This is an optimization exercise on Yosys and OpenROAD, whose aim is a short achievable clock period and few clock cycles, not a production implementation.
Where RTL was checked, it was by simulation tests only, not by an equivalence proof against the original.
The series may have gaps, and a smaller design here may also do less where the tests do not look.
Only the layout flow was run in runs 3 to 7; the RTL was not checked for function there.

$ cat flow/run.sh
#!/bin/bash
# synth_recipe.tcl (not shown) runs the flow's synth.tcl, then flattens the netlist and writes it again
# the make line also repeats each setting of config.mk as NAME=value (left out here)
make -C /OpenROAD-flow-scripts/flow DESIGN_CONFIG=/design/flow/config.mk WORK_HOME=/design/flow/orfs CLKGATE_MAP_FILE= SYNTH_SCRIPT=/design/flow/synth_recipe.tcl finish
$ cat flow/config.mk
export PLATFORM = sky130hd
export DESIGN_NAME = simproc
export DESIGN_NICKNAME = simproc
export VERILOG_FILES = /design/flow/design.v
export SDC_FILE = /design/flow/constraint.sdc
export NUM_CORES = 4
export LEC_CHECK = 0
export CAP_MARGIN = 20
export CORE_MARGIN = 2
export CORE_UTILIZATION = 45
export SLEW_MARGIN = 20
$ cat flow/constraint.sdc
create_clock -name core_clock -period 10.0 [get_ports {clk}]
set_input_delay 2.0000 -clock core_clock [delete_from_list [all_inputs] [get_ports {clk}]]
set_output_delay 2.0000 -clock core_clock [all_outputs]
set_load 0.01 [all_outputs]
$ cat flow/design.v
module simproc (
    input  logic            clk,
    input  logic            rst,
    output logic    [7:0]   mem_din,
    output logic    [7:0]   mem_addr,
    output logic            mem_we,
    input  logic    [7:0]   mem_dout,
    input  logic    [7:0]   pc_set_val,
    input  logic            pc_set_wr,
    input  logic            run,
    output logic    [7:0]   pc_val,
    output logic            halt,
    output logic            done
);
    logic [2:0] alu_op;
    logic [7:0] alu_in_a;
    logic [7:0] alu_in_b;
    logic       alu_n, alu_z;
    logic [7:0] alu_out;
    logic       rf_write;
    logic [1:0] rf_reg_a_in;
    logic [1:0] rf_reg_b_in;
    logic [1:0] rf_reg_w_in;
    logic [7:0] rf_data_w_in;
    logic [7:0] rf_data_a_out;
    logic [7:0] rf_data_b_out;
    logic [7:0] pc_in;
    logic       pc_wr;
    logic [7:0] pc_out;
    ALU ALU1 (
        .ALUop(alu_op),
        .A(alu_in_a),
        .B(alu_in_b),
        .N(alu_n),
        .Z(alu_z),
        .ALUout(alu_out)
    );
    register_file RF1 (
        .clk(clk),
        .rst(rst),
        .RFWrite(rf_write),
        .regA(rf_reg_a_in),
        .regB(rf_reg_b_in),
        .regW(rf_reg_w_in),
        .dataW(rf_data_w_in),
        .dataA(rf_data_a_out),
        .dataB(rf_data_b_out)
    );
    program_counter PC1 (
        .clk(clk),
        .rst(rst),
        .pc_in(pc_in),
        .pc_wr(pc_wr),
        .pc_out(pc_out)
    );
    logic [7:0] instr_reg_in;
    logic [7:0] instr_reg_out;
    logic [7:0] mdr_in;
    logic [7:0] mdr_out;
    logic [7:0] reg_a_in;
    logic [7:0] reg_a_out;
    logic [7:0] reg_b_in;
    logic [7:0] reg_b_out;
    logic [7:0] alu_reg_in;
    logic [7:0] alu_reg_out;
    logic       n_flag_in, z_flag_in;
    logic       n_flag_out, z_flag_out;
    logic       ir_load;
    logic       mdr_load;
    logic       ab_load;
    logic       alu_out_load;
    logic       flag_wr;
    always_comb begin
        n_flag_in       = alu_n;
        z_flag_in       = alu_z;
        alu_reg_in      = alu_out;
        reg_a_in        = rf_data_a_out;
        reg_b_in        = rf_data_b_out;
        mdr_in          = mem_dout;
        instr_reg_in    = mem_dout;
        pc_val          = pc_out;
    end
    typedef enum logic[2:0] { 
        IDLE, CYCLE_1, CYCLE_2, CYCLE_3, CYCLE_4, CYCLE_5
    } state_t;
    typedef enum logic [2:0] {
        ALU_ADD  = 3'b000,
        ALU_SUB  = 3'b001,
        ALU_OR   = 3'b010,
        ALU_NAND = 3'b011,
        ALU_SHL  = 3'b100,
        ALU_SHR  = 3'b101
    } aluop_t;
    typedef enum logic [3:0] {
        OP_ADD   = 4'b0100,
        OP_SUB   = 4'b0110,
        OP_NAND  = 4'b1000,
        OP_ORI   = 4'b0111,   
        OP_LOAD  = 4'b0000,
        OP_STORE = 4'b0010,
        OP_BNZ   = 4'b1001,
        OP_BPZ   = 4'b0101,
        OP_BZ    = 4'b1010,
        OP_SHIFT = 4'b0011,   
        OP_JUMP  = 4'b0001    
    } opcode_t;
    typedef enum logic {
        SHIFT_R  = 1'b0,
        SHIFT_L  = 1'b1
    } shift_t;
    state_t curr_state, next_state;
    always_comb begin
        next_state      = curr_state;
        done            = 0;
        halt            = 0;
        pc_in           = 8'b0;
        pc_wr           = 0;
        alu_in_a        = 8'b0;
        alu_in_b        = 8'b0;
        mem_addr        = 8'b0;
        mem_we          = 0;
        mem_din         = 8'b0;
        ir_load         = 0;
        rf_write        = 0;
        rf_data_w_in    = 8'b0;
        alu_op          = ALU_ADD;
        alu_out_load    = 0;
        flag_wr         = 0;
        rf_reg_a_in     = 2'b0;
        rf_reg_b_in     = 2'b0;
        ab_load         = 0;
        mdr_load        = 0;
        rf_reg_w_in     = 2'b0;
        case (curr_state)
            IDLE: begin
                halt = 1;
                pc_in = pc_set_val;
                pc_wr = pc_set_wr;
                if (run) begin
                    next_state = CYCLE_1;
                end
                else begin
                    next_state = IDLE;
                end
            end
            CYCLE_1: begin
                mem_addr        = pc_out;
                ir_load         = 1;
                alu_in_a        = pc_out;
                alu_in_b        = 8'h01;
                alu_op          = ALU_ADD;
                pc_in           = alu_out;
                pc_wr           = 1;
                next_state      = CYCLE_2;
            end
            CYCLE_2: begin
                rf_reg_a_in     = instr_reg_out[7:6];
                rf_reg_b_in     = instr_reg_out[5:4];
                ab_load         = 1;
                next_state      = CYCLE_3;
            end
            CYCLE_3: begin
                next_state = IDLE;
                if (instr_reg_out[3:0] == OP_ADD || instr_reg_out[3:0] == OP_SUB ||
                    instr_reg_out[3:0] == OP_NAND) begin
                    case (instr_reg_out[3:0])
                        OP_ADD:  alu_op = ALU_ADD;
                        OP_SUB:  alu_op = ALU_SUB;
                        OP_NAND: alu_op = ALU_NAND;
                        default: alu_op = ALU_ADD;
                    endcase
                    alu_in_a        = reg_a_out;
                    alu_in_b        = reg_b_out;
                    alu_out_load    = 1;
                    flag_wr         = 1;
                    next_state = CYCLE_4;
                end
                else if (instr_reg_out[2:0] == OP_SHIFT[2:0]) begin
                    if (instr_reg_out[5] == 1)
                        alu_op = ALU_SHL;
                    else
                        alu_op = ALU_SHR;
                    alu_in_a        = reg_a_out;
                    alu_in_b        = {6'b0, instr_reg_out[4:3]};
                    alu_out_load    = 1;
                    flag_wr         = 1;
                    next_state      = CYCLE_4;
                end
                else if (instr_reg_out[3:0] == OP_LOAD) begin
                    mem_addr        = reg_b_out;
                    mdr_load        = 1;
                    next_state      = CYCLE_4;
                end
                else if (instr_reg_out[3:0] == OP_STORE) begin
                    mem_addr        = reg_b_out;
                    mem_din         = reg_a_out;
                    mem_we          = 1;
                    done            = 1;
                    if (run)
                        next_state = CYCLE_1;
                    else
                        next_state = IDLE;
                end
                else if (instr_reg_out[3:0] == OP_BNZ || instr_reg_out[3:0] == OP_BPZ ||
                    instr_reg_out[3:0] == OP_BZ || instr_reg_out[3:0] == OP_JUMP) begin
                    case (instr_reg_out[3:0])
                        OP_BNZ: if (!z_flag_out) pc_wr = 1;
                        OP_BPZ: if (!n_flag_out) pc_wr = 1;
                        OP_BZ:  if (z_flag_out)  pc_wr = 1;
                        OP_JUMP:                 pc_wr = 1;
                    endcase
                    alu_in_a        = pc_out;
                    alu_in_b        = {{4{instr_reg_out[7]}}, instr_reg_out[7:4]};
                    alu_op          = ALU_ADD;
                    pc_in           = alu_out;
                    done            = 1;
                    if (run)
                        next_state = CYCLE_1;
                    else
                        next_state = IDLE;
                end
                else if (instr_reg_out[2:0] == OP_ORI[2:0]) begin
                    rf_reg_a_in     = 2'b0;  
                    ab_load         = 1;
                    next_state      = CYCLE_4;
                end
            end
            CYCLE_4: begin
                next_state = IDLE;
                if (instr_reg_out[3:0] == OP_ADD || instr_reg_out[3:0] == OP_SUB ||
                    instr_reg_out[3:0] == OP_NAND || instr_reg_out[2:0] == OP_SHIFT[2:0]) 
                    begin
                    rf_reg_w_in     = instr_reg_out[7:6];
                    rf_data_w_in    = alu_reg_out;
                    rf_write        = 1;
                    done            = 1;
                    if (run)
                        next_state = CYCLE_1;
                    else
                        next_state = IDLE;
                end
                else if (instr_reg_out[3:0] == OP_LOAD) begin
                    rf_reg_w_in     = instr_reg_out[7:6];
                    rf_data_w_in    = mdr_out;
                    rf_write        = 1;
                    done            = 1;
                    if (run)
                        next_state = CYCLE_1;
                    else
                        next_state = IDLE;
                end
                else if (instr_reg_out[2:0] == OP_ORI[2:0]) begin
                    alu_in_a        = reg_a_out;
                    alu_in_b        = {3'b0, instr_reg_out[7:3]};
                    alu_op          = ALU_OR;
                    alu_out_load    = 1;
                    flag_wr         = 1;
                    next_state      = CYCLE_5;
                end
            end
            CYCLE_5: begin
                    rf_reg_w_in     = 2'b0;  
                    rf_data_w_in    = alu_reg_out;
                    rf_write        = 1;
                    done            = 1;
                    if (run)
                        next_state = CYCLE_1;
                    else
                        next_state = IDLE;
            end
            default: next_state = IDLE;
        endcase
    end
    always_ff @(posedge clk) begin
        if (rst) begin
            curr_state      <= IDLE;
            instr_reg_out   <= 8'b0;
            mdr_out         <= 8'b0;
            reg_a_out       <= 8'b0;
            reg_b_out       <= 8'b0;
            alu_reg_out     <= 8'b0;
            n_flag_out      <= 0;
            z_flag_out      <= 0;
        end
        else begin
            curr_state <= next_state;
            if (ir_load) begin
                instr_reg_out   <= instr_reg_in;
            end
            if (mdr_load) begin
                mdr_out         <= mdr_in;
            end
            if (ab_load) begin
                reg_a_out       <= reg_a_in;
                reg_b_out       <= reg_b_in;
            end
            if (alu_out_load) begin
                alu_reg_out     <= alu_reg_in;
            end
            if (flag_wr) begin
                n_flag_out      <= n_flag_in;
                z_flag_out      <= z_flag_in;
            end
        end
    end
endmodule
module register_file (
	input  logic            clk,
    input  logic            rst,
	input  logic            RFWrite,
	input  logic    [1:0]   regA,
	input  logic    [1:0]   regB,
	input  logic    [1:0]   regW,
	input  logic    [7:0]   dataW,
	output logic    [7:0]   dataA,
	output logic    [7:0]   dataB
);
    logic [7:0] rf[0:3];
	always_ff @ (posedge clk) begin
        if (rst) begin
            rf[0] <= 8'b0;
            rf[1] <= 8'b0;
            rf[2] <= 8'b0;
            rf[3] <= 8'b0;
        end
		else if (RFWrite) begin
            rf[regW] <= dataW;
		end
	end
	always_comb begin
        dataA = rf[regA];
        dataB = rf[regB];
    end
endmodule
module program_counter (
    input  logic            clk,
    input  logic            rst,
    input  logic    [7:0]   pc_in,
    input  logic            pc_wr,
    output logic    [7:0]   pc_out
); 
    always_ff @ (posedge clk) begin
        if (rst) begin
            pc_out <= 8'b0;
        end
        else if (pc_wr) begin
            pc_out <= pc_in;
        end
    end
endmodule
module ALU (
    input  logic    [2:0]   ALUop,
    input  logic    [7:0]   A,
    input  logic    [7:0]   B,
    output logic            N,
    output logic            Z,
    output logic    [7:0]   ALUout
);
    typedef enum logic [2:0] {
        ADD  = 3'b000,
        SUB  = 3'b001,
        OR   = 3'b010,
        NAND = 3'b011,
        SHL  = 3'b100,
        SHR  = 3'b101
    } aluop_t;
    always @ (*) begin
        case(ALUop) 
            ADD:        ALUout = A + B;
            SUB:        ALUout = A - B;
            OR:         ALUout = A | B;
            NAND:       ALUout = ~(A & B);
            SHL:        ALUout = A << B[1:0];
            SHR:        ALUout = A >> B[1:0];
            default:    ALUout = 8'h00; 
        endcase
    end
    assign N = ALUout[7];
    assign Z = ~(|ALUout);
endmodule
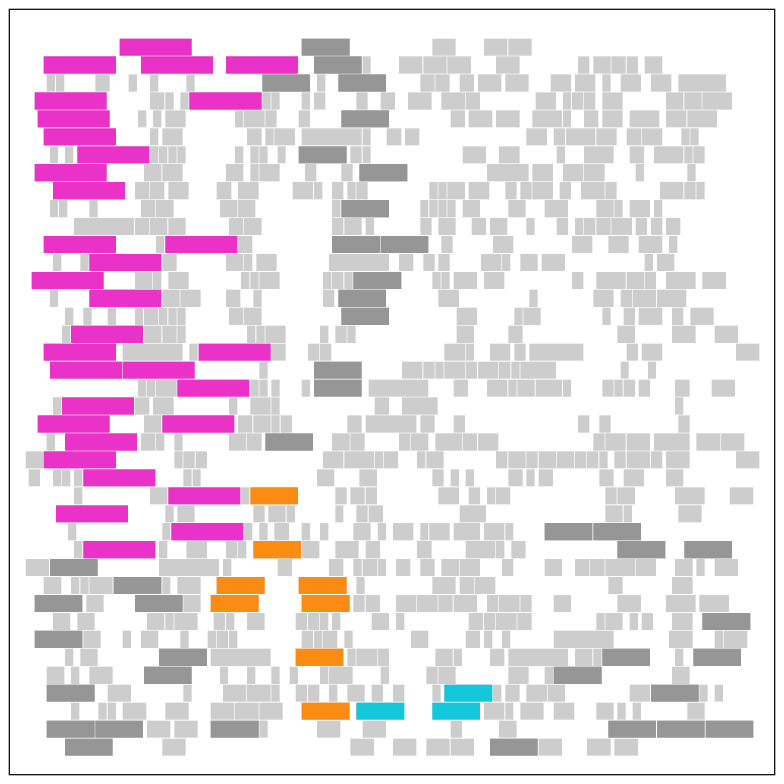
run_1/ff_map.png
legend:
  magenta:
    signal: `RF1.rf`
    placed_flops: 32
  orange:
    signal: `instr_reg_out`
    placed_flops: 8
  cyan:
    signal: `curr_state`
    placed_flops: 3
not coloured: 41

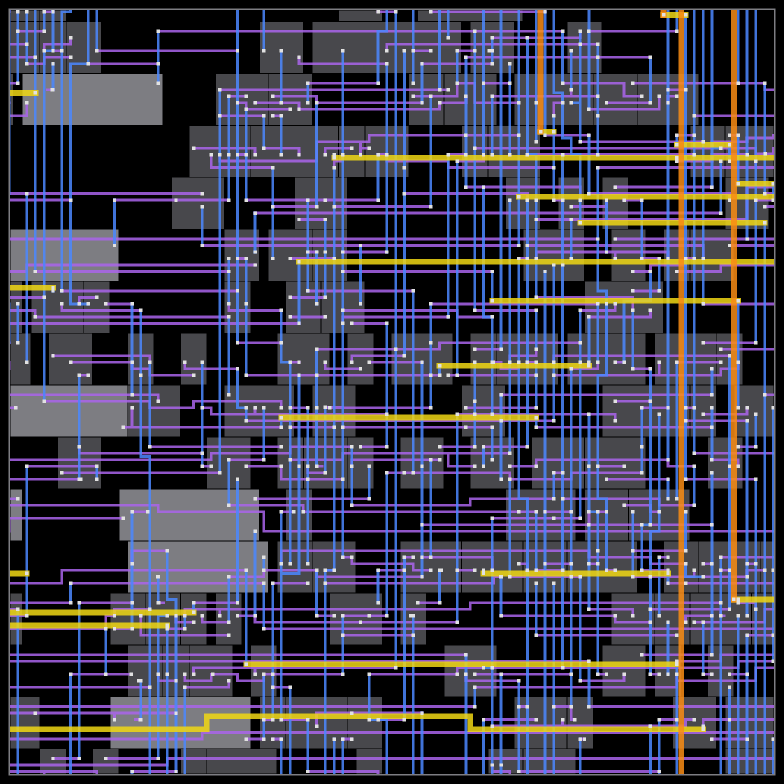
run_1/closeup.png
Window x 38 to 78, y 15 to 55 um. Cells in grey, sequential cells in the stronger grey; small squares are vias.
legend:
  purple:
    layer: M1
  blue:
    layer: M2
  orange:
    layer: M4
  yellow:
    layer: M3
most frequent: nand2_1 (14), nor2_1 (10), a21oi_1 (8)
sequential cells in the window: 6
netlist names of flops here include: `instr_reg_out` (5), `reg_b_out` (1)
cells with their middle in the window: 112

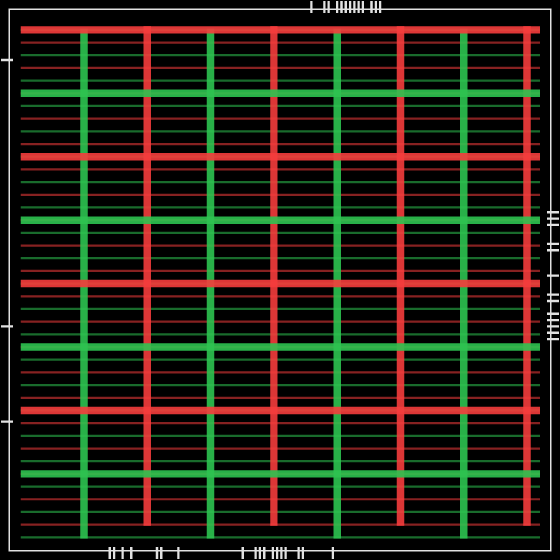
run_1/floorplan.png
Pins as bars on the die edge.
legend:
  red:
    net: VDD
  green:
    net: VSS
met1 rails: 41
met5 straps: 8
signal pins: 47
rows: 40
met4 straps: 8
die width: 115.8 um
die height: 115.8 um
core area: 0.01211 mm2

==> summary.md, run 1 <==
| Metric | Value |
|---|---|
| Antenna violations before repair | 0 |
| Achievable Freq | between 150 and 200 MHz |
| Port Buf Inserts | 46 |
| Critical Path End | z_flag_out$_SDFFE_PP0P_ |
| Routed vias | 5421 |
| GRT met3 Usage | ~4.7% |
| Final WL | 19.13 mm |
| CTS root buf | clkbuf_16 |
| Met2 wire length | about 9.0 mm |
| CTS tree | yes |
| Non-Clock Buffer Count | 55 |
| Most frequent cells after synthesis | 111 x nor2_1, 72 x nand2_1, 52 x dfxtp_1 |
| Clock network area share | ~4.2% |
| Start point of the worst hold path | alu_reg_out[0]$_SDFFE_PP0P_ |
| Slowest-stage cell, CP | dfxtp_1 |
| DP Area | 0.006107 mm2 |
| Worst-margin pin slew | roughly 1.1 ns |
| Register Area | ~0.0020 mm2 |
| PostCTS Resize Cnt | 0 |
| Max H-tree Level | 3 |
| Hold/Removal Path Class | reg -> reg |
| Met1 Use GR | a little under two fifths |
| Finished Cell Area | 0.006384 mm2 |
| Vias per Instance | 6.245 |
| Multi-input gate area | about 0.0033 mm2 |
| Period utilization | a little over half |
| # rows | 40 |
| Initial Util | a little under half |
| # Taps | between 150 and 200 |
| Gate Count Post-Synth | just under 700 |
| Synth top area share | between 10% and 20% |
| Startpoint Class | flop |
| FF-to-FF End | z_flag_out$_SDFFE_PP0P_ |
| Top FF cell, synth | dfxtp_1 |
| Commonest non-fill, non-tap cell in the layout | nor2_1 |
| Final HPWL DP | ~14 mm |
| CP peak stage delay | just over 0.8 ns |
| Met1 wire length | just over 8 mm |
| Seq/Total Area, Yosys | between 30% and 40% |
| FF-to-FF Start | instr_reg_out[1]$_SDFFE_PP0N_ |
| Seq area share | 31.36% |
| Reg2reg path depth | 15 |
| Gr busiest metal | met2 |
| Worst path required time | 10.26 ns |
| Worst Setup SP | instr_reg_out[1]$_SDFFE_PP0N_ |
| Ys async rst share | 0% |
| Met3 Wirelength | 1.141 mm |
| CP Max Fanout | 25 |
| First-pass GRT wire length | just under 30 mm |
| Gr ovfl total | 0 |
| #MultiIn Comb | roughly 540 |
| Fraction of area in multi-input gates | around 52% |
| Postcts setup bufs | 0 |
| Hold Vio Cnt, Final | 0 |
| CTS clk-pin slew, worst paths | ~0.07 ns |
| Cts bufs inserted | 9 |
| Syn. warnings | 4 |
| Net count, final | slightly above 700 |
| Cells along the critical path | nor2b_1 -> o311ai_1 -> o21ai_2 -> inv_2 -> ha_1 -> o21ai_0 -> ha_1 -> a21o_1 -> a21o_1 -> a311oi_1 -> xnor2_1 -> a221o_1 -> nor3_1 -> nand4_1 -> o31ai_2 |
| Status | no timing/DRC/antenna violations |
| Inverters | 10 |
| GP Congestion | around 0.96 |
| Post-route ant nets | 0 |
| Fillers | between 1000 and 1500 |
| Fraction of cell area in non-clock buffers | 8.193% |
| Crit path buffers/inverters | 1 |
| Final slew viol count | 0 |
| Pre-Repair DR Iteration Count | 5 |
| Rel. slew slack | around 25% |
| Critical path depth in cells | 15 |
| Hold depth | 2 |
| N_diodes | 0 |
| Synth unique cells | 84 |
| Worst-Skew Late Latency | 0.35 ns |
| Seq cells post-synth | between 80 and 90 |
| CP Class | reg -> reg |
| Tot GR Track Use | between 20% and 30% |
| Top Ports | 47 |
| R2R setup slack | 4.55 ns |
| Worst Skew | roughly 0.011 ns |
| Top delay family on crit path | compound AO/OA/AOI/OAI gates |
| Setup TNS | 0 ns |
| Crit path arrival time | ~5.7 ns |
| Placement Setup Slack | approximately 4.6 ns |
| Setup Viol. Count Final | 0 |
| Synth Cell Area | between 0.005 and 0.006 mm2 |
| Crit path time final | 5.450 ns |
| FF+latch count | 84 |
| Layout cells sized above 1 | under 10% |
| Most common cell in the netlist | nor2_1 |
| RSZ-0062 raised after global routing | no |
| Max Used Layer | met4 |
| Net Count, Synth | 710 |
| Worst Hold Endpoint | alu_reg_out[0]$_SDFFE_PP0P_ |
| Post-synth EDFFs | 32 |
| Clock Tree Buf Depth | 2 |
| Synth area leader | dfxtp_1 |
| Met2 usage | between 40% and 50% |
| Max-area cell class | multi-input gates |
| Die ar. | between 0.01 and 0.015 mm2 |
| Largest net degree at the start of global routing | 60 |
| Worst hold margin | between 0.5 and 0.6 ns |
| Clk sinks | 84 |
| Avg Cell Area, Syn | approximately 8.3 um2 |
| Layout area overhead | 13.53% |
| Wirelength per Cell | about 22 um |
| # hold bufs at CTS | 0 |
| Initial DRC Count | just under 500 |
| Ranking of synthesized cells by area | dfxtp_1 19%, edfxtp_1 17%, nor2_1 7.4% |
| CP Capture Type | flop |
| Commonest cells after routing, fill and taps aside | 111 x nor2_1, 72 x nand2_1, 52 x dfxtp_1, 45 x clkdlybuf4s50_1, 44 x a21oi_1 |
| Vias in the first global route | ~5000 |
| Max-capacitance violation count | 0 |
| Clock buffer count | 10 |
| Final worst setup slack | between 4 and 5 ns |
| DRC viols | 0 |
Testbench counts for the RTL of run 1, summed over its fixed seeds: cycles 184,814.
[run 1: kinds of logic (layout without fill, tap and decap cells)]
logic type	after synthesis	after routing	share of synthesized area [%]
AOI/OAI and AO/OA	202	202	26.46
xor gates and xnor gates	13	13	2.270
adders and majority gates	12	12	2.804
buffers and inverters	59	81	4.962
DFF	84	84	35.60
muxes	17	17	3.026
and+or+nand+nor	291	291	24.88
[run 1: stage by stage]
step / instances / utilization [%]
5_1_grt: 868 / 52.71
2_1_floorplan: 678 / -
4_1_cts: 867 / 52.64
6_report: 868 / 52.71
3_5_place_dp: 851 / 50.42
3_3_place_gp: 851 / 50.42
[run 1: registers in the layout, indices dropped and copies added, names as in the netlist]
name / cells
z_flag_out: 1
curr_state: 3
instr_reg_out: 8
RF1.rf: 32
reg_a_out: 8
reg_b_out: 8
mdr_out: 8
alu_reg_out: 8
PC1.pc_out: 8
--- run 2 (diff from run 1) ---
==> flow/design.v (replaced) <==
module simproc (
    input  logic            clk,
    input  logic            rst,
    output logic    [7:0]   mem_din,
    output logic    [7:0]   mem_addr,
    output logic            mem_we,
    input  logic    [7:0]   mem_dout,
    input  logic    [7:0]   pc_set_val,
    input  logic            pc_set_wr,
    input  logic            run,
    output logic    [7:0]   pc_val,
    output logic            halt,
    output logic            done
);
    logic [7:0] r0, r1, r2, r3;
    logic       n_flag, z_flag;
    logic [7:0] ir;          
    logic       v;           
    logic [7:0] fpc;         
    logic [7:0] tpc;         
    logic       halt_q;
    logic d_load, d_store, d_ls;
    logic d_bnz, d_bpz, d_bz, d_jmp;
    logic d_add, d_sub, d_nand, d_shift, d_ori;
    logic [3:0] f_op;
    logic f_load, f_store, f_bnz, f_bpz, f_bz, f_jmp, f_add, f_sub, f_nand, f_shift, f_ori;
    always_comb begin
        f_op    = mem_dout[3:0];
        f_load  = (f_op == 4'b0000);
        f_store = (f_op == 4'b0010);
        f_bnz   = (f_op == 4'b1001);
        f_bpz   = (f_op == 4'b0101);
        f_bz    = (f_op == 4'b1010);
        f_jmp   = (f_op == 4'b0001);
        f_add   = (f_op == 4'b0100);
        f_sub   = (f_op == 4'b0110);
        f_nand  = (f_op == 4'b1000);
        f_shift = (f_op[2:0] == 3'b011);
        f_ori   = (f_op[2:0] == 3'b111);
    end
    logic [7:0] ra, rb;
    always_comb begin
        case (ir[7:6])
            2'd0: ra = r0;
            2'd1: ra = r1;
            2'd2: ra = r2;
            default: ra = r3;
        endcase
        case (ir[5:4])
            2'd0: rb = r0;
            2'd1: rb = r1;
            2'd2: rb = r2;
            default: rb = r3;
        endcase
    end
    logic taken;
    assign taken = d_jmp | (d_bnz & ~z_flag) | (d_bz & z_flag) | (d_bpz & ~n_flag);
    logic [7:0] fa;
    assign fa = taken ? tpc : fpc;
    logic [7:0] res;
    logic       alu_wr;
    always_comb begin
        res = 8'h00;
        if (d_add)        res = ra + rb;
        else if (d_sub)   res = ra - rb;
        else if (d_nand)  res = ~(ra & rb);
        else if (d_shift) res = ir[5] ? (ra << ir[4:3]) : (ra >> ir[4:3]);
        else if (d_ori)   res = r0 | {3'b000, ir[7:3]};
        alu_wr = d_add | d_sub | d_nand | d_shift | d_ori;
    end
    logic [1:0] wsel;
    assign wsel = d_ori ? 2'd0 : ir[7:6];
    assign mem_addr = d_ls ? rb : fa;
    assign mem_din  = ra;
    assign mem_we   = d_store;
    assign done     = v;
    assign halt     = halt_q;
    assign pc_val   = fpc;
    logic fetch;         
    assign fetch = run & ~d_ls & ~pc_set_wr;
    logic [7:0] fa1;
    assign fa1 = fa + 8'd1;
    always_ff @(posedge clk) begin
        if (rst) begin
            r0 <= 8'h00; r1 <= 8'h00; r2 <= 8'h00; r3 <= 8'h00;
            n_flag <= 1'b0; z_flag <= 1'b0;
            v <= 1'b0;
            fpc <= 8'h00;
            halt_q <= 1'b1;
            d_load <= 1'b0; d_store <= 1'b0; d_ls <= 1'b0;
            d_bnz <= 1'b0; d_bpz <= 1'b0; d_bz <= 1'b0; d_jmp <= 1'b0;
            d_add <= 1'b0; d_sub <= 1'b0; d_nand <= 1'b0; d_shift <= 1'b0; d_ori <= 1'b0;
        end else begin
            halt_q <= ~run;
            if (alu_wr) begin
                case (wsel)
                    2'd0: r0 <= res;
                    2'd1: r1 <= res;
                    2'd2: r2 <= res;
                    default: r3 <= res;
                endcase
                n_flag <= res[7];
                z_flag <= (res == 8'h00);
            end else if (d_load) begin
                case (ir[7:6])
                    2'd0: r0 <= mem_dout;
                    2'd1: r1 <= mem_dout;
                    2'd2: r2 <= mem_dout;
                    default: r3 <= mem_dout;
                endcase
            end
            v <= fetch;
            d_load  <= fetch & f_load;
            d_store <= fetch & f_store;
            d_ls    <= fetch & (f_load | f_store);
            d_bnz   <= fetch & f_bnz;
            d_bpz   <= fetch & f_bpz;
            d_bz    <= fetch & f_bz;
            d_jmp   <= fetch & f_jmp;
            d_add   <= fetch & f_add;
            d_sub   <= fetch & f_sub;
            d_nand  <= fetch & f_nand;
            d_shift <= fetch & f_shift;
            d_ori   <= fetch & f_ori;
            if (fetch) begin
                ir  <= mem_dout;
                tpc <= fa1 + {{4{mem_dout[7]}}, mem_dout[7:4]};
            end
            if (pc_set_wr)
                fpc <= pc_set_val;
            else if (!d_ls)
                fpc <= run ? fa1 : fa;
        end
    end
endmodule
==> summary.md, run 2 <==
| Metric | Value |
|---|---|
| Placement Setup Slack | 5.360 ns (+0.7978 ns) |
| Most frequent cells after synthesis | 64 x nor2_1, 56 x dfxtp_1, 40 x a21oi_1 |
| Avg Cell Area, Syn | 9.125 um2 (+10%) |
| Net count, final | 642 (-12%) |
| Finished Cell Area | 0.006071 mm2 (-4.9%) |
| # hold bufs at CTS | 0 (unchanged) |
| Max-area cell class | multi-input gates |
| Met2 usage | 37.07% (-10 points) |
| Hold Vio Cnt, Final | 0 (unchanged) |
| Gr ovfl total | 0 (unchanged) |
| Met3 Wirelength | 1.300 mm (+14%) |
| Hold/Removal Path Class | reg -> reg |
| Fillers | 1017 (-17%) |
| R2R setup slack | 5.71 ns (+1.16 ns) |
| Commonest cells after routing, fill and taps aside | 64 x nor2_1, 56 x dfxtp_1, 46 x clkdlybuf4s50_1, 40 x a21oi_1, 36 x nand2_1 |
| Top delay family on crit path | multiplexers |
| Worst path required time | 8.00 ns (-2.26 ns) |
| CTS tree | yes |
| Max H-tree Level | 3 (unchanged) |
| Final worst setup slack | 5.247 ns (+0.6972 ns) |
| Inverters | 30 (+20) |
| RSZ-0062 raised after global routing | no |
| Antenna violations before repair | 0 (unchanged) |
| Seq cells post-synth | 69 (-18%) |
| Rel. slew slack | 33.93% (+8.9 points) |
| Cells along the critical path | mux2_4 -> nor3_4 -> mux2i_1 -> a21oi_1 -> clkdlybuf4s50_1 |
| Complex-gate fraction of the synthesized area | 17.27% (-9.2 points) |
| Tot GR Track Use | 24.79% (-4.4 points) |
| Initial Util | 45.70% (-0.72 points) |
| # rows | 39 (-2.5%) |
| Crit path arrival time | 2.75 ns (-2.96 ns) |
| Setup TNS | 0 ns (unchanged) |
| CP Class | reg -> out |
| Final HPWL DP | 11.19 mm (-22%) |
| Top Ports | 47 (unchanged) |
| First-pass GRT wire length | 23.92 mm (-18%) |
| Vias in the first global route | 4402 (-12%) |
| CP Max Fanout | 8 (-68%) |
| Post-route ant nets | 0 (unchanged) |
| DP Area | 0.005739 mm2 (-6.0%) |
| Largest net degree at the start of global routing | 48 (-20%) |
| Worst-margin pin slew | 0.9869 ns (-0.1297 ns) |
| Max-capacitance violation count | 0 (unchanged) |
| Met1 Use GR | 34.17% (-4.2 points) |
| Ys async rst share | 0% (unchanged) |
| Seq/Total Area, Yosys | 29.21% (-6.4 points) |
| Clock buffer count | 11 (+1) |
| Max Used Layer | met4 |
| CP Capture Type | output port |
| Postcts setup bufs | 0 (unchanged) |
| Clk sinks | 69 (-18%) |
| Syn. warnings | 1 (-3) |
| Commonest non-fill, non-tap cell in the layout | nor2_1 |
| GRT met3 Usage | 7.545% (+2.9 points) |
| Simple-Gate Fraction of Synth Area | 17.24% (-7.6 points) |
| Clock Tree Buf Depth | 2 (unchanged) |
| Worst-Skew Late Latency | 0.34 ns (about the same) |
| Post-synth EDFFs | 13 (-59%) |
| Multi-input gate area | 0.003423 mm2 (+2.4%) |
| Most common cell in the netlist | nor2_1 |
| Synth area leader | dfxtp_1 |
| Die ar. | 0.01237 mm2 (-7.7%) |
| CTS root buf | clkbuf_16 |
| Non-Clock Buffer Count | 55 (unchanged) |
| Crit path buffers/inverters | 1 (unchanged) |
| Vias per Instance | 6.203 (-0.68%) |
| CP peak stage delay | 0.58 ns (-0.23 ns) |
| Post-Synth Adder-Cell Area | 6.965% (+4.2 points) |
| Gate Count Post-Synth | 567 (-16%) |
| #MultiIn Comb | 430 (-20%) |
| Portion of netlist area occupied by mux cells | 19.20% (+16 points) |
| Worst Skew | 0.008124 ns (-0.003222 ns) |
| Final slew viol count | 0 (unchanged) |
| Port Buf Inserts | 46 (unchanged) |
| Top FF cell, synth | dfxtp_1 |
| Synth Cell Area | 0.005174 mm2 (-8.0%) |
| Fraction of cell area in non-clock buffers | 8.945% (+0.75 points) |
| Achievable Freq | 210.4 MHz (+15%) |
| Register Area | 0.001511 mm2 (-24%) |
| DRC viols | 0 (unchanged) |
| Met2 wire length | 6.740 mm (-25%) |
| Crit path time final | 4.753 ns (-0.6972 ns) |
| Cts bufs inserted | 9 (unchanged) |
| Net Count, Synth | 614 (-14%) |
| # Taps | 143 (-15%) |
| Largest family of logic cells by synthesized area | multiplexers |
| PostCTS Resize Cnt | 0 (unchanged) |
| Startpoint Class | flop |
| Layout cells sized above 1 | 11.50% (+4.9 points) |
| Synth unique cells | 58 (-31%) |
| Ranking of synthesized cells by area | dfxtp_1 22%, mux4_2 12%, edfxtp_1 7.5% |
| Wirelength per Cell | 20.15 um (-8.6%) |
| GP Congestion | 0.9297 (-2.9%) |
| Seq area share | 24.90% (-6.5 points) |
| Fraction of area in multi-input gates | 56.39% (+4.0 points) |
| Post-Synth XOR/XNOR Area | 5.079% (+2.8 points) |
| Met1 wire length | 6.593 mm (-19%) |
| Period utilization | 47.53% (-7.0 points) |
| Slowest-stage cell, CP | mux2i_1 |
| CTS clk-pin slew, worst paths | 0.06 ns (about the same) |
| Initial DRC Count | 441 (-8.5%) |
| FF+latch count | 69 (-18%) |
| Gr busiest metal | met2 |
| Pre-Repair DR Iteration Count | 5 (unchanged) |
| Synth top area share | 21.67% (+3.2 points) |
| Status | no timing/DRC/antenna violations |
| N_diodes | 0 (unchanged) |
| Setup Viol. Count Final | 0 (unchanged) |
| Clock network area share | 4.967% (+0.75 points) |
| Layout area overhead | 17.34% |
Testbench counts for the RTL of run 2, summed over its fixed seeds: cycles 59,725.
-- run 2: cell count changes after synthesis, moves of 12 or more --
| cell | before | now |
|---|---|---|
| nor2_1 | 111 | 64 |
| mux4_2 | 0 | 28 |
| nand2_1 | 72 | 36 |
| edfxtp_1 | 32 | 13 |
| ha_1 | 11 | 24 |
| and2_1 | 14 | 2 |
| inv_1 | 8 | 29 |
| a211oi_1 | 32 | 10 |
| xnor2_1 | 9 | 24 |
-- run 2: metrics by stage --
stage,hold WS [ns],instances,util [%]
finish,0.4695,743,53.63
detailed placement,0.4664,725,50.70
CTS,0.4713,741,53.36
global route,0.5018,743,53.63
global placement,0.4589,725,50.70
floorplan,0.4367,567,-
-- run 2: path summary, 6_finish.rpt --
| path | from | to | cells after the start |
|---|---|---|---|
| worst max-delay path | z_flag$_SDFFE_PP0N_ | mem_addr[5] | 5 |
| worst min-delay path | n_flag$_SDFFE_PP0N_ | n_flag$_SDFFE_PP0N_ | 2 |
| worst max register to register | ir[4]$_DFFE_PP_ | z_flag$_SDFFE_PP0N_ | 10 |
| worst min register to register | n_flag$_SDFFE_PP0N_ | n_flag$_SDFFE_PP0N_ | 2 |
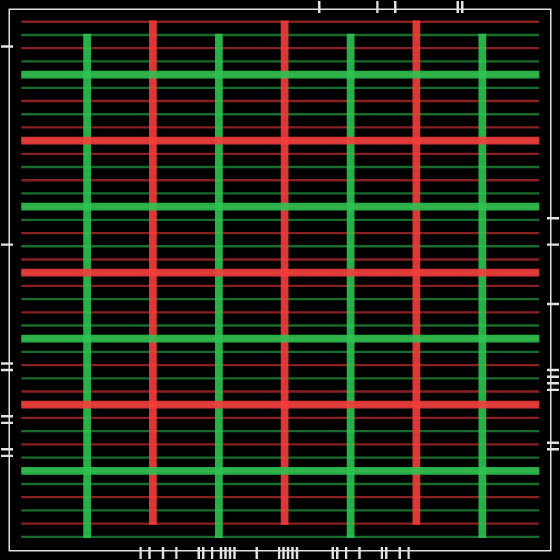
run_2/floorplan.png
Pins as bars on the die edge.
legend:
  red:
    net: VDD
  green:
    net: VSS
met5 straps: 7
rows: 39
met4 straps: 7
met1 rails: 40
core area: 0.01132 mm2
die width: 111.2 um
die height: 111.2 um

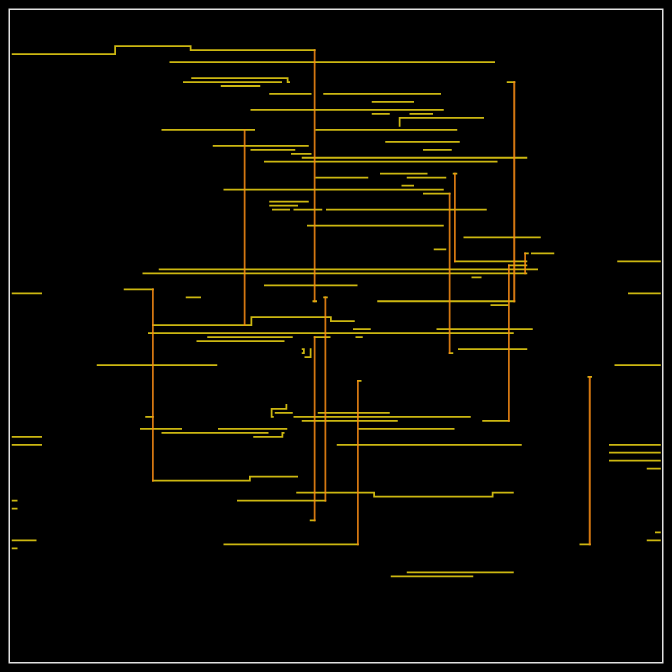
run_2/layers.png
Two of the layers only.
legend:
  orange:
    layer: M4
    wire_length: 341 um
  yellow:
    layer: M3
    wire_length: 1300 um
final WL: 14.98 mm
routed vias: 4609

## Run 3: files that changed since run 2, shown whole
==> flow/design.v <==
module simproc (
    input  logic            clk,
    input  logic            rst,
    output logic    [7:0]   mem_din,
    output logic    [7:0]   mem_addr,
    output logic            mem_we,
    input  logic    [7:0]   mem_dout,
    input  logic    [7:0]   pc_set_val,
    input  logic            pc_set_wr,
    input  logic            run,
    output logic    [7:0]   pc_val,
    output logic            halt,
    output logic            done
);
    logic [7:0] r0, r1, r2, r3;
    logic       n_flag, z_flag;
    logic [7:0] maddr;       
    logic [7:0] fpc;         
    logic       v;           
    logic       halt_q;
    logic       we_q;
    logic [7:0] op_a, op_b;  
    logic e_ls;                          
    logic e_add, e_sub, e_nand, e_ori;
    logic e_shl, e_shr;
    logic [1:0] e_sh;                    
    logic [4:0] e_imm;                   
    logic [3:0] e_wr;                    
    logic [3:0] e_ld;                    
    logic [7:0] b_eff, sum, res;
    always_comb begin
        b_eff = op_b ^ {8{e_sub}};
        sum   = op_a + b_eff + {7'b0, e_sub};
        res   = ({8{e_add | e_sub}} & sum)
              | ({8{e_nand}} & ~(op_a & op_b))
              | ({8{e_shl}} & (op_a << e_sh))
              | ({8{e_shr}} & (op_a >> e_sh))
              | ({8{e_ori}} & (op_a | {3'b000, e_imm}));
    end
    logic e_flags;
    assign e_flags = e_add | e_sub | e_nand | e_shl | e_shr | e_ori;
    logic [7:0] r0_f, r1_f, r2_f, r3_f;
    logic       n_f, z_f;
    always_comb begin
        r0_f = e_wr[0] ? res : r0;
        r1_f = e_wr[1] ? res : r1;
        r2_f = e_wr[2] ? res : r2;
        r3_f = e_wr[3] ? res : r3;
        n_f  = e_flags ? res[7] : n_flag;
        z_f  = e_flags ? (res == 8'h00) : z_flag;
    end
    logic [7:0] i;
    logic [3:0] f_op;
    logic f_load, f_store, f_bnz, f_bpz, f_bz, f_jmp, f_add, f_sub, f_nand, f_shift, f_ori;
    always_comb begin
        i       = mem_dout;
        f_op    = i[3:0];
        f_load  = (f_op == 4'b0000);
        f_store = (f_op == 4'b0010);
        f_bnz   = (f_op == 4'b1001);
        f_bpz   = (f_op == 4'b0101);
        f_bz    = (f_op == 4'b1010);
        f_jmp   = (f_op == 4'b0001);
        f_add   = (f_op == 4'b0100);
        f_sub   = (f_op == 4'b0110);
        f_nand  = (f_op == 4'b1000);
        f_shift = (f_op[2:0] == 3'b011);
        f_ori   = (f_op[2:0] == 3'b111);
    end
    function automatic logic [7:0] rsel(input logic [1:0] s, input logic [7:0] a0,
                                        input logic [7:0] a1, input logic [7:0] a2,
                                        input logic [7:0] a3);
        case (s)
            2'd0: rsel = a0;
            2'd1: rsel = a1;
            2'd2: rsel = a2;
            default: rsel = a3;
        endcase
    endfunction
    logic [1:0] f_ai;
    logic [7:0] f_a, f_b;
    assign f_ai = f_ori ? 2'd0 : i[7:6];
    assign f_a  = rsel(f_ai,   r0_f, r1_f, r2_f, r3_f);
    assign f_b  = rsel(i[5:4], r0_f, r1_f, r2_f, r3_f);
    logic f_taken;
    assign f_taken = f_jmp | (f_bnz & ~z_f) | (f_bz & z_f) | (f_bpz & ~n_f);
    logic [7:0] seq, tgt, f_next;
    assign seq    = maddr + 8'd1;
    assign tgt    = seq + {{4{i[7]}}, i[7:4]};
    assign f_next = (f_load | f_store) ? f_b : (f_taken ? tgt : seq);
    logic fetch;
    assign fetch = run & ~e_ls & ~pc_set_wr;
    assign mem_addr = maddr;
    assign pc_val   = maddr;
    assign mem_din  = op_a;
    assign mem_we   = we_q;
    assign done     = v;
    assign halt     = halt_q;
    always_ff @(posedge clk) begin
        if (rst) begin
            r0 <= 8'h00; r1 <= 8'h00; r2 <= 8'h00; r3 <= 8'h00;
            n_flag <= 1'b0; z_flag <= 1'b0;
        end else begin
            r0 <= e_ld[0] ? mem_dout : r0_f;
            r1 <= e_ld[1] ? mem_dout : r1_f;
            r2 <= e_ld[2] ? mem_dout : r2_f;
            r3 <= e_ld[3] ? mem_dout : r3_f;
            n_flag <= n_f;
            z_flag <= z_f;
        end
    end
    always_ff @(posedge clk) begin
        if (rst) begin
            maddr  <= 8'h00;
            v      <= 1'b0;
            halt_q <= 1'b1;
            we_q   <= 1'b0;
            e_ls   <= 1'b0;
            e_add  <= 1'b0; e_sub <= 1'b0; e_nand <= 1'b0; e_ori <= 1'b0;
            e_shl  <= 1'b0; e_shr <= 1'b0;
            e_wr   <= 4'b0;
            e_ld   <= 4'b0;
        end else begin
            halt_q <= ~run;
            v      <= fetch;
            we_q   <= fetch & f_store;
            e_ls   <= fetch & (f_load | f_store);
            e_add  <= fetch & f_add;
            e_sub  <= fetch & f_sub;
            e_nand <= fetch & f_nand;
            e_ori  <= fetch & f_ori;
            e_shl  <= fetch & f_shift & i[5];
            e_shr  <= fetch & f_shift & ~i[5];
            e_wr   <= (fetch & (f_add | f_sub | f_nand | f_shift)) ? (4'b0001 << i[7:6])
                    : (fetch & f_ori) ? 4'b0001 : 4'b0000;
            e_ld   <= (fetch & f_load) ? (4'b0001 << i[7:6]) : 4'b0000;
            if (pc_set_wr)  maddr <= pc_set_val;
            else if (e_ls)  maddr <= fpc;
            else if (run)   maddr <= f_next;
        end
    end
    always_ff @(posedge clk) begin
        if (fetch) begin
            op_a  <= f_a;
            op_b  <= f_b;
            e_sh  <= i[4:3];
            e_imm <= i[7:3];
            fpc   <= seq;
        end
    end
endmodule
==> flow/config.mk <==
export PLATFORM = sky130hd
export DESIGN_NAME = simproc
export DESIGN_NICKNAME = simproc
export VERILOG_FILES = /design/flow/design.v
export SDC_FILE = /design/flow/constraint.sdc
export NUM_CORES = 4
export LEC_CHECK = 0
export ABC_CLOCK_PERIOD_IN_PS = 2800
export CAP_MARGIN = 20
export CORE_MARGIN = 2
export CORE_UTILIZATION = 45
export SETUP_SLACK_MARGIN = 5
export SLEW_MARGIN = 20
==> summary.md, run 3 <==
| Metric | Value |
|---|---|
| Pre-Repair DR Iteration Count | 5 (unchanged) |
| Period utilization | 47.55% (about the same) |
| # rows | 41 (+5.1%) |
| Seq/Total Area, Yosys | 35.67% (+6.5 points) |
| Post-Synth Adder-Cell Area | 4.136% (-2.8 points) |
| Max-capacitance violation count | 0 (unchanged) |
| Met2 usage | 39.46% (+2.4 points) |
| Ys async rst share | 0% (unchanged) |
| Slowest-stage cell, CP | clkdlybuf4s50_1 |
| Top delay family on crit path | compound AO/OA/AOI/OAI gates |
| CTS clk-pin slew, worst paths | 0.06 ns (about the same) |
| Synth Cell Area | 0.005808 mm2 (+12%) |
| Gr busiest metal | met2 |
| Crit path arrival time | 5.00 ns (+2.25 ns) |
| Largest family of logic cells by synthesized area | compound AO/OA/AOI/OAI gates |
| Top Ports | 47 (unchanged) |
| Clk sinks | 89 (+29%) |
| Reg2reg path depth | 11 (+1) |
| R2R setup slack | 5.83 ns (+0.12 ns) |
| FF-to-FF Start | e_sub$_SDFF_PP0_ |
| CP Capture Type | flop |
| Initial DRC Count | 468 (+6.1%) |
| Worst-Skew Late Latency | 0.35 ns (about the same) |
| Commonest cells after routing, fill and taps aside | 115 x nor2_1, 76 x a21oi_1, 60 x dfxtp_1, 46 x clkdlybuf4s50_1, 34 x nand2_1 |
| Post-synth EDFFs | 29 (+16) |
| Die width | 117.6 um (+5.7%) |
| Worst Skew | 0.01109 ns (+0.002969 ns) |
| Net count, final | 710 (+11%) |
| Status | no timing/DRC/antenna violations |
| Gr ovfl total | 0 (unchanged) |
| Post-route ant nets | 0 (unchanged) |
| Final HPWL DP | 12.04 mm (+7.6%) |
| N_diodes | 0 (unchanged) |
| GP Congestion | 0.8982 (-3.4%) |
| CP peak stage delay | 0.63 ns (+0.05 ns) |
| Hold Vio Cnt, Final | 0 (unchanged) |
| Synth unique cells | 82 (+41%) |
| Critical Path End | maddr[6]$_SDFFE_PP0P_ |
| Max H-tree Level | 3 (unchanged) |
| PostCTS Resize Cnt | 0 (unchanged) |
| Avg Cell Area, Syn | 8.774 um2 (-3.8%) |
| Core area | 0.01262 mm2 (+11%) |
| # hold bufs at CTS | 0 (unchanged) |
| Syn. warnings | 1 (unchanged) |
| Antenna violations before repair | 0 (unchanged) |
| Worst-margin pin slew | 1.078 ns (+0.09065 ns) |
| Final core occ | 51.86% (-1.8 points) |
| Layout area overhead | 12.69% |
| Vias per Instance | 6.117 (-1.4%) |
| Cells along the critical path | clkdlybuf4s50_1 -> ha_1 -> fa_1 -> a21o_1 -> a21oi_1 -> o21bai_1 -> a21oi_1 -> xnor2_1 -> nor3_1 -> nor4_1 -> o21ai_0 -> o32ai_1 |
| Gate Count Post-Synth | 662 (+17%) |
| Port Buf Inserts | 46 (unchanged) |
| Layout cells sized above 1 | 9.158% (-2.3 points) |
| Post-Synth XOR/XNOR Area | 3.167% (-1.9 points) |
| Hold depth | 2 (unchanged) |
| Hold/Removal Path Class | reg -> reg |
| Rel. slew slack | 27.83% (-6.1 points) |
| Clock Tree Buf Depth | 2 (unchanged) |
| Worst Setup SP | mem_dout[4] |
| Postcts setup bufs | 0 (unchanged) |
| Commonest non-fill, non-tap cell in the layout | nor2_1 |
| Final slew viol count | 0 (unchanged) |
| CTS tree | yes |
| Placement Setup Slack | 4.999 ns (-0.3609 ns) |
| Synth area leader | dfxtp_1 |
| Final worst setup slack | 5.245 ns (-0.001810 ns) |
| Fillers | 1246 (+23%) |
| CTS root buf | clkbuf_16 |
| RSZ-0062 raised after global routing | no |
| Crit path buffers/inverters | 1 (unchanged) |
| Complex-gate fraction of the synthesized area | 20.66% (+3.4 points) |
| DRC viols | 0 (unchanged) |
| Portion of netlist area occupied by mux cells | 11.40% (-7.8 points) |
| Seq cells post-synth | 89 (+29%) |
| Worst path required time | 10.24 ns (+2.24 ns) |
| Top FF cell, synth | dfxtp_1 |
| Startpoint Class | primary input |
| Net Count, Synth | 700 (+14%) |
| Achievable Freq | 210.3 MHz (about the same) |
| Worst Hold Endpoint | n_flag$_SDFF_PP0_ |
| Critical path depth in cells | 12 (+7) |
| CP Class | in -> reg |
| Ranking of synthesized cells by area | dfxtp_1 21%, edfxtp_1 15%, nor2_1 7.4% |
[run 3: cell types whose count changed after synthesis, moves of 9 or more]
cell	delta
buf_4	+10
o22ai_1	+9
mux4_2	-16
edfxtp_1	+16
a21oi_1	+36
xnor2_1	-14
nor3b_1	-12
nor2_1	+51
[run 3: area by class of cell]
cell class	count	area, um2	area share, %
multi-input combinational	497	3390	51.79
sequential	89	2072	31.66
timing repair buffer	50	488.0	7.456
clock buffer	9	225.2	3.441
tap	172	215.2	3.288
inverter	25	93.84	1.434
clock inverter	7	61.31	0.9367
[run 3: stage by stage]
step	hold WS [ns]	area [um2]	cells
after CTS	0.4825	6540	848
after detailed placement	0.4735	6254	832
after global routing	0.5075	6545	849
final	0.4835	6545	849
after global placement	0.4702	6254	832
after floorplan	0.4443	5808	662
[run 3: per-layer routing]
metal,routed length (um),vias up,part of all wire (%)
li1,-,2435,-
met1,7718,2534,45
met2,7895,192,46
met3,949,32,5.6
met4,424,0,2.5
met5,0,-,0
[run 3: worst min-delay path, stage by stage, from the launching register on]
cell and delay, ns:
dfxtp_1 0.30, nand2_1 0.07, a21oi_1 0.06
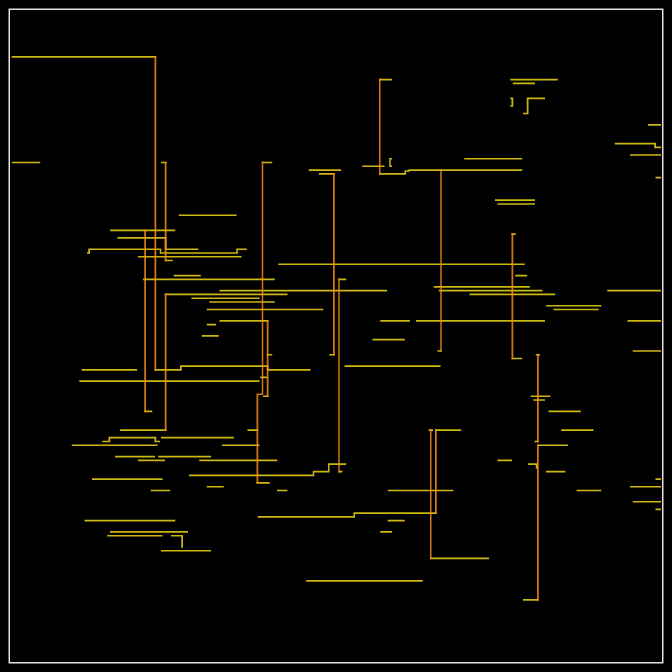
run_3/layers.png
Two of the layers only.
legend:
  yellow:
    layer: M3
    wire_length: 950 um
  orange:
    layer: M4
    wire_length: 425 um
final WL: 16.99 mm
routed vias: 5193
Wirelength per Cell: 20.01 um
Tot GR Track Use: 25.01%

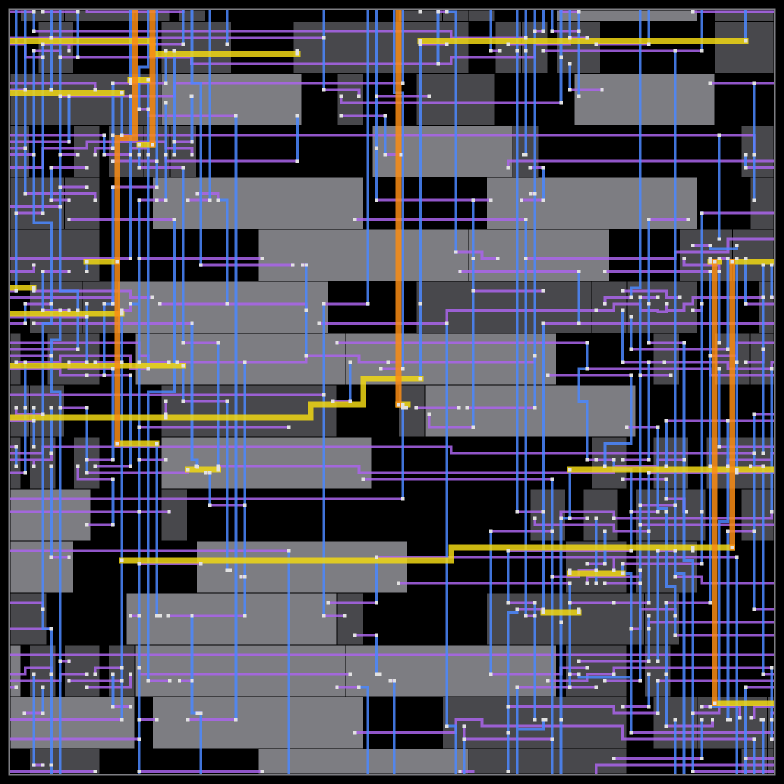
run_3/closeup.png
Window x 39 to 79, y 15 to 55 um. Cells in grey, sequential cells in the stronger grey; small squares are vias.
legend:
  yellow:
    layer: M3
  purple:
    layer: M1
  blue:
    layer: M2
  orange:
    layer: M4
most frequent: edfxtp_1 (13), nor2_1 (9), a21oi_1 (8)
cells with their middle in the window: 76
sequential cells in the window: 19
netlist names of flops here include: `op_a` (7), `op_b` (5), `r3` (2)

## Run 4: files that changed since run 3, shown whole
removed: flow/run.sh
==> flow/design.v <==
module simproc (
    input  logic            clk,
    input  logic            rst,
    output logic    [7:0]   mem_din,
    output logic    [7:0]   mem_addr,
    output logic            mem_we,
    input  logic    [7:0]   mem_dout,
    input  logic    [7:0]   pc_set_val,
    input  logic            pc_set_wr,
    input  logic            run,
    output logic    [7:0]   pc_val,
    output logic            halt,
    output logic            done
);
    logic [7:0] r0, r1, r2, r3;
    logic       n_flag, z_flag;
    logic [7:0] maddr;       
    logic [7:0] pc_q;        
    logic [7:0] fpc;         
    logic       v;           
    logic       halt_q;
    logic       we_q;
    logic [7:0] op_a, op_b, op_0;    
    logic e_ls, e_ld;                    
    logic e_add, e_sub, e_nand, e_ori;
    logic e_shl, e_shr;
    logic e_alu;                         
    logic [1:0] e_sh;                    
    logic [4:0] e_imm;                   
    logic [1:0] e_w;                     
    logic [7:0] b_eff, sum, res_sh, res;
    always_comb begin
        b_eff  = op_b ^ {8{e_sub}};
        sum    = op_a + b_eff + {7'b0, e_sub};
        res_sh = e_shl ? (op_a << e_sh) : (op_a >> e_sh);
        res    = ({8{e_add | e_sub}} & sum)
               | ({8{e_nand}} & ~(op_a & op_b))
               | ({8{e_shl | e_shr}} & res_sh)
               | ({8{e_ori}} & (op_0 | {3'b000, e_imm}));
    end
    logic z_add, z_sub, z_nand, z_sh, z_ori, z_res;
    always_comb begin
        z_add  = ((op_a ^ op_b) == {op_a[6:0] | op_b[6:0], 1'b0});
        z_sub  = (op_a == op_b);
        z_nand = ((op_a & op_b) == 8'hFF);
        z_sh   = (res_sh == 8'h00);
        z_ori  = ((op_0 | {3'b000, e_imm}) == 8'h00);
        z_res  = (e_add & z_add) | (e_sub & z_sub) | (e_nand & z_nand)
               | ((e_shl | e_shr) & z_sh) | (e_ori & z_ori);
    end
    logic n_as, n_res;
    add_msb NAS (.a(op_a), .b(op_b), .sub(e_sub), .y(n_as));
    assign n_res = ((e_add | e_sub) & n_as)
                 | (e_nand & ~(op_a[7] & op_b[7]))
                 | ((e_shl | e_shr) & res_sh[7])
                 | (e_ori & op_0[7]);
    logic e_flags, e_busy, e_load;
    logic [3:0] e_wr;
    assign e_flags = v & e_alu;
    assign e_busy  = v & e_ls;
    assign e_load  = v & e_ld;
    assign e_wr    = {4{e_flags}} & (4'b0001 << e_w);
    logic [7:0] r0_f, r1_f, r2_f, r3_f;
    logic       n_f, z_f;
    always_comb begin
        r0_f = e_wr[0] ? res : r0;
        r1_f = e_wr[1] ? res : r1;
        r2_f = e_wr[2] ? res : r2;
        r3_f = e_wr[3] ? res : r3;
        n_f  = e_flags ? n_res : n_flag;
        z_f  = e_flags ? z_res : z_flag;
    end
    logic [7:0] i;
    logic [3:0] f_op;
    logic f_load, f_store, f_ls, f_bnz, f_bpz, f_bz, f_jmp, f_add, f_sub, f_nand, f_shift, f_ori;
    always_comb begin
        i       = mem_dout;
        f_op    = i[3:0];
        f_load  = (f_op == 4'b0000);
        f_store = (f_op == 4'b0010);
        f_ls    = (f_op[3:2] == 2'b00) & ~f_op[0];
        f_bnz   = (f_op == 4'b1001);
        f_bpz   = (f_op == 4'b0101);
        f_bz    = (f_op == 4'b1010);
        f_jmp   = (f_op == 4'b0001);
        f_add   = (f_op == 4'b0100);
        f_sub   = (f_op == 4'b0110);
        f_nand  = (f_op == 4'b1000);
        f_shift = (f_op[2:0] == 3'b011);
        f_ori   = (f_op[2:0] == 3'b111);
    end
    function automatic logic [7:0] rsel(input logic [1:0] s, input logic [7:0] a0,
                                        input logic [7:0] a1, input logic [7:0] a2,
                                        input logic [7:0] a3);
        case (s)
            2'd0: rsel = a0;
            2'd1: rsel = a1;
            2'd2: rsel = a2;
            default: rsel = a3;
        endcase
    endfunction
    logic [7:0] f_a, f_b;
    assign f_a = rsel(i[7:6], r0_f, r1_f, r2_f, r3_f);
    assign f_b = rsel(i[5:4], r0_f, r1_f, r2_f, r3_f);
    logic [7:0] seq;
    logic [127:0] cand;
    assign seq = maddr + 8'd1;
    always_comb
        for (int k = 0; k < 16; k++)
            cand[8*k +: 8] = seq + {{4{k[3]}}, k[3:0]};
    logic [7:0] tgt;
    addr_mux16 TGT (.cand(cand), .sel(i[7:4]), .y(tgt));
    logic fetch;
    assign fetch = run & ~pc_set_wr & ~rst & ~e_busy;
    logic [7:0] hold;
    always_comb begin
        if (rst)             hold = 8'h00;
        else if (pc_set_wr)  hold = pc_set_val;
        else if (e_busy)     hold = fpc;
        else                 hold = maddr;
    end
    logic       s_tgt, s_ls;
    logic [7:0] other, maddr_d;
    always_comb begin
        s_ls  = fetch & f_ls;
        other = fetch ? seq : hold;
    end
    branch_sel TKN (.fetch(fetch), .jmp(f_jmp), .bnz(f_bnz), .bz(f_bz), .bpz(f_bpz),
                    .ef(e_flags), .zr(z_res), .zq(z_flag), .nr(n_res), .nq(n_flag), .y(s_tgt));
    addr_sel SEL (.s_tgt(s_tgt), .tgt(tgt), .s_ls(s_ls), .ls(f_b), .other(other), .y(maddr_d));
    assign mem_addr = maddr;
    assign pc_val   = pc_q;
    assign mem_din  = op_a;
    assign mem_we   = we_q;
    assign done     = v;
    assign halt     = halt_q;
    always_ff @(posedge clk) begin
        if (rst) begin
            r0 <= 8'h00; r1 <= 8'h00; r2 <= 8'h00; r3 <= 8'h00;
            n_flag <= 1'b0; z_flag <= 1'b0;
        end else begin
            if (e_load) begin
                case (e_w)
                    2'd0: r0 <= mem_dout;
                    2'd1: r1 <= mem_dout;
                    2'd2: r2 <= mem_dout;
                    default: r3 <= mem_dout;
                endcase
            end else begin
                r0 <= r0_f;
                r1 <= r1_f;
                r2 <= r2_f;
                r3 <= r3_f;
            end
            n_flag <= n_f;
            z_flag <= z_f;
        end
    end
    always_ff @(posedge clk) begin
        if (rst) begin
            v      <= 1'b0;
            halt_q <= 1'b1;
            we_q   <= 1'b0;
            pc_q   <= 8'h00;
        end else begin
            v      <= fetch;
            halt_q <= ~run;
            we_q   <= fetch & f_store;
            if (pc_set_wr || !run)
                pc_q <= hold;
        end
    end
    always_ff @(posedge clk) begin
        maddr  <= maddr_d;
        op_a   <= f_a;
        op_b   <= f_b;
        op_0   <= r0_f;
        e_ls   <= f_ls;
        e_ld   <= f_load;
        e_add  <= f_add;
        e_sub  <= f_sub;
        e_nand <= f_nand;
        e_ori  <= f_ori;
        e_shl  <= f_shift & i[5];
        e_shr  <= f_shift & ~i[5];
        e_alu  <= f_add | f_sub | f_nand | f_shift | f_ori;
        e_sh   <= i[4:3];
        e_imm  <= i[7:3];
        e_w    <= f_ori ? 2'd0 : i[7:6];
        if (!e_busy)
            fpc <= seq;
    end
endmodule
module addr_mux16 (
    input  logic [127:0] cand,
    input  logic [3:0]   sel,
    output logic [7:0]   y
);
    assign y = cand[8*sel +: 8];
endmodule
module addr_sel (
    input  logic       s_tgt,
    input  logic [7:0] tgt,
    input  logic       s_ls,
    input  logic [7:0] ls,
    input  logic [7:0] other,
    output logic [7:0] y
);
    assign y = s_tgt ? tgt : (s_ls ? ls : other);
endmodule
module add_msb (
    input  logic [7:0] a, b,
    input  logic       sub,
    output logic       y
);
    logic [7:0] s;
    assign s = a + (b ^ {8{sub}}) + {7'b0, sub};
    assign y = s[7];
endmodule
module branch_sel (
    input  logic fetch, jmp, bnz, bz, bpz,
    input  logic ef, zr, zq, nr, nq,
    output logic y
);
    logic z, n;
    assign z = ef ? zr : zq;
    assign n = ef ? nr : nq;
    assign y = fetch & (jmp | (bnz & ~z) | (bz & z) | (bpz & ~n));
endmodule
==> flow/flow/run.sh <==
#!/bin/bash
set -o pipefail
bash standard.sh SETUP_SLACK_MARGIN=7.2 finish > standard.log 2>&1
==> flow/standard.sh <==
#!/bin/bash
# synth_recipe.tcl (not shown) runs the flow's synth.tcl, then flattens the netlist and writes it again
# the make line also repeats each setting of config.mk as NAME=value (left out here)
make -C /OpenROAD-flow-scripts/flow DESIGN_CONFIG=/design/flow/config.mk WORK_HOME=/design/flow/orfs CLKGATE_MAP_FILE= SYNTH_SCRIPT=/design/flow/synth_recipe.tcl "${@:-finish}"
==> flow/config.mk <==
export PLATFORM = sky130hd
export DESIGN_NAME = simproc
export DESIGN_NICKNAME = simproc
export VERILOG_FILES = /design/flow/design.v
export SDC_FILE = /design/flow/constraint.sdc
export NUM_CORES = 4
export LEC_CHECK = 0
export ABC_CLOCK_PERIOD_IN_PS = 2800
export CAP_MARGIN = 20
export CORE_MARGIN = 2
export CORE_UTILIZATION = 45
export SLEW_MARGIN = 20
export SYNTH_HIERARCHICAL = 1
==> summary.md, run 4 <==
| Metric | Value |
|---|---|
| Clk sinks | 101 (+13%) |
| Net Count, Synth | 1054 (+51%) |
| RSZ-0062 raised after global routing | yes |
| Synth Cell Area | 0.008483 mm2 (+46%) |
| Non-Clock Buffer Count | 154 (+210%) |
| Crit path arrival time | 3.41 ns (-1.59 ns) |
| Rel. slew slack | 31.36% (+3.5 points) |
| Initial DRC Count | 796 (+70%) |
| # rows | 50 (+22%) |
| Hold depth | 2 (unchanged) |
| Startpoint Class | flop |
| Clock network area share | 2.851% (-1.5 points) |
| Initial Util | 45.66% |
| Reg2reg path depth | 11 (unchanged) |
| Synth area leader | dfxtp_1 |
| Post-Synth Adder-Cell Area | 7.021% (+2.9 points) |
| Final slew viol count | 0 (unchanged) |
| Post-synth EDFFs | 8 (-72%) |
| Inverters | 46 (+84%) |
| Simple-Gate Fraction of Synth Area | between 10% and 20% |
| FF-to-FF End | maddr[7]$_DFF_P_ |
| Max Used Layer | met4 |
| Postcts setup bufs | 66 (+66) |
| Fillers | 1554 (+25%) |
| GRT met3 Usage | a little under 7% |
| Crit path time final | between 3 and 4 ns |
| CTS root buf | clkbuf_16 |
| Avg Cell Area, Syn | 8.595 um2 (-2.0%) |
| CP Capture Type | flop |
| Setup Viol. Count Final | 0 |
| Synth unique cells | 62 (-24%) |
| Max H-tree Level | 3 (unchanged) |
| Gr ovfl total | 0 (unchanged) |
| Ys async rst share | 0% (unchanged) |
| Start point of the worst hold path | r2[4]$_SDFFE_PP0P_ |
| Gate Count Post-Synth | 987 (+49%) |
| Top FF cell, synth | dfxtp_1 |
| #MultiIn Comb | 770 (+55%) |
| Vias per Instance | 6.121 (about the same) |
| Syn. warnings | 7 (+6) |
| Gr busiest metal | met2 |
| Max-capacitance violation count | 0 (unchanged) |
| Met1 wire length | 12.68 mm (+64%) |
| Crit path buffers/inverters | 1 (unchanged) |
| CTS clk-pin slew, worst paths | 0.07 ns (about the same) |
| Met2 wire length | 12.84 mm (+63%) |
| Post-Synth XOR/XNOR Area | 10.22% (+7.1 points) |
| Max-area cell class | multi-input gates |
| Layout cells sized above 1 | 30.08% (+21 points) |
| Period utilization | 31.76% (-16 points) |
| N_diodes | 0 (unchanged) |
| Worst-margin pin slew | 1.030 ns (-0.04804 ns) |
| Largest net degree at the start of global routing | between 50 and 60 |
| Tot GR Track Use | 28.77% (+3.8 points) |
| Port Buf Inserts | 46 (unchanged) |
| Layout area overhead | 29.35% |
| Top Ports | 47 (unchanged) |
| Fraction of cell area in non-clock buffers | 15.46% (+8.0 points) |
| FF-to-FF Start | e_sub$_DFF_P_ |
| Die ar. | approximately 0.02 mm2 |
| Met3 Wirelength | 2.997 mm (+220%) |
| FF+latch count | 101 (+13%) |
| Most frequent cells after synthesis | 158 x nand2_1, 93 x dfxtp_1, 91 x nor2_1 |
| Clock buffer count | 10 (+1) |
| Worst Skew | 0.01148 ns (+0.0003842 ns) |
| Largest family of logic cells by synthesized area | multiplexers |
| Final HPWL DP | 17.38 mm (+44%) |
| Core area | 0.01858 mm2 (+47%) |
| Post-route ant nets | 0 (unchanged) |
| CP peak stage delay | 0.58 ns (-0.05 ns) |
| Routed vias | 8086 (+56%) |
| Seq/Total Area, Yosys | 24.78% (-11 points) |
| Met2 usage | 42.46% (+3.0 points) |
| Worst path required time | 10.23 ns (about the same) |
| Synth top area share | between 20% and 30% |
| Die width | 141.3 um (+20%) |
| Final WL | 29.33 mm (+73%) |
| Hold Vio Cnt, Final | 0 (unchanged) |
| # hold bufs at CTS | 0 (unchanged) |
| Pre-Repair DR Iteration Count | 6 (+1) |
| Met1 Use GR | 40.89% |
| Register Area | 0.002191 mm2 (+5.7%) |
| Clock Tree Buf Depth | 2 (unchanged) |
| Fraction of area in multi-input gates | 56.96% (+5.2 points) |
| Complex-gate fraction of the synthesized area | 14.71% (-6.0 points) |
| R2R setup slack | 6.82 ns (+0.99 ns) |
| Cts bufs inserted | 9 |
| Wirelength per Cell | 22.20 um (+11%) |
| Setup TNS | 0 ns |
| Die height | about 140 um |
| Net count, final | 1149 (+62%) |
| PostCTS Resize Cnt | 307 (+307) |
| Cells along the critical path | xor2_2 -> ha_1 -> a21o_1 -> o41ai_2 -> xnor2_1 -> mux2i_2 -> buf_6 -> a31oi_4 -> mux4_2 -> mux2i_1 -> o21ai_1 |
| Ranking of synthesized cells by area | dfxtp_1 22%, mux4_2 9.3%, nand2_1 7.0% |
| Achievable Freq | 314.9 MHz (+50%) |
| Seq area share | 19.97% (-12 points) |
| Portion of netlist area occupied by mux cells | 19.31% (+7.9 points) |
| CP Max Fanout | 8 |
| Critical path depth in cells | 11 (-1) |
| Critical Path End | maddr[7]$_DFF_P_ |
| Antenna violations before repair | 0 (unchanged) |
| Slowest-stage cell, CP | mux4_2 |
| Multi-input gate area | 0.006250 mm2 (+84%) |
| DRC viols | 0 (unchanged) |
| Vias in the first global route | about 7500 |
| CP Class | reg -> reg |
| Seq cells post-synth | 101 (+13%) |
| Status | no timing/DRC/antenna violations |
| CTS tree | yes |
| Worst Hold Endpoint | r2[4]$_SDFFE_PP0P_ |
| Top delay family on crit path | multiplexers |
| Most common cell in the netlist | nand2_1 |
| First-pass GRT wire length | between 40 and 50 mm |
| Worst-Skew Late Latency | 0.36 ns (about the same) |
| GP Congestion | 0.8867 (-1.3%) |
| Commonest cells after routing, fill and taps aside | 156 x nand2_1, 90 x nor2_1, 79 x buf_4, 60 x xnor2_1, 58 x dfxtp_1 |
| # Taps | 234 (+36%) |
| Commonest non-fill, non-tap cell in the layout | nand2_1 |
| Hold/Removal Path Class | reg -> reg |
| Worst Setup SP | e_sub$_DFF_P_ |
==> run 4: changes by cell type in the layout (fill, tap and decap cells not counted), moves of 27 or more <==
cell             previous run  this run
buf_6                       0        27
a21oi_1                    76        33
clkdlybuf4s50_1            46         8
buf_4                       3        79
nand2_1                    34       156
mux4_2                     12        48
xnor2_1                    10        60
==> run 4: through the flow <==
stage | cells | utilization (%) | hold slack [ns] | instance area (um2) | worst slack (ns)
final | 1321 | 59.06 | 0.4824 | 10970 | 6.824
after global routing | 1321 | 59.06 | 0.4988 | 10970 | 6.727
after CTS | 1305 | 57.19 | 0.4585 | 10630 | 6.829
after detailed placement | 1210 | 48.51 | 0.4487 | 9014 | 5.629
after global placement | 1210 | 48.51 | 0.4453 | 9014 | 5.655
after floorplan | 987 | - | 0.4357 | 8597 | 6.705
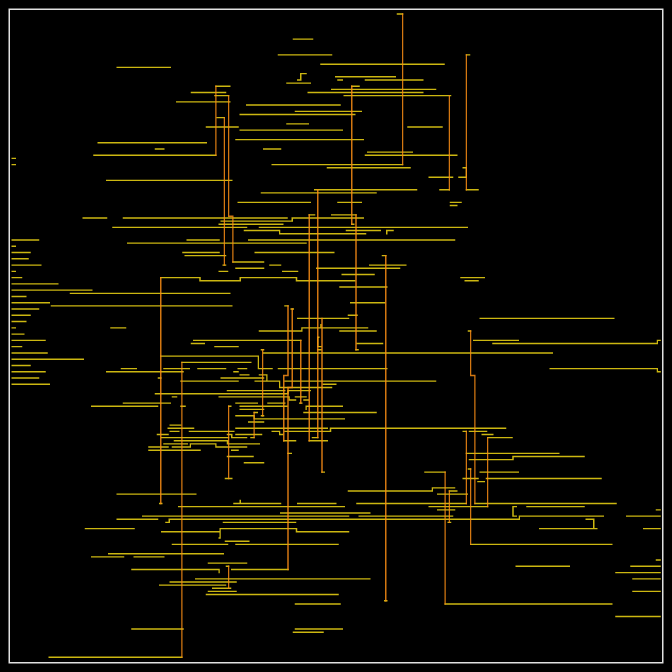
run_4/layers.png
Two of the layers only.
legend:
  yellow:
    layer: M3
    wire_length: 3000 um
  orange:
    layer: M4
    wire_length: 811 um

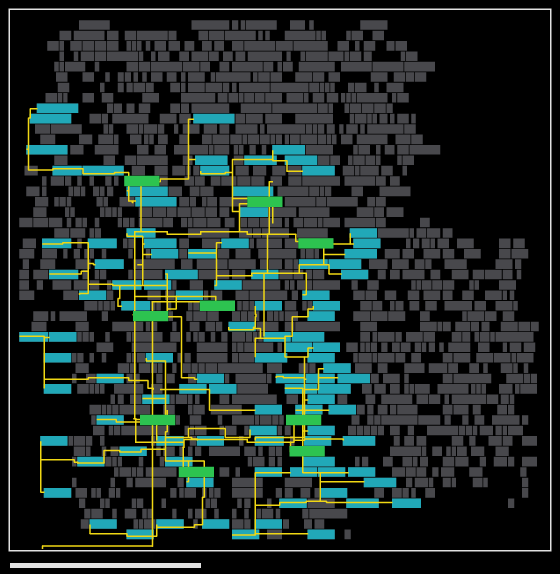
run_4/clock_wires.png
Bar = 50 um.
legend:
  green:
    item: clock-net drivers
    count: 9
  cyan:
    item: flip-flops
    count: 101
  yellow:
    item: clock wires
    length: 1340 um
routed clock nets: 10

--- run 5 (diff from run 4) ---
==> flow/flow/run.sh (replaced) <==
#!/bin/bash
set -o pipefail
bash standard.sh SETUP_SLACK_MARGIN=7.2 MATCH_CELL_FOOTPRINT=0 finish > standard.log 2>&1
==> summary.md, run 5 <==
| Metric | Value |
|---|---|
| Status | no timing/DRC/antenna violations |
| Setup Viol. Count Final | 0 (unchanged) |
| Start point of the worst hold path | n_flag$_SDFFE_PP0P_ |
| Initial Util | 45.66% (unchanged) |
| Ranking of synthesized cells by area | dfxtp_1 22%, mux4_2 9.3%, nand2_1 7.0% |
| Post-Synth XOR/XNOR Area | 10.22% (unchanged) |
| Met2 usage | 46.40% (+3.9 points) |
| Complex-gate fraction of the synthesized area | 14.71% (unchanged) |
| Most frequent cells after synthesis | 158 x nand2_1, 93 x dfxtp_1, 91 x nor2_1 |
| Worst-Skew Late Latency | 0.35 ns (about the same) |
| Top Ports | 47 (unchanged) |
| Reg2reg path depth | 13 (+2) |
| Syn. warnings | 7 (unchanged) |
| CTS root buf | clkbuf_16 |
| # rows | 50 (unchanged) |
| Worst Setup SP | e_sub$_DFF_P_ |
| Gr ovfl total | 0 (unchanged) |
| Seq cells post-synth | 101 (unchanged) |
| GRT met3 Usage | 3.645% (-3.1 points) |
| Hold depth | 2 (unchanged) |
| Synth unique cells | 62 (unchanged) |
| Multi-input gate area | 0.006290 mm2 (+0.64%) |
| DP Area | 0.009012 mm2 (about the same) |
| Startpoint Class | flop |
| Largest net degree at the start of global routing | 57 (unchanged) |
| Synth area leader | dfxtp_1 |
| FF-to-FF End | maddr[4]$_DFF_P_ |
| Clk sinks | 101 (unchanged) |
| Die height | 141.3 um (unchanged) |
| Vias in the first global route | 7580 (+0.45%) |
| DRC viols | 0 (unchanged) |
| First-pass GRT wire length | 43.14 mm (-2.0%) |
| Tot GR Track Use | 28.02% (-0.76 points) |
| Hold/Removal Path Class | reg -> reg |
| Met1 Use GR | 38.03% (-2.9 points) |
| Seq/Total Area, Yosys | 24.78% (unchanged) |
| Top FF cell, synth | dfxtp_1 |
| Fillers | 1584 (+1.9%) |
| Met3 Wirelength | 2.299 mm (-23%) |
| Simple-Gate Fraction of Synth Area | 17.70% (unchanged) |
| Final WL | 28.00 mm (-4.5%) |
| Commonest non-fill, non-tap cell in the layout | nand2_1 |
| Largest family of logic cells by synthesized area | multiplexers |
| Max Used Layer | met4 |
| Ys async rst share | 0% (unchanged) |
| Crit path time final | 3.125 ns (-0.05159 ns) |
| Worst Hold Endpoint | n_flag$_SDFFE_PP0P_ |
| # hold bufs at CTS | 0 (unchanged) |
| Net count, final | 1158 (+0.78%) |
| Layout area overhead | 29.22% |
| Final HPWL DP | 17.28 mm (-0.59%) |
| CTS tree | yes |
| Max H-tree Level | 3 (unchanged) |
| Net Count, Synth | 1054 (unchanged) |
| Post-route ant nets | 0 (unchanged) |
| Synth Cell Area | 0.008483 mm2 (unchanged) |
| Post-synth EDFFs | 8 (unchanged) |
| Achievable Freq | 320.1 MHz (+1.7%) |
| Critical Path End | maddr[4]$_DFF_P_ |
| Crit path arrival time | 3.36 ns (-0.05 ns) |
| CTS clk-pin slew, worst paths | 0.07 ns (about the same) |
| Final slew viol count | 0 (unchanged) |
| Worst Skew | 0.01130 ns (-0.0001789 ns) |
| Gate Count Post-Synth | 987 (unchanged) |
| Finished Cell Area | 0.01096 mm2 (-0.10%) |
| Initial DRC Count | 736 (-7.5%) |
| Gr busiest metal | met2 |
| Avg Cell Area, Syn | 8.595 um2 (unchanged) |
| Core area | 0.01858 mm2 (unchanged) |
| RSZ-0062 raised after global routing | yes |
| Portion of netlist area occupied by mux cells | 19.31% (unchanged) |
| Period utilization | 31.25% (-0.52 points) |
-- run 5: cell counts after synthesis --
No cell type changed its count.
-- run 5: critical path: stages, from the launching register on --
cell and delay, ns:
dfxtp_4 0.40, buf_4 0.16, mux2i_4 0.16, inv_2 0.05, fa_2 0.34, a21o_1 0.18
a21o_1 0.20, xor2_2 0.18, a221oi_4 0.28, buf_6 0.18, o21ai_2 0.08, mux4_2 0.55
mux2i_1 0.17, o21ai_1 0.07
-- run 5: Yosys stat by module (local to each module, per instance) --
module,copies in the design,flops+latches
add_msb,1,0
addr_mux16,1,0
addr_sel,1,0
branch_sel,1,0
simproc,1,101
-- run 5: cell type report --
type | count | share of cell area, %
Clock buffer | 9 | 2.055
Clock inverter | 7 | 0.8332
Inverter | 46 | 1.861
Multi-Input combinational cell | 770 | 57.38
Sequential cell | 101 | 20.05
Tap cell | 234 | 2.671
Timing Repair Buffer | 163 | 15.15
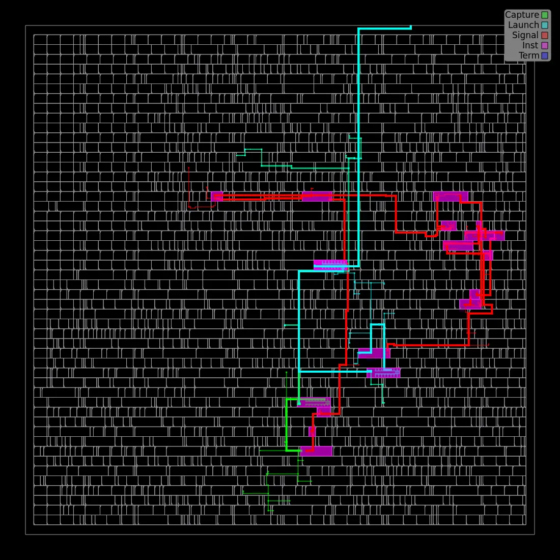
run_5/critical_path.png
Setup TNS: 0 ns
final worst setup slack: 6.875 ns

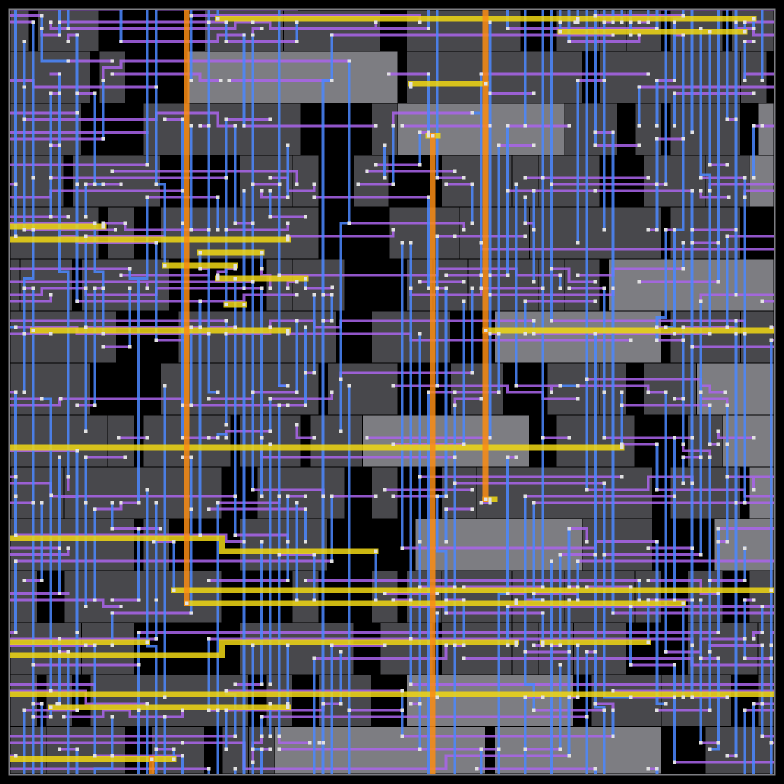
run_5/closeup.png
Window x 51 to 91, y 22 to 62 um. Cells in grey, sequential cells in the stronger grey; small squares are vias.
legend:
  yellow:
    layer: M3
  purple:
    layer: M1
  blue:
    layer: M2
  orange:
    layer: M4
cells with their middle in the window: 116
most frequent: mux2i_1 (17), buf_4 (16), nand2_1 (13)
sequential cells in the window: 10
netlist names of flops here include: `maddr` (6), `fpc` (2), `op_b` (2)

--- run 6 (diff from run 5) ---
--- a/flow/design.v
+++ b/flow/design.v
@@ -90,17 +90,16 @@
         f_ori   = (f_op[2:0] == 3'b111);
     end
-    function automatic logic [7:0] rsel(input logic [1:0] s, input logic [7:0] a0,
-                                        input logic [7:0] a1, input logic [7:0] a2,
-                                        input logic [7:0] a3);
-        case (s)
-            2'd0: rsel = a0;
-            2'd1: rsel = a1;
-            2'd2: rsel = a2;
-            default: rsel = a3;
-        endcase
-    endfunction
+    logic [4:0] sa, sb;
     logic [7:0] f_a, f_b;
-    assign f_a = rsel(i[7:6], r0_f, r1_f, r2_f, r3_f);
-    assign f_b = rsel(i[5:4], r0_f, r1_f, r2_f, r3_f);
+    always_comb begin
+        sa[4] = e_flags & (e_w == i[7:6]);
+        sb[4] = e_flags & (e_w == i[5:4]);
+        for (int k = 0; k < 4; k++) begin
+            sa[k] = ~sa[4] & (i[7:6] == k[1:0]);
+            sb[k] = ~sb[4] & (i[5:4] == k[1:0]);
+        end
+    end
+    sel5x8 OPA (.s(sa), .d0(r0), .d1(r1), .d2(r2), .d3(r3), .d4(res), .y(f_a));
+    sel5x8 OPB (.s(sb), .d0(r0), .d1(r1), .d2(r2), .d3(r3), .d4(res), .y(f_b));
     logic [7:0] seq;
     logic [127:0] cand;
@@ -228,2 +227,10 @@
     assign y = fetch & (jmp | (bnz & ~z) | (bz & z) | (bpz & ~n));
 endmodule
+module sel5x8 (
+    input  logic [4:0] s,
+    input  logic [7:0] d0, d1, d2, d3, d4,
+    output logic [7:0] y
+);
+    assign y = ({8{s[0]}} & d0) | ({8{s[1]}} & d1) | ({8{s[2]}} & d2)
+             | ({8{s[3]}} & d3) | ({8{s[4]}} & d4);
+endmodule
==> flow/flow/run.sh (replaced) <==
#!/bin/bash
set -o pipefail
bash standard.sh SETUP_SLACK_MARGIN=7.2 finish > standard.log 2>&1
==> summary.md, run 6 <==
| Metric | Value |
|---|---|
| Status | no timing/DRC/antenna violations |
| CTS tree | yes |
| Cts bufs inserted | 9 |
| Postcts setup bufs | 52 |
| Start point of the worst hold path | n_flag$_SDFFE_PP0P_ |
| Layout area overhead | 22.11% |
| CP Class | in -> reg |
| # rows | 50 (unchanged) |
| Most frequent CP cell | buf_12 |
| Placement Setup Slack | roughly 5.2 ns |
| Non-Clock Buffer Count | 125 (-23%) |
| Worst Hold Endpoint | n_flag$_SDFFE_PP0P_ |
| Setup Viol. Count Final | 0 (unchanged) |
| Initial Util | 45.75% (+0.095 points) |
| Die ar. | between 0.02 and 0.025 mm2 |
| FF-to-FF Start | maddr[0]$_DFF_P_ |
| Synth Cell Area | 0.008529 mm2 (+0.55%) |
| Gr ovfl total | 0 (unchanged) |
| Slowest-stage cell, CP | a222oi_1 |
| Worst path required time | about 10 ns |
| Max Used Layer | met4 |
| First-pass GRT wire length | 42.85 mm (-0.67%) |
| Clk sinks | 101 (unchanged) |
| Die height | 141.7 um (+0.27%) |
| Ys async rst share | 0% (unchanged) |
| GRT met3 Usage | 3.375% (-0.27 points) |
| Antenna violations before repair | 0 |
| Hold/Removal Path Class | reg -> reg |
| Clock network area share | 2.595% (-0.29 points) |
| Routed vias | ~8000 |
| Post-synth EDFFs | 8 (unchanged) |
| GP Congestion | ~0.9 |
| Inverters | 53 (+15%) |
| Top delay family on crit path | simple AND/OR/NAND/NOR gates |
| Hold depth | 2 (unchanged) |
| FF+latch count | 101 (unchanged) |
| DRC viols | 0 (unchanged) |
| Max-area cell class | multi-input gates |
| Synth unique cells | 71 (+15%) |
| Fraction of area in multi-input gates | 58.97% (+1.6 points) |
| Final WL | 27.68 mm (-1.1%) |
| Crit path time final | 3.323 ns (+0.1988 ns) |
| CTS clk-pin slew, worst paths | 0.07 ns (about the same) |
| Final worst setup slack | 6.677 ns (-0.1988 ns) |
| Register Area | 0.002181 mm2 |
| Crit path arrival time | 3.56 ns (+0.20 ns) |
| Seq area share | 20.94% (+0.88 points) |
| Period utilization | 33.23% (+2.0 points) |
| CP Capture Type | flop |
| Critical Path End | maddr[0]$_DFF_P_ |
| Fraction of cell area in non-clock buffers | 12.52% (-2.6 points) |
| Final HPWL DP | 18.10 mm (+4.8%) |
| # Taps | 234 (unchanged) |
| Clock Tree Buf Depth | 2 |
| CP peak stage delay | 0.28 ns (-0.27 ns) |
| PostCTS Resize Cnt | a little under 300 |
| Net count, final | 1121 (-3.2%) |
| Fillers | 1705 (+7.6%) |
| Final slew viol count | 0 (unchanged) |
| FF-to-FF End | maddr[7]$_DFF_P_ |
| Startpoint Class | primary input |
| Top Ports | 47 (unchanged) |
| CP Max Fanout | 7 |
| Seq cells post-synth | 101 (unchanged) |
| Setup TNS | 0 ns (unchanged) |
| Achievable Freq | 300.9 MHz (-6.0%) |
| Worst-margin pin slew | 0.9915 ns |
| Hold Vio Cnt, Final | 0 |
| Met3 Wirelength | 1.900 mm (-17%) |
| Commonest non-fill, non-tap cell in the layout | nand2_1 |
| Met1 Use GR | 40.00% (+2.0 points) |
| Avg Cell Area, Syn | 8.598 um2 (about the same) |
| Multi-input gate area | 0.006142 mm2 (-2.3%) |
| Die width | ~140 um |
| Met1 wire length | between 10 and 15 mm |
| Layout cells sized above 1 | roughly 26% |
| Core area | 0.01864 mm2 (+0.34%) |
| Crit path buffers/inverters | 3 (unchanged) |
| Seq/Total Area, Yosys | 24.64% (-0.13 points) |
| Worst Skew | 0.01118 ns (-0.0001208 ns) |
| Top FF cell, synth | dfxtp_1 |
| # hold bufs at CTS | 0 (unchanged) |
| Cells along the critical path | buf_12 -> buf_12 -> xnor2_4 -> nand3_2 -> and3_4 -> buf_6 -> a222oi_1 -> nand2_1 -> mux2i_1 -> o21ai_1 |
| RSZ-0062 raised after global routing | yes |
| Syn. warnings | 7 (unchanged) |
| Synth area leader | dfxtp_1 |
| Max H-tree Level | 3 (unchanged) |
| Vias per Instance | 6.086 |
| Post-route ant nets | 0 (unchanged) |
| Commonest cells after routing, fill and taps aside | 112 x nand2_1, 64 x dfxtp_1, 63 x nor2_1, 63 x buf_4, 55 x xnor2_1 |
| Ranking of synthesized cells by area | dfxtp_1 22%, ha_1 6.3%, xnor2_1 6.1% |
| Critical path depth in cells | 10 (-3) |
| Reg2reg path depth | 13 (unchanged) |
| Worst-Skew Late Latency | 0.35 ns (about the same) |
| Initial DRC Count | 790 (+7.3%) |
| CTS root buf | clkbuf_16 |
| Net Count, Synth | 1056 (+0.19%) |
| Pre-Repair DR Iteration Count | 6 |
| Worst Setup SP | mem_dout[4] |
| Clock buffer count | 13 (+4) |
| Max-capacitance violation count | 0 |
| Gate Count Post-Synth | 992 (+0.51%) |
| Gr busiest metal | met2 |
| Tot GR Track Use | 27.73% (-0.28 points) |
| #MultiIn Comb | 767 (-0.39%) |
| Port Buf Inserts | 46 |
| Vias in the first global route | 7446 (-1.8%) |
| Synth top area share | 21.83% |
| Most frequent cells after synthesis | 112 x nand2_1, 93 x dfxtp_1, 68 x nor2_1 |
| Met2 usage | 42.57% (-3.8 points) |
| Largest net degree at the start of global routing | 26 (-54%) |
[run 6: cell types whose count changed after synthesis, moves of 11 or more]
cell      change
mux4_2       -14
a222oi_1     +15
a22oi_1      +17
a311oi_1     -11
and3_1       +16
nand2b_1     +11
nand2_1      -46
nor2_1       -23
[run 6: per-stage QoR]
step / hold slack [ns] / area, um2 / cells / util, %
2_1_floorplan: 0.4357 / 8613 / 992 / -
3_3_place_gp: 0.4504 / 8999 / 1211 / 48.27
3_5_place_dp: 0.4546 / 8999 / 1211 / 48.27
4_1_cts: 0.4629 / 10260 / 1286 / 55.05
5_1_grt: 0.4930 / 10420 / 1296 / 55.87
6_report: 0.4694 / 10420 / 1296 / 55.87
[run 6: logic make-up after synthesis]
group	Yosys count	synth area share, %
and+or+nand+nor	310	17.19
AOI/OAI and AO/OA	233	18.82
adders and majority gates	44	6.543
muxes	77	14.99
DFF	101	24.64
xor gates and xnor gates	102	10.78
buffers and inverters	125	7.027
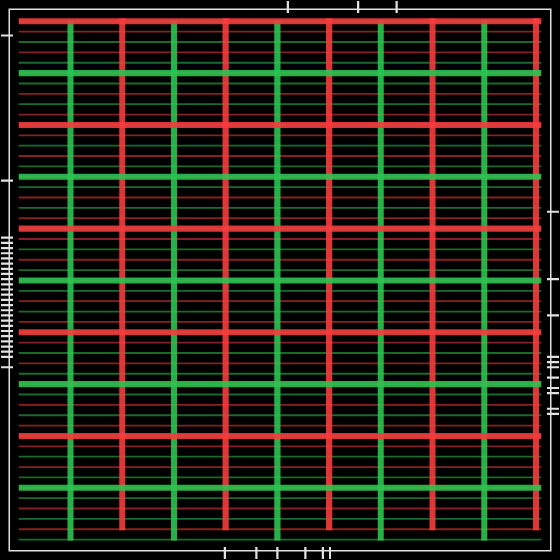
run_6/floorplan.png
Pins as bars on the die edge.
legend:
  red:
    net: VDD
  green:
    net: VSS
met5 straps: 10
signal pins: 47
met1 rails: 51
rows: 50

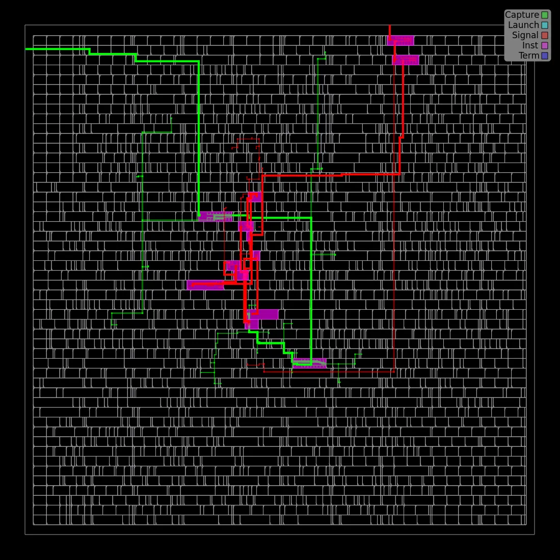
run_6/critical_path.png
final core occ: 55.87%
Final Instance Count excl. Fillers: 1296

--- run 7 (diff from run 6) ---
==> flow/flow/run.sh (replaced) <==
#!/bin/bash
set -o pipefail
bash standard.sh SETUP_SLACK_MARGIN=7.2 MATCH_CELL_FOOTPRINT=0 finish > standard.log 2>&1
==> summary.md, run 7 <==
| Metric | Value |
|---|---|
| Status | no timing/DRC/antenna violations |
| CTS clk-pin slew, worst paths | 0.08 ns (about the same) |
| CTS tree | yes |
| Commonest cells after routing, fill and taps aside | 111 x nand2_1, 63 x nor2_1, 62 x dfxtp_1, 59 x buf_4, 54 x xnor2_1 |
| Final HPWL DP | 18.21 mm (+0.59%) |
| Multi-input gate area | 0.006186 mm2 (+0.71%) |
| Worst-Skew Late Latency | 0.35 ns (about the same) |
| Register Area | 0.002183 mm2 (+0.11%) |
| Cts bufs inserted | 9 (unchanged) |
| Simple-Gate Fraction of Synth Area | 17.19% (unchanged) |
| Post-route ant nets | 0 (unchanged) |
| Die ar. | 0.02007 mm2 (unchanged) |
| Cells along the critical path | buf_12 -> buf_12 -> xnor2_4 -> nand3_2 -> buf_4 -> inv_1 -> a222oi_1 -> nand2_1 -> mux2i_1 -> o21ai_1 |
| Largest net degree at the start of global routing | 29 (+12%) |
| # hold bufs at CTS | 0 (unchanged) |
| Start point of the worst hold path | n_flag$_SDFFE_PP0P_ |
| Setup TNS | 0 ns (unchanged) |
| Die width | 141.7 um (unchanged) |
| Hold Vio Cnt, Final | 0 (unchanged) |
| Vias per Instance | 6.147 (+1.0%) |
| Seq area share | 20.86% (-0.079 points) |
| Post-synth EDFFs | 8 (unchanged) |
| Synth unique cells | 71 (unchanged) |
| DP Area | 0.008991 mm2 (about the same) |
| Met1 wire length | 12.21 mm (-2.5%) |
| Tot GR Track Use | 27.28% (-0.45 points) |
| Initial Util | 45.75% (unchanged) |
| Post-Synth Adder-Cell Area | 6.542% (unchanged) |
| Portion of netlist area occupied by mux cells | 14.99% (unchanged) |
| Worst Setup SP | mem_dout[4] |
| Met3 Wirelength | 1.940 mm (+2.1%) |
| Placement Setup Slack | 5.616 ns (+0.3698 ns) |
| Layout cells sized above 1 | 25.85% (+0.33 points) |
| GP Congestion | 0.8633 (-6.2%) |
| Seq/Total Area, Yosys | 24.64% (unchanged) |
| Fraction of cell area in non-clock buffers | 12.42% (-0.097 points) |
| Syn. warnings | 7 (unchanged) |
| Period utilization | 33.86% (+0.62 points) |
| Commonest non-fill, non-tap cell in the layout | nand2_1 |
| Dpl cells | 1209 (-0.17%) |
| Complex-gate fraction of the synthesized area | 18.82% (unchanged) |
| Layout area overhead | 22.71% |
| Clk sinks | 101 (unchanged) |
| Synth Cell Area | 0.008529 mm2 (unchanged) |
| Max Used Layer | met4 |
| Clock buffer count | 9 (-4) |
| Max-area cell class | multi-input gates |
| Max-capacitance violation count | 0 (unchanged) |
| DRC viols | 0 (unchanged) |
| Inverters | 52 (-1.9%) |
| Worst-margin pin slew | 0.9290 ns (-0.06246 ns) |
| Seq cells post-synth | 101 (unchanged) |
| # Taps | 234 (unchanged) |
| Worst hold margin | 0.4743 ns (+0.004877 ns) |
| CTS root buf | clkbuf_16 |
| Non-Clock Buffer Count | 124 (-0.80%) |
| Initial DRC Count | 650 (-18%) |
| Synth area leader | dfxtp_1 |
| Gate Count Post-Synth | 992 (unchanged) |
| CP Max Fanout | 8 (+1) |
| Worst Skew | 0.008429 ns (-0.002749 ns) |
| Slowest-stage cell, CP | a222oi_1 |
| Ys async rst share | 0% (unchanged) |
| Antenna violations before repair | 1 (+1) |
| Worst path required time | 10.23 ns (about the same) |
| First-pass GRT wire length | 42.21 mm (-1.5%) |
| Die height | 141.7 um (unchanged) |
| Final slew viol count | 0 (unchanged) |
| Top FF cell, synth | dfxtp_1 |
-- run 7: cell counts after synthesis --
No cell type changed its count.
-- run 7: worst paths after layout --
path	to	slack (ns)	cells after the start
worst min-delay path	n_flag$_SDFFE_PP0P_	0.47	2
worst max register to register	maddr[6]$_DFF_P_	6.90	12
worst max-delay path	maddr[2]$_DFF_P_	6.61	10
worst min register to register	n_flag$_SDFFE_PP0P_	0.47	2
-- run 7: timing repair --
item	CTS	global route
pin swaps	16	22
resized for setup	238	49
setup endpoints to repair	104	74
buffers inserted	43	18
gates cloned	7	1
-- run 7: per-module statistics from Yosys (local to each module, per instance) --
module / cells / copies in the design / cell area (um2) / flops+latches
addr_mux16: 70 / 1 / 1033 / 0
simproc: 810 / 1 / 6669 / 101
addr_sel: 26 / 1 / 172.7 / 0
sel5x8: 28 / 2 / 192.7 / 0
add_msb: 25 / 1 / 226.5 / 0
branch_sel: 5 / 1 / 42.54 / 0
-- run 7: worst max-delay path, delay by kind of cell --
family,cells,cell delay (ns)
buffers and inverters,4,0.48
xor gates and xnor gates,1,0.12
and+or+nand+nor,2,0.31
AOI/OAI and AO/OA,2,0.48
muxes,1,0.23
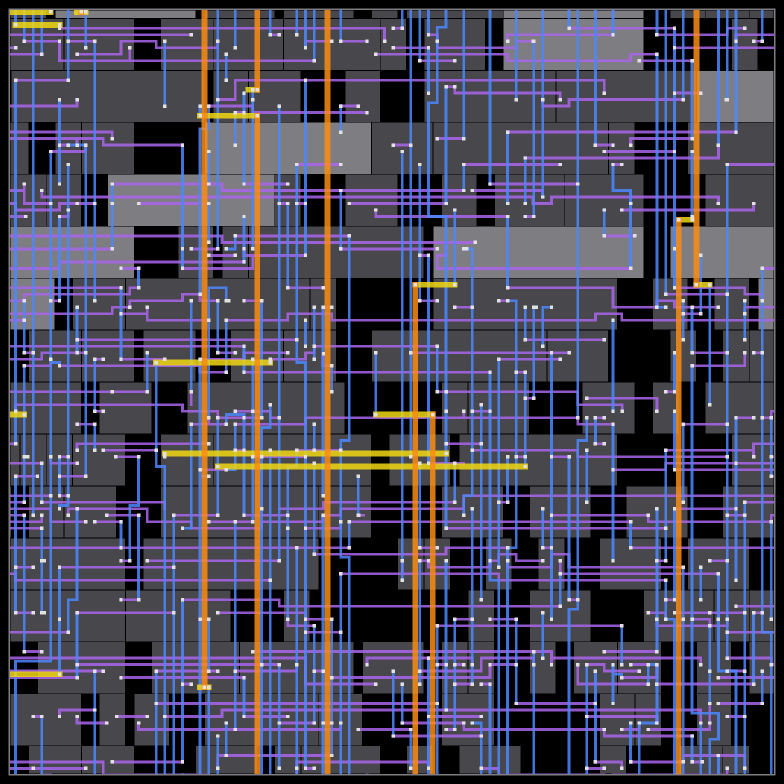
run_7/closeup.png
Window x 51 to 91, y 23 to 63 um. Cells in grey, sequential cells in the stronger grey; small squares are vias.
legend:
  orange:
    layer: M4
  purple:
    layer: M1
  blue:
    layer: M2
  yellow:
    layer: M3
most frequent: nand2_1 (18), xnor2_1 (11), buf_4 (11)
cells with their middle in the window: 119
sequential cells in the window: 7
netlist names of flops here include: `maddr` (4)

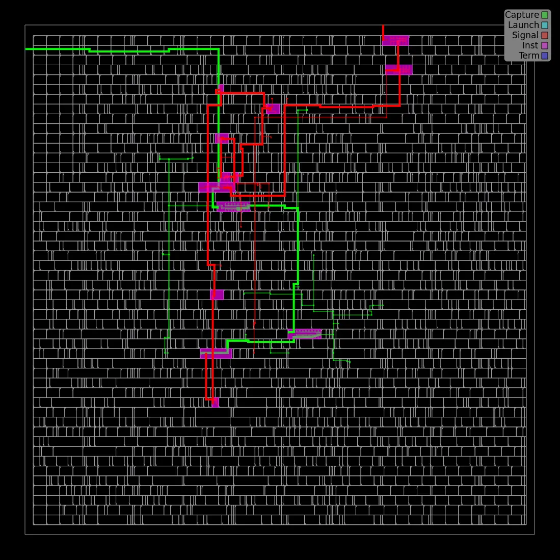
run_7/critical_path.png
final worst setup slack: 6.614 ns
crit path time final: 3.386 ns
final core occ: 56.14%
Final Instance Count excl. Fillers: 1295

--- run 8 (diff from run 7) ---
--- a/flow/design.v
+++ b/flow/design.v
@@ -49,10 +49,4 @@
                | ((e_shl | e_shr) & z_sh) | (e_ori & z_ori);
     end
-    logic n_as, n_res;
-    add_msb NAS (.a(op_a), .b(op_b), .sub(e_sub), .y(n_as));
-    assign n_res = ((e_add | e_sub) & n_as)
-                 | (e_nand & ~(op_a[7] & op_b[7]))
-                 | ((e_shl | e_shr) & res_sh[7])
-                 | (e_ori & op_0[7]);
     logic e_flags, e_busy, e_load;
     logic [3:0] e_wr;
@@ -68,5 +62,5 @@
         r2_f = e_wr[2] ? res : r2;
         r3_f = e_wr[3] ? res : r3;
-        n_f  = e_flags ? n_res : n_flag;
+        n_f  = e_flags ? res[7] : n_flag;
         z_f  = e_flags ? z_res : z_flag;
     end
@@ -90,16 +84,19 @@
         f_ori   = (f_op[2:0] == 3'b111);
     end
-    logic [4:0] sa, sb;
+    function automatic logic [7:0] rsel(input logic [1:0] s, input logic [7:0] a0,
+                                        input logic [7:0] a1, input logic [7:0] a2,
+                                        input logic [7:0] a3);
+        case (s)
+            2'd0: rsel = a0;
+            2'd1: rsel = a1;
+            2'd2: rsel = a2;
+            default: rsel = a3;
+        endcase
+    endfunction
     logic [7:0] f_a, f_b;
-    always_comb begin
-        sa[4] = e_flags & (e_w == i[7:6]);
-        sb[4] = e_flags & (e_w == i[5:4]);
-        for (int k = 0; k < 4; k++) begin
-            sa[k] = ~sa[4] & (i[7:6] == k[1:0]);
-            sb[k] = ~sb[4] & (i[5:4] == k[1:0]);
-        end
-    end
-    sel5x8 OPA (.s(sa), .d0(r0), .d1(r1), .d2(r2), .d3(r3), .d4(res), .y(f_a));
-    sel5x8 OPB (.s(sb), .d0(r0), .d1(r1), .d2(r2), .d3(r3), .d4(res), .y(f_b));
+    assign f_a = rsel(i[7:6], r0_f, r1_f, r2_f, r3_f);
+    assign f_b = rsel(i[5:4], r0_f, r1_f, r2_f, r3_f);
+    logic f_taken;
+    assign f_taken = f_jmp | (f_bnz & ~z_f) | (f_bz & z_f) | (f_bpz & ~n_f);
     logic [7:0] seq;
     logic [127:0] cand;
@@ -122,9 +119,8 @@
     logic [7:0] other, maddr_d;
     always_comb begin
+        s_tgt = fetch & f_taken;
         s_ls  = fetch & f_ls;
         other = fetch ? seq : hold;
     end
-    branch_sel TKN (.fetch(fetch), .jmp(f_jmp), .bnz(f_bnz), .bz(f_bz), .bpz(f_bpz),
-                    .ef(e_flags), .zr(z_res), .zq(z_flag), .nr(n_res), .nq(n_flag), .y(s_tgt));
     addr_sel SEL (.s_tgt(s_tgt), .tgt(tgt), .s_ls(s_ls), .ls(f_b), .other(other), .y(maddr_d));
     assign mem_addr = maddr;
@@ -208,29 +204,2 @@
     assign y = s_tgt ? tgt : (s_ls ? ls : other);
 endmodule
-module add_msb (
-    input  logic [7:0] a, b,
-    input  logic       sub,
-    output logic       y
-);
-    logic [7:0] s;
-    assign s = a + (b ^ {8{sub}}) + {7'b0, sub};
-    assign y = s[7];
-endmodule
-module branch_sel (
-    input  logic fetch, jmp, bnz, bz, bpz,
-    input  logic ef, zr, zq, nr, nq,
-    output logic y
-);
-    logic z, n;
-    assign z = ef ? zr : zq;
-    assign n = ef ? nr : nq;
-    assign y = fetch & (jmp | (bnz & ~z) | (bz & z) | (bpz & ~n));
-endmodule
-module sel5x8 (
-    input  logic [4:0] s,
-    input  logic [7:0] d0, d1, d2, d3, d4,
-    output logic [7:0] y
-);
-    assign y = ({8{s[0]}} & d0) | ({8{s[1]}} & d1) | ({8{s[2]}} & d2)
-             | ({8{s[3]}} & d3) | ({8{s[4]}} & d4);
-endmodule
==> flow/flow/run.sh (replaced) <==
#!/bin/bash
set -o pipefail
bash standard.sh SETUP_SLACK_MARGIN=7.5 MATCH_CELL_FOOTPRINT=0 finish > standard.log 2>&1
==> summary.md, run 8 <==
| Metric | Value |
|---|---|
| Synth Cell Area | 0.008284 mm2 (-2.9%) |
| R2R setup slack | 6.94 ns (+0.04 ns) |
| Max Used Layer | met4 |
| Final HPWL DP | 17.44 mm (-4.2%) |
| Clk sinks | 101 (unchanged) |
| Worst-margin pin slew | 0.8148 ns (-0.1142 ns) |
| Commonest cells after routing, fill and taps aside | 102 x nand2_1, 89 x nor2_1, 78 x buf_4, 62 x dfxtp_1, 56 x xnor2_1 |
| Hold depth | 2 (unchanged) |
| Post-synth EDFFs | 8 (unchanged) |
| Seq/Total Area, Yosys | 25.37% (+0.73 points) |
| Top delay family on crit path | compound AO/OA/AOI/OAI gates |
| Met1 wire length | 12.54 mm (+2.7%) |
| Gate Count Post-Synth | 991 (-0.10%) |
| Hold Vio Cnt, Final | 0 (unchanged) |
| Initial Util | 45.96% (+0.21 points) |
| Status | no timing/DRC/antenna violations |
| Die height | 139.7 um (-1.4%) |
| Final slew viol count | 0 (unchanged) |
| First-pass GRT wire length | 45.93 mm (+8.8%) |
| Crit path buffers/inverters | 1 (-3) |
| Worst-Skew Late Latency | 0.36 ns (about the same) |
| Die width | 139.7 um (-1.4%) |
| Portion of netlist area occupied by mux cells | 17.54% (+2.5 points) |
| Worst path required time | 10.28 ns (+0.05 ns) |
| Worst Setup SP | e_sub$_DFF_P_ |
| Simple-Gate Fraction of Synth Area | 19.21% (+2.0 points) |
| Vias per Instance | 6.174 (+0.45%) |
| Met3 Wirelength | 2.544 mm (+31%) |
| FF-to-FF End | maddr[7]$_DFF_P_ |
| Post-Synth Adder-Cell Area | 5.679% (-0.86 points) |
| Die ar. | 0.01951 mm2 (-2.8%) |
| Max-capacitance violation count | 0 (unchanged) |
| Cts bufs inserted | 9 (unchanged) |
| Synth area leader | dfxtp_1 |
| Syn. warnings | 7 (unchanged) |
| Period utilization | 30.61% (-3.2 points) |
| Placement Setup Slack | 5.717 ns (+0.1007 ns) |
| Seq cells post-synth | 101 (unchanged) |
| CP Max Fanout | 16 (+8) |
| Post-route ant nets | 0 (unchanged) |
| Multi-input gate area | 0.006548 mm2 (+5.8%) |
| Net count, final | 1170 |
| Critical path depth in cells | 13 (+3) |
| CTS root buf | clkbuf_16 |
| Worst Hold Endpoint | r3[0]$_SDFFE_PP0P_ |
| Register Area | 0.002191 mm2 (+0.34%) |
| Antenna violations before repair | 0 (-1) |
| DRC viols | 0 (unchanged) |
| Worst Skew | 0.01039 ns (+0.001962 ns) |
| Top FF cell, synth | dfxtp_1 |
| # hold bufs at CTS | 0 (unchanged) |
| RSZ-0062 raised after global routing | yes |
| Postcts setup bufs | 80 (+86%) |
| Commonest non-fill, non-tap cell in the layout | nand2_1 |
| CTS clk-pin slew, worst paths | 0.08 ns (about the same) |
| Initial DRC Count | 773 (+19%) |
| PostCTS Resize Cnt | 395 (+66%) |
| Complex-gate fraction of the synthesized area | 16.40% (-2.4 points) |
| CTS tree | yes |
| Synth top area share | between 20% and 30% |
| Cells along the critical path | xor2_2 -> ha_1 -> a21o_1 -> a2111oi_4 -> a21oi_2 -> mux2i_2 -> nor2_2 -> a21oi_1 -> or4b_4 -> a21oi_4 -> buf_12 -> nand2_1 -> o21ai_1 |
Testbench counts for the RTL of run 8, summed over its fixed seeds: cycles 59,725.
-- run 8: cell type report --
type	count	area share, %
multi-input cells	774	56.52
clock buffers	9	1.944
flip-flops and latches	101	18.91
clock inverters	7	0.7237
well taps	229	2.474
repair buffers	183	17.81
inverters	43	1.545
repair inverters	1	0.06481
-- run 8: stage by stage --
step | utilization, % | cells | area (um2) | hold slack (ns)
2_1_floorplan | - | 991 | 8613 | 0.4528
3_3_place_gp | 49.58 | 1211 | 8937 | 0.4734
3_5_place_dp | 49.58 | 1211 | 8937 | 0.4762
4_1_cts | 61.17 | 1325 | 11030 | 0.4875
5_1_grt | 64.26 | 1347 | 11580 | 0.5064
6_report | 64.26 | 1347 | 11580 | 0.4883
-- run 8: Yosys stat by module, one instance, submodules excluded --
module	area, um2	flops+latches
addr_mux16	1033	0
addr_sel	172.7	0
simproc	7078	101
-- run 8: worst register-to-register path, stage by stage (launching register included) --
cell and delay (ns):
dfxtp_4 0.39, xor2_2 0.15, ha_1 0.31, a21o_1 0.25, a2111oi_4 0.34, a21oi_2 0.12
mux2i_2 0.19, nor2_2 0.19, a21oi_1 0.09, or4b_4 0.52, a21oi_4 0.16, buf_12 0.15
nand2_1 0.06, o21ai_1 0.08
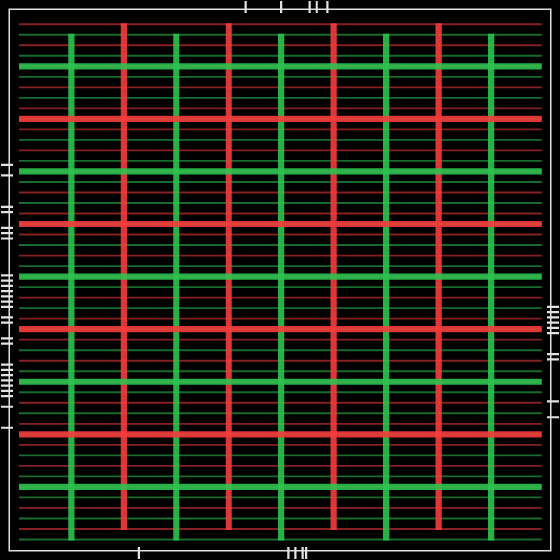
run_8/floorplan.png
Pins as bars on the die edge.
legend:
  green:
    net: VSS
  red:
    net: VDD
met5 straps: 9
met1 rails: 50
met4 straps: 9

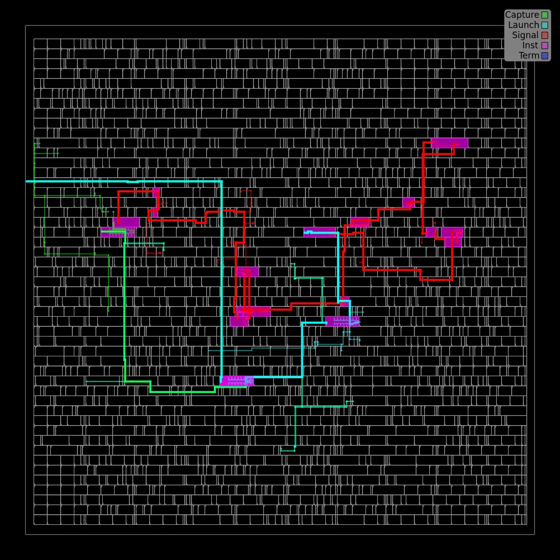
run_8/critical_path.png
final core occ: 64.26%
crit path time final: 3.061 ns

--- run 9 (diff from run 8) ---
==> flow/flow/run.sh (replaced) <==
#!/bin/bash
set -o pipefail
bash standard.sh SETUP_SLACK_MARGIN=7.2 finish > standard.log 2>&1
==> summary.md, run 9 <==
| Metric | Value |
|---|---|
| Status | no timing/DRC/antenna violations |
| Commonest non-fill, non-tap cell in the layout | nand2_1 |
| Cts bufs inserted | 9 (unchanged) |
| Met1 Use GR | 35.79% |
| Die width | 139.7 um (unchanged) |
| Finished Cell Area | 0.01024 mm2 (-12%) |
| Seq/Total Area, Yosys | 25.37% (unchanged) |
| Layout cells sized above 1 | around a quarter |
| Hold Vio Cnt, Final | 0 (unchanged) |
| Fillers | approximately 1600 |
| Worst Skew | 0.007118 ns (-0.003273 ns) |
| Top FF cell, synth | dfxtp_1 |
| Placement Setup Slack | 5.183 ns (-0.5335 ns) |
| Layout area overhead | 23.61% |
| Clock Tree Buf Depth | 2 |
| Most frequent cells after synthesis | 107 x nand2_1, 105 x nor2_1, 93 x dfxtp_1 |
| Simple-Gate Fraction of Synth Area | 19.21% (unchanged) |
| Post-synth EDFFs | 8 (unchanged) |
| Largest net degree at the start of global routing | 56 |
| Net count, final | 1117 (-4.5%) |
| Worst-margin pin slew | 0.7900 ns (-0.02489 ns) |
| Portion of netlist area occupied by mux cells | 17.54% (unchanged) |
| PostCTS Resize Cnt | 294 (-26%) |
| Vias per Instance | 6.065 (-1.8%) |
| DP Area | 0.008805 mm2 (-1.5%) |
| Antenna violations before repair | 0 (unchanged) |
| Commonest cells after routing, fill and taps aside | 107 x nand2_1, 98 x nor2_1, 67 x buf_4, 60 x dfxtp_1, 58 x xnor2_1 |
| Initial DRC Count | 626 (-19%) |
| Startpoint Class | primary input |
| Tot GR Track Use | between 20% and 30% |
| Final HPWL DP | 17.67 mm (+1.3%) |
| R2R setup slack | 6.95 ns (about the same) |
| Period utilization | 31.09% (+0.48 points) |
| Final Instance Count excl. Fillers | 1294 (-3.9%) |
| Most common cell in the netlist | nand2_1 |
| Net Count, Synth | approximately 1000 |
| GRT met3 Usage | 4.646% |
| Syn. warnings | 7 (unchanged) |
| # hold bufs at CTS | 0 (unchanged) |
| Start point of the worst hold path | r3[1]$_SDFFE_PP0P_ |
| Die height | 139.7 um (unchanged) |
| Routed vias | roughly 8000 |
| First-pass GRT wire length | 42.86 mm (-6.7%) |
| Critical Path End | maddr[4]$_DFF_P_ |
| Setup TNS | 0 ns |
| CP Max Fanout | 7 (-9) |
| # rows | 49 |
| CP Class | in -> reg |
| Achievable Freq | about 320 MHz |
| Post-Synth Adder-Cell Area | 5.679% (unchanged) |
| Reg2reg path depth | 12 |
| Post-route ant nets | 0 (unchanged) |
| Gr busiest metal | met2 |
| Postcts setup bufs | 55 (-31%) |
| Hold depth | 2 (unchanged) |
| Vias in the first global route | 7403 |
| Ranking of synthesized cells by area | dfxtp_1 22%, mux4_2 7.3%, xnor2_1 6.2% |
| Ys async rst share | 0% |
| Setup Viol. Count Final | 0 |
| Die ar. | 0.01951 mm2 (unchanged) |
| Final slew viol count | 0 (unchanged) |
| Initial Util | 45.96% (unchanged) |
| Synth top area share | 22.47% (unchanged) |
| Max-capacitance violation count | 0 (unchanged) |
| Post-Synth XOR/XNOR Area | about a tenth |
| Worst Setup SP | mem_dout[4] |
| GP Congestion | about 0.87 |
| RSZ-0062 raised after global routing | yes |
| Rel. slew slack | between 40 and 50% |
| Max H-tree Level | 3 |
| CP Capture Type | flop |
| Final core occ | 56.81% (-7.5 points) |
| CTS clk-pin slew, worst paths | 0.07 ns (about the same) |
| Dpl cells | 1208 (-0.25%) |
| Worst path required time | 10.24 ns (-0.04 ns) |
| CTS tree | yes |
| Synth unique cells | between 60 and 70 |
| Crit path arrival time | approximately 3.4 ns |
| Synth area leader | dfxtp_1 |
| Top Ports | 47 |
| Clk sinks | 101 (unchanged) |
| Gr ovfl total | 0 |
| Hold/Removal Path Class | reg -> reg |
| CTS root buf | clkbuf_16 |
| Gate Count Post-Synth | 991 (unchanged) |
| Port Buf Inserts | 46 |
| Wirelength per Cell | about 21 um |
| Worst hold margin | 0.4913 ns (+0.003034 ns) |
| Final WL | ~28 mm |
| Largest family of logic cells by synthesized area | simple AND/OR/NAND/NOR gates |
| N_diodes | 0 |
| Avg Cell Area, Syn | between 8 and 9 um2 |
| Met2 usage | around 47% |
| Worst Hold Endpoint | r3[1]$_SDFFE_PP0P_ |
| FF-to-FF End | maddr[4]$_DFF_P_ |
| FF-to-FF Start | op_b[0]$_DFF_P_ |
| Core area | between 0.015 and 0.02 mm2 |
| Complex-gate fraction of the synthesized area | 16.40% (unchanged) |
| Seq cells post-synth | 101 (unchanged) |
| Worst-Skew Late Latency | 0.35 ns (about the same) |
| Synth Cell Area | 0.008284 mm2 (unchanged) |
| DRC viols | 0 (unchanged) |
| Pre-Repair DR Iteration Count | 5 |
[run 9: cell counts after synthesis]
No cell type changed its count.
[run 9: routing by layer]
metal  up-vias  part of all wire, %
li1       3679                    -
met1      3783                   41
met2       308                   48
met3        78                  6.0
met4         0                  4.3
met5         -                    0
[run 9: critical path, stage by stage]
cell and delay, ns:
buf_12 0.13, buf_12 0.14, mux4_1 0.57, a22oi_1 0.20
nand2_1 0.12, nand2_1 0.09, o21ai_1 0.07
[run 9: layout make-up]
| class | instances | area, um2 | area share, % |
|---|---|---|---|
| inverter | 43 | 170.2 | 1.662 |
| clock inverter | 3 | 43.79 | 0.4277 |
| multi-input combinational | 774 | 5942 | 58.03 |
| clock buffer | 13 | 260.3 | 2.542 |
| tap | 229 | 286.5 | 2.798 |
| sequential | 101 | 2191 | 21.40 |
| timing repair buffer | 131 | 1346 | 13.15 |
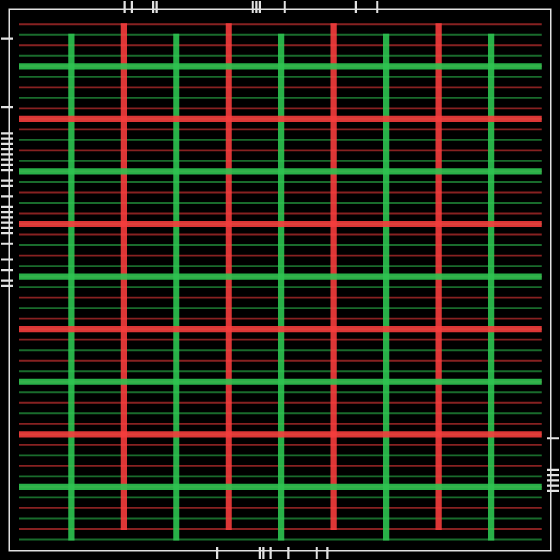
run_9/floorplan.png
Pins as bars on the die edge.
legend:
  red:
    net: VDD
  green:
    net: VSS
met1 rails: 50
rows: 49
signal pins: 47
met4 straps: 9

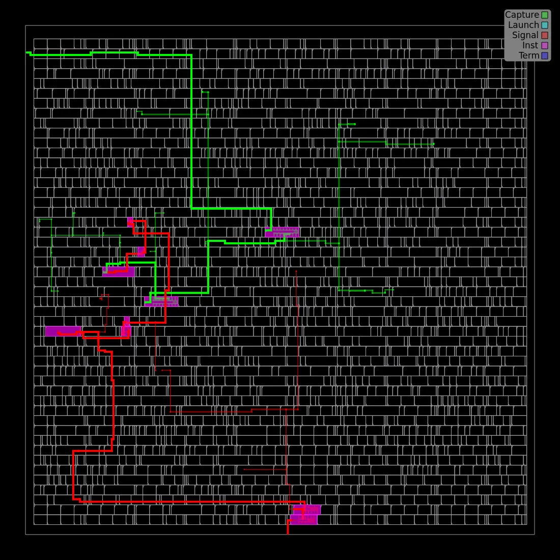
run_9/critical_path.png
final worst setup slack: 6.891 ns
crit path time final: 3.109 ns


==> layout pictures side by side <==
Routed metal, one colour a layer.
Two of the layers only.
panel A
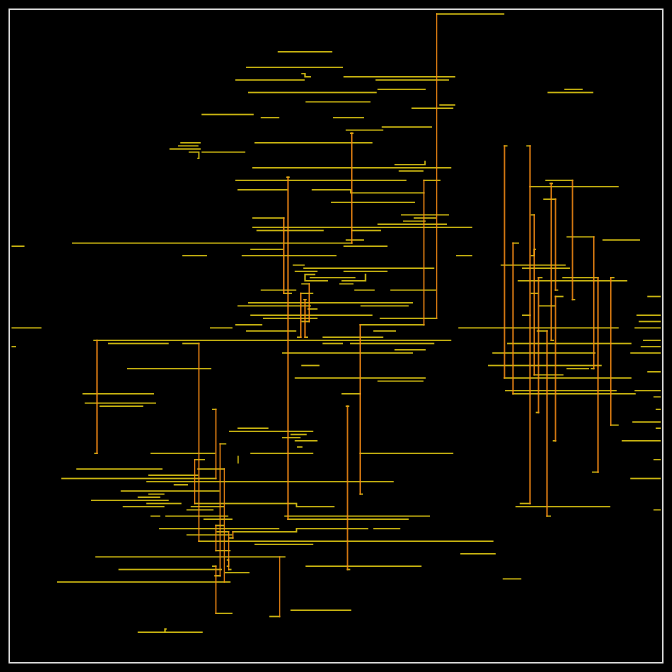
panel B
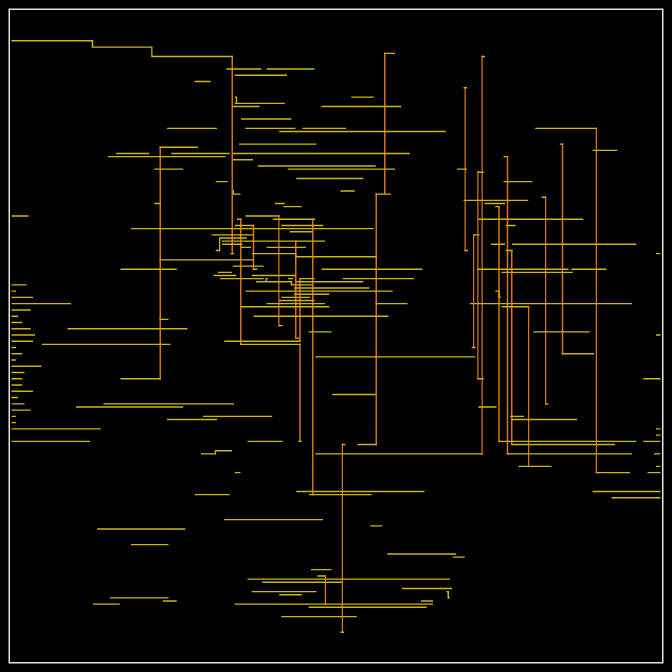
panel C
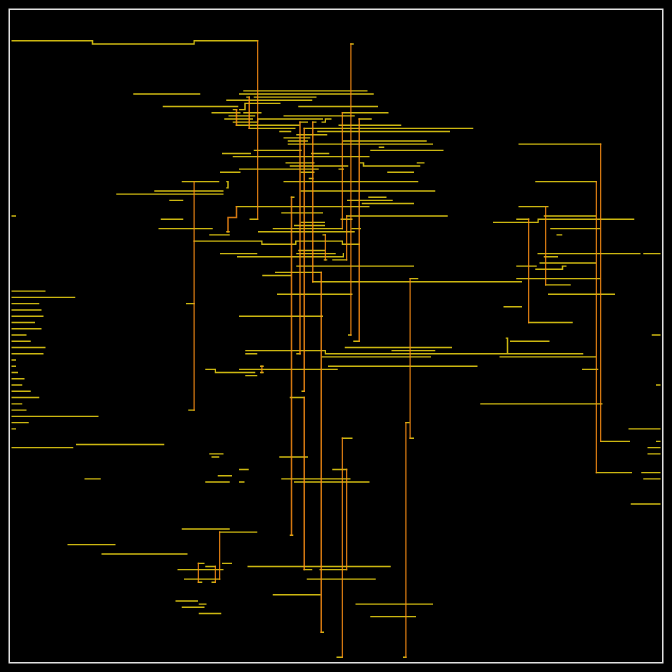
panel D
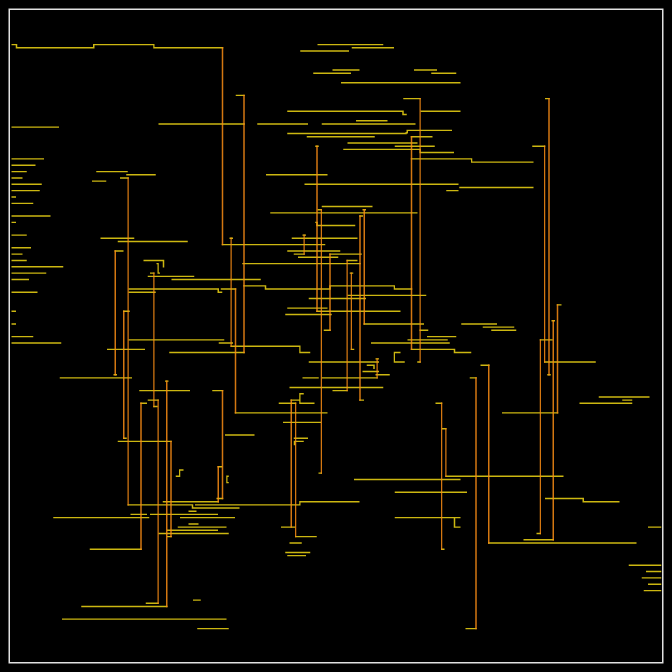
panel E
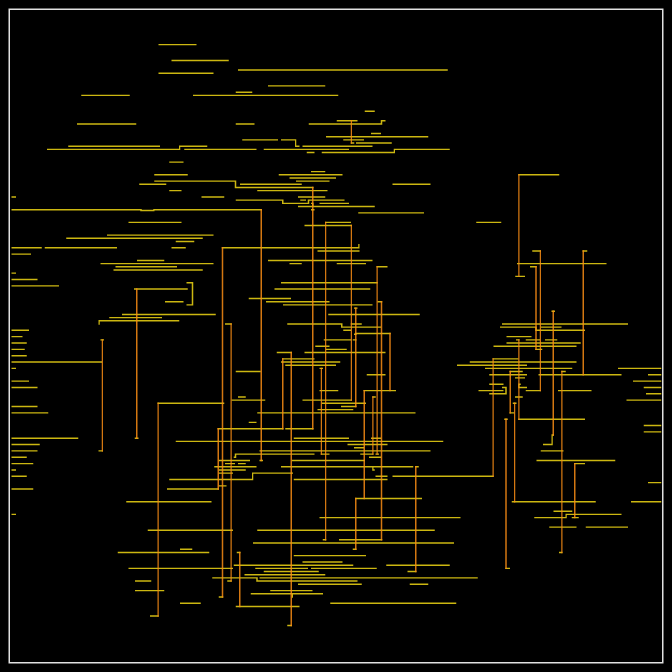
Panel B is run 6.
Panel D is run 9.
Panel A is run 5.
Panel C is run 7.
Panel E is run 8.

Key to panel D:
legend:
  yellow:
    layer: M3
    wire_length: 1650 um
  orange:
    layer: M4
    wire_length: 1210 um

-- re-timing with driven ports --
The flow's constraints put no driver on any port. The routed layouts listed below were extracted and timed again, unchanged, in two steps.
Step 1 sets driving cells, clkbuf_16 on the clock port and buf_2 on the other inputs (assumed; they add their load-dependent delay and slew).
Step 2, shift: input delay + t, output delay - t, t = (earliest + latest rising clock arrival at the registers) / 2. This alone moves slack from input paths to output paths.
Slacks: no drivers / after step 1 / after step 2; pairs: no drivers / after step 1.
run | shift t [ns] | setup WS [ns] | worst hold slack (ns)
run 1 | 0.384 | 4.550 / 4.550 / 4.550 | 0.502 / 0.502 / 0.502
run 2 | 0.376 | 5.247 / 5.208 / 5.583 | 0.469 / 0.469 / 0.469
run 3 | 0.388 | 5.245 / 5.264 / 4.877 | 0.483 / 0.483 / 0.483
run 4 | 0.393 | 6.824 / 6.824 / 6.483 | 0.482 / 0.482 / 0.482
run 5 | 0.380 | 6.875 / 6.873 / 6.493 | 0.467 / 0.467 / 0.467
run 6 | 0.386 | 6.677 / 6.669 / 6.284 | 0.469 / 0.469 / 0.469
run 7 | 0.380 | 6.614 / 6.606 / 6.226 | 0.474 / 0.474 / 0.474
run 8 | 0.396 | 6.939 / 6.939 / 6.569 | 0.488 / 0.488 / 0.488
run 9 | 0.393 | 6.891 / 6.872 / 6.480 | 0.491 / 0.491 / 0.491
After both steps setup and hold are still met in every run listed. For run 9, which loses most, drivers alone change the setup slack by -0.019 ns; drivers and shift together by -0.411 ns.
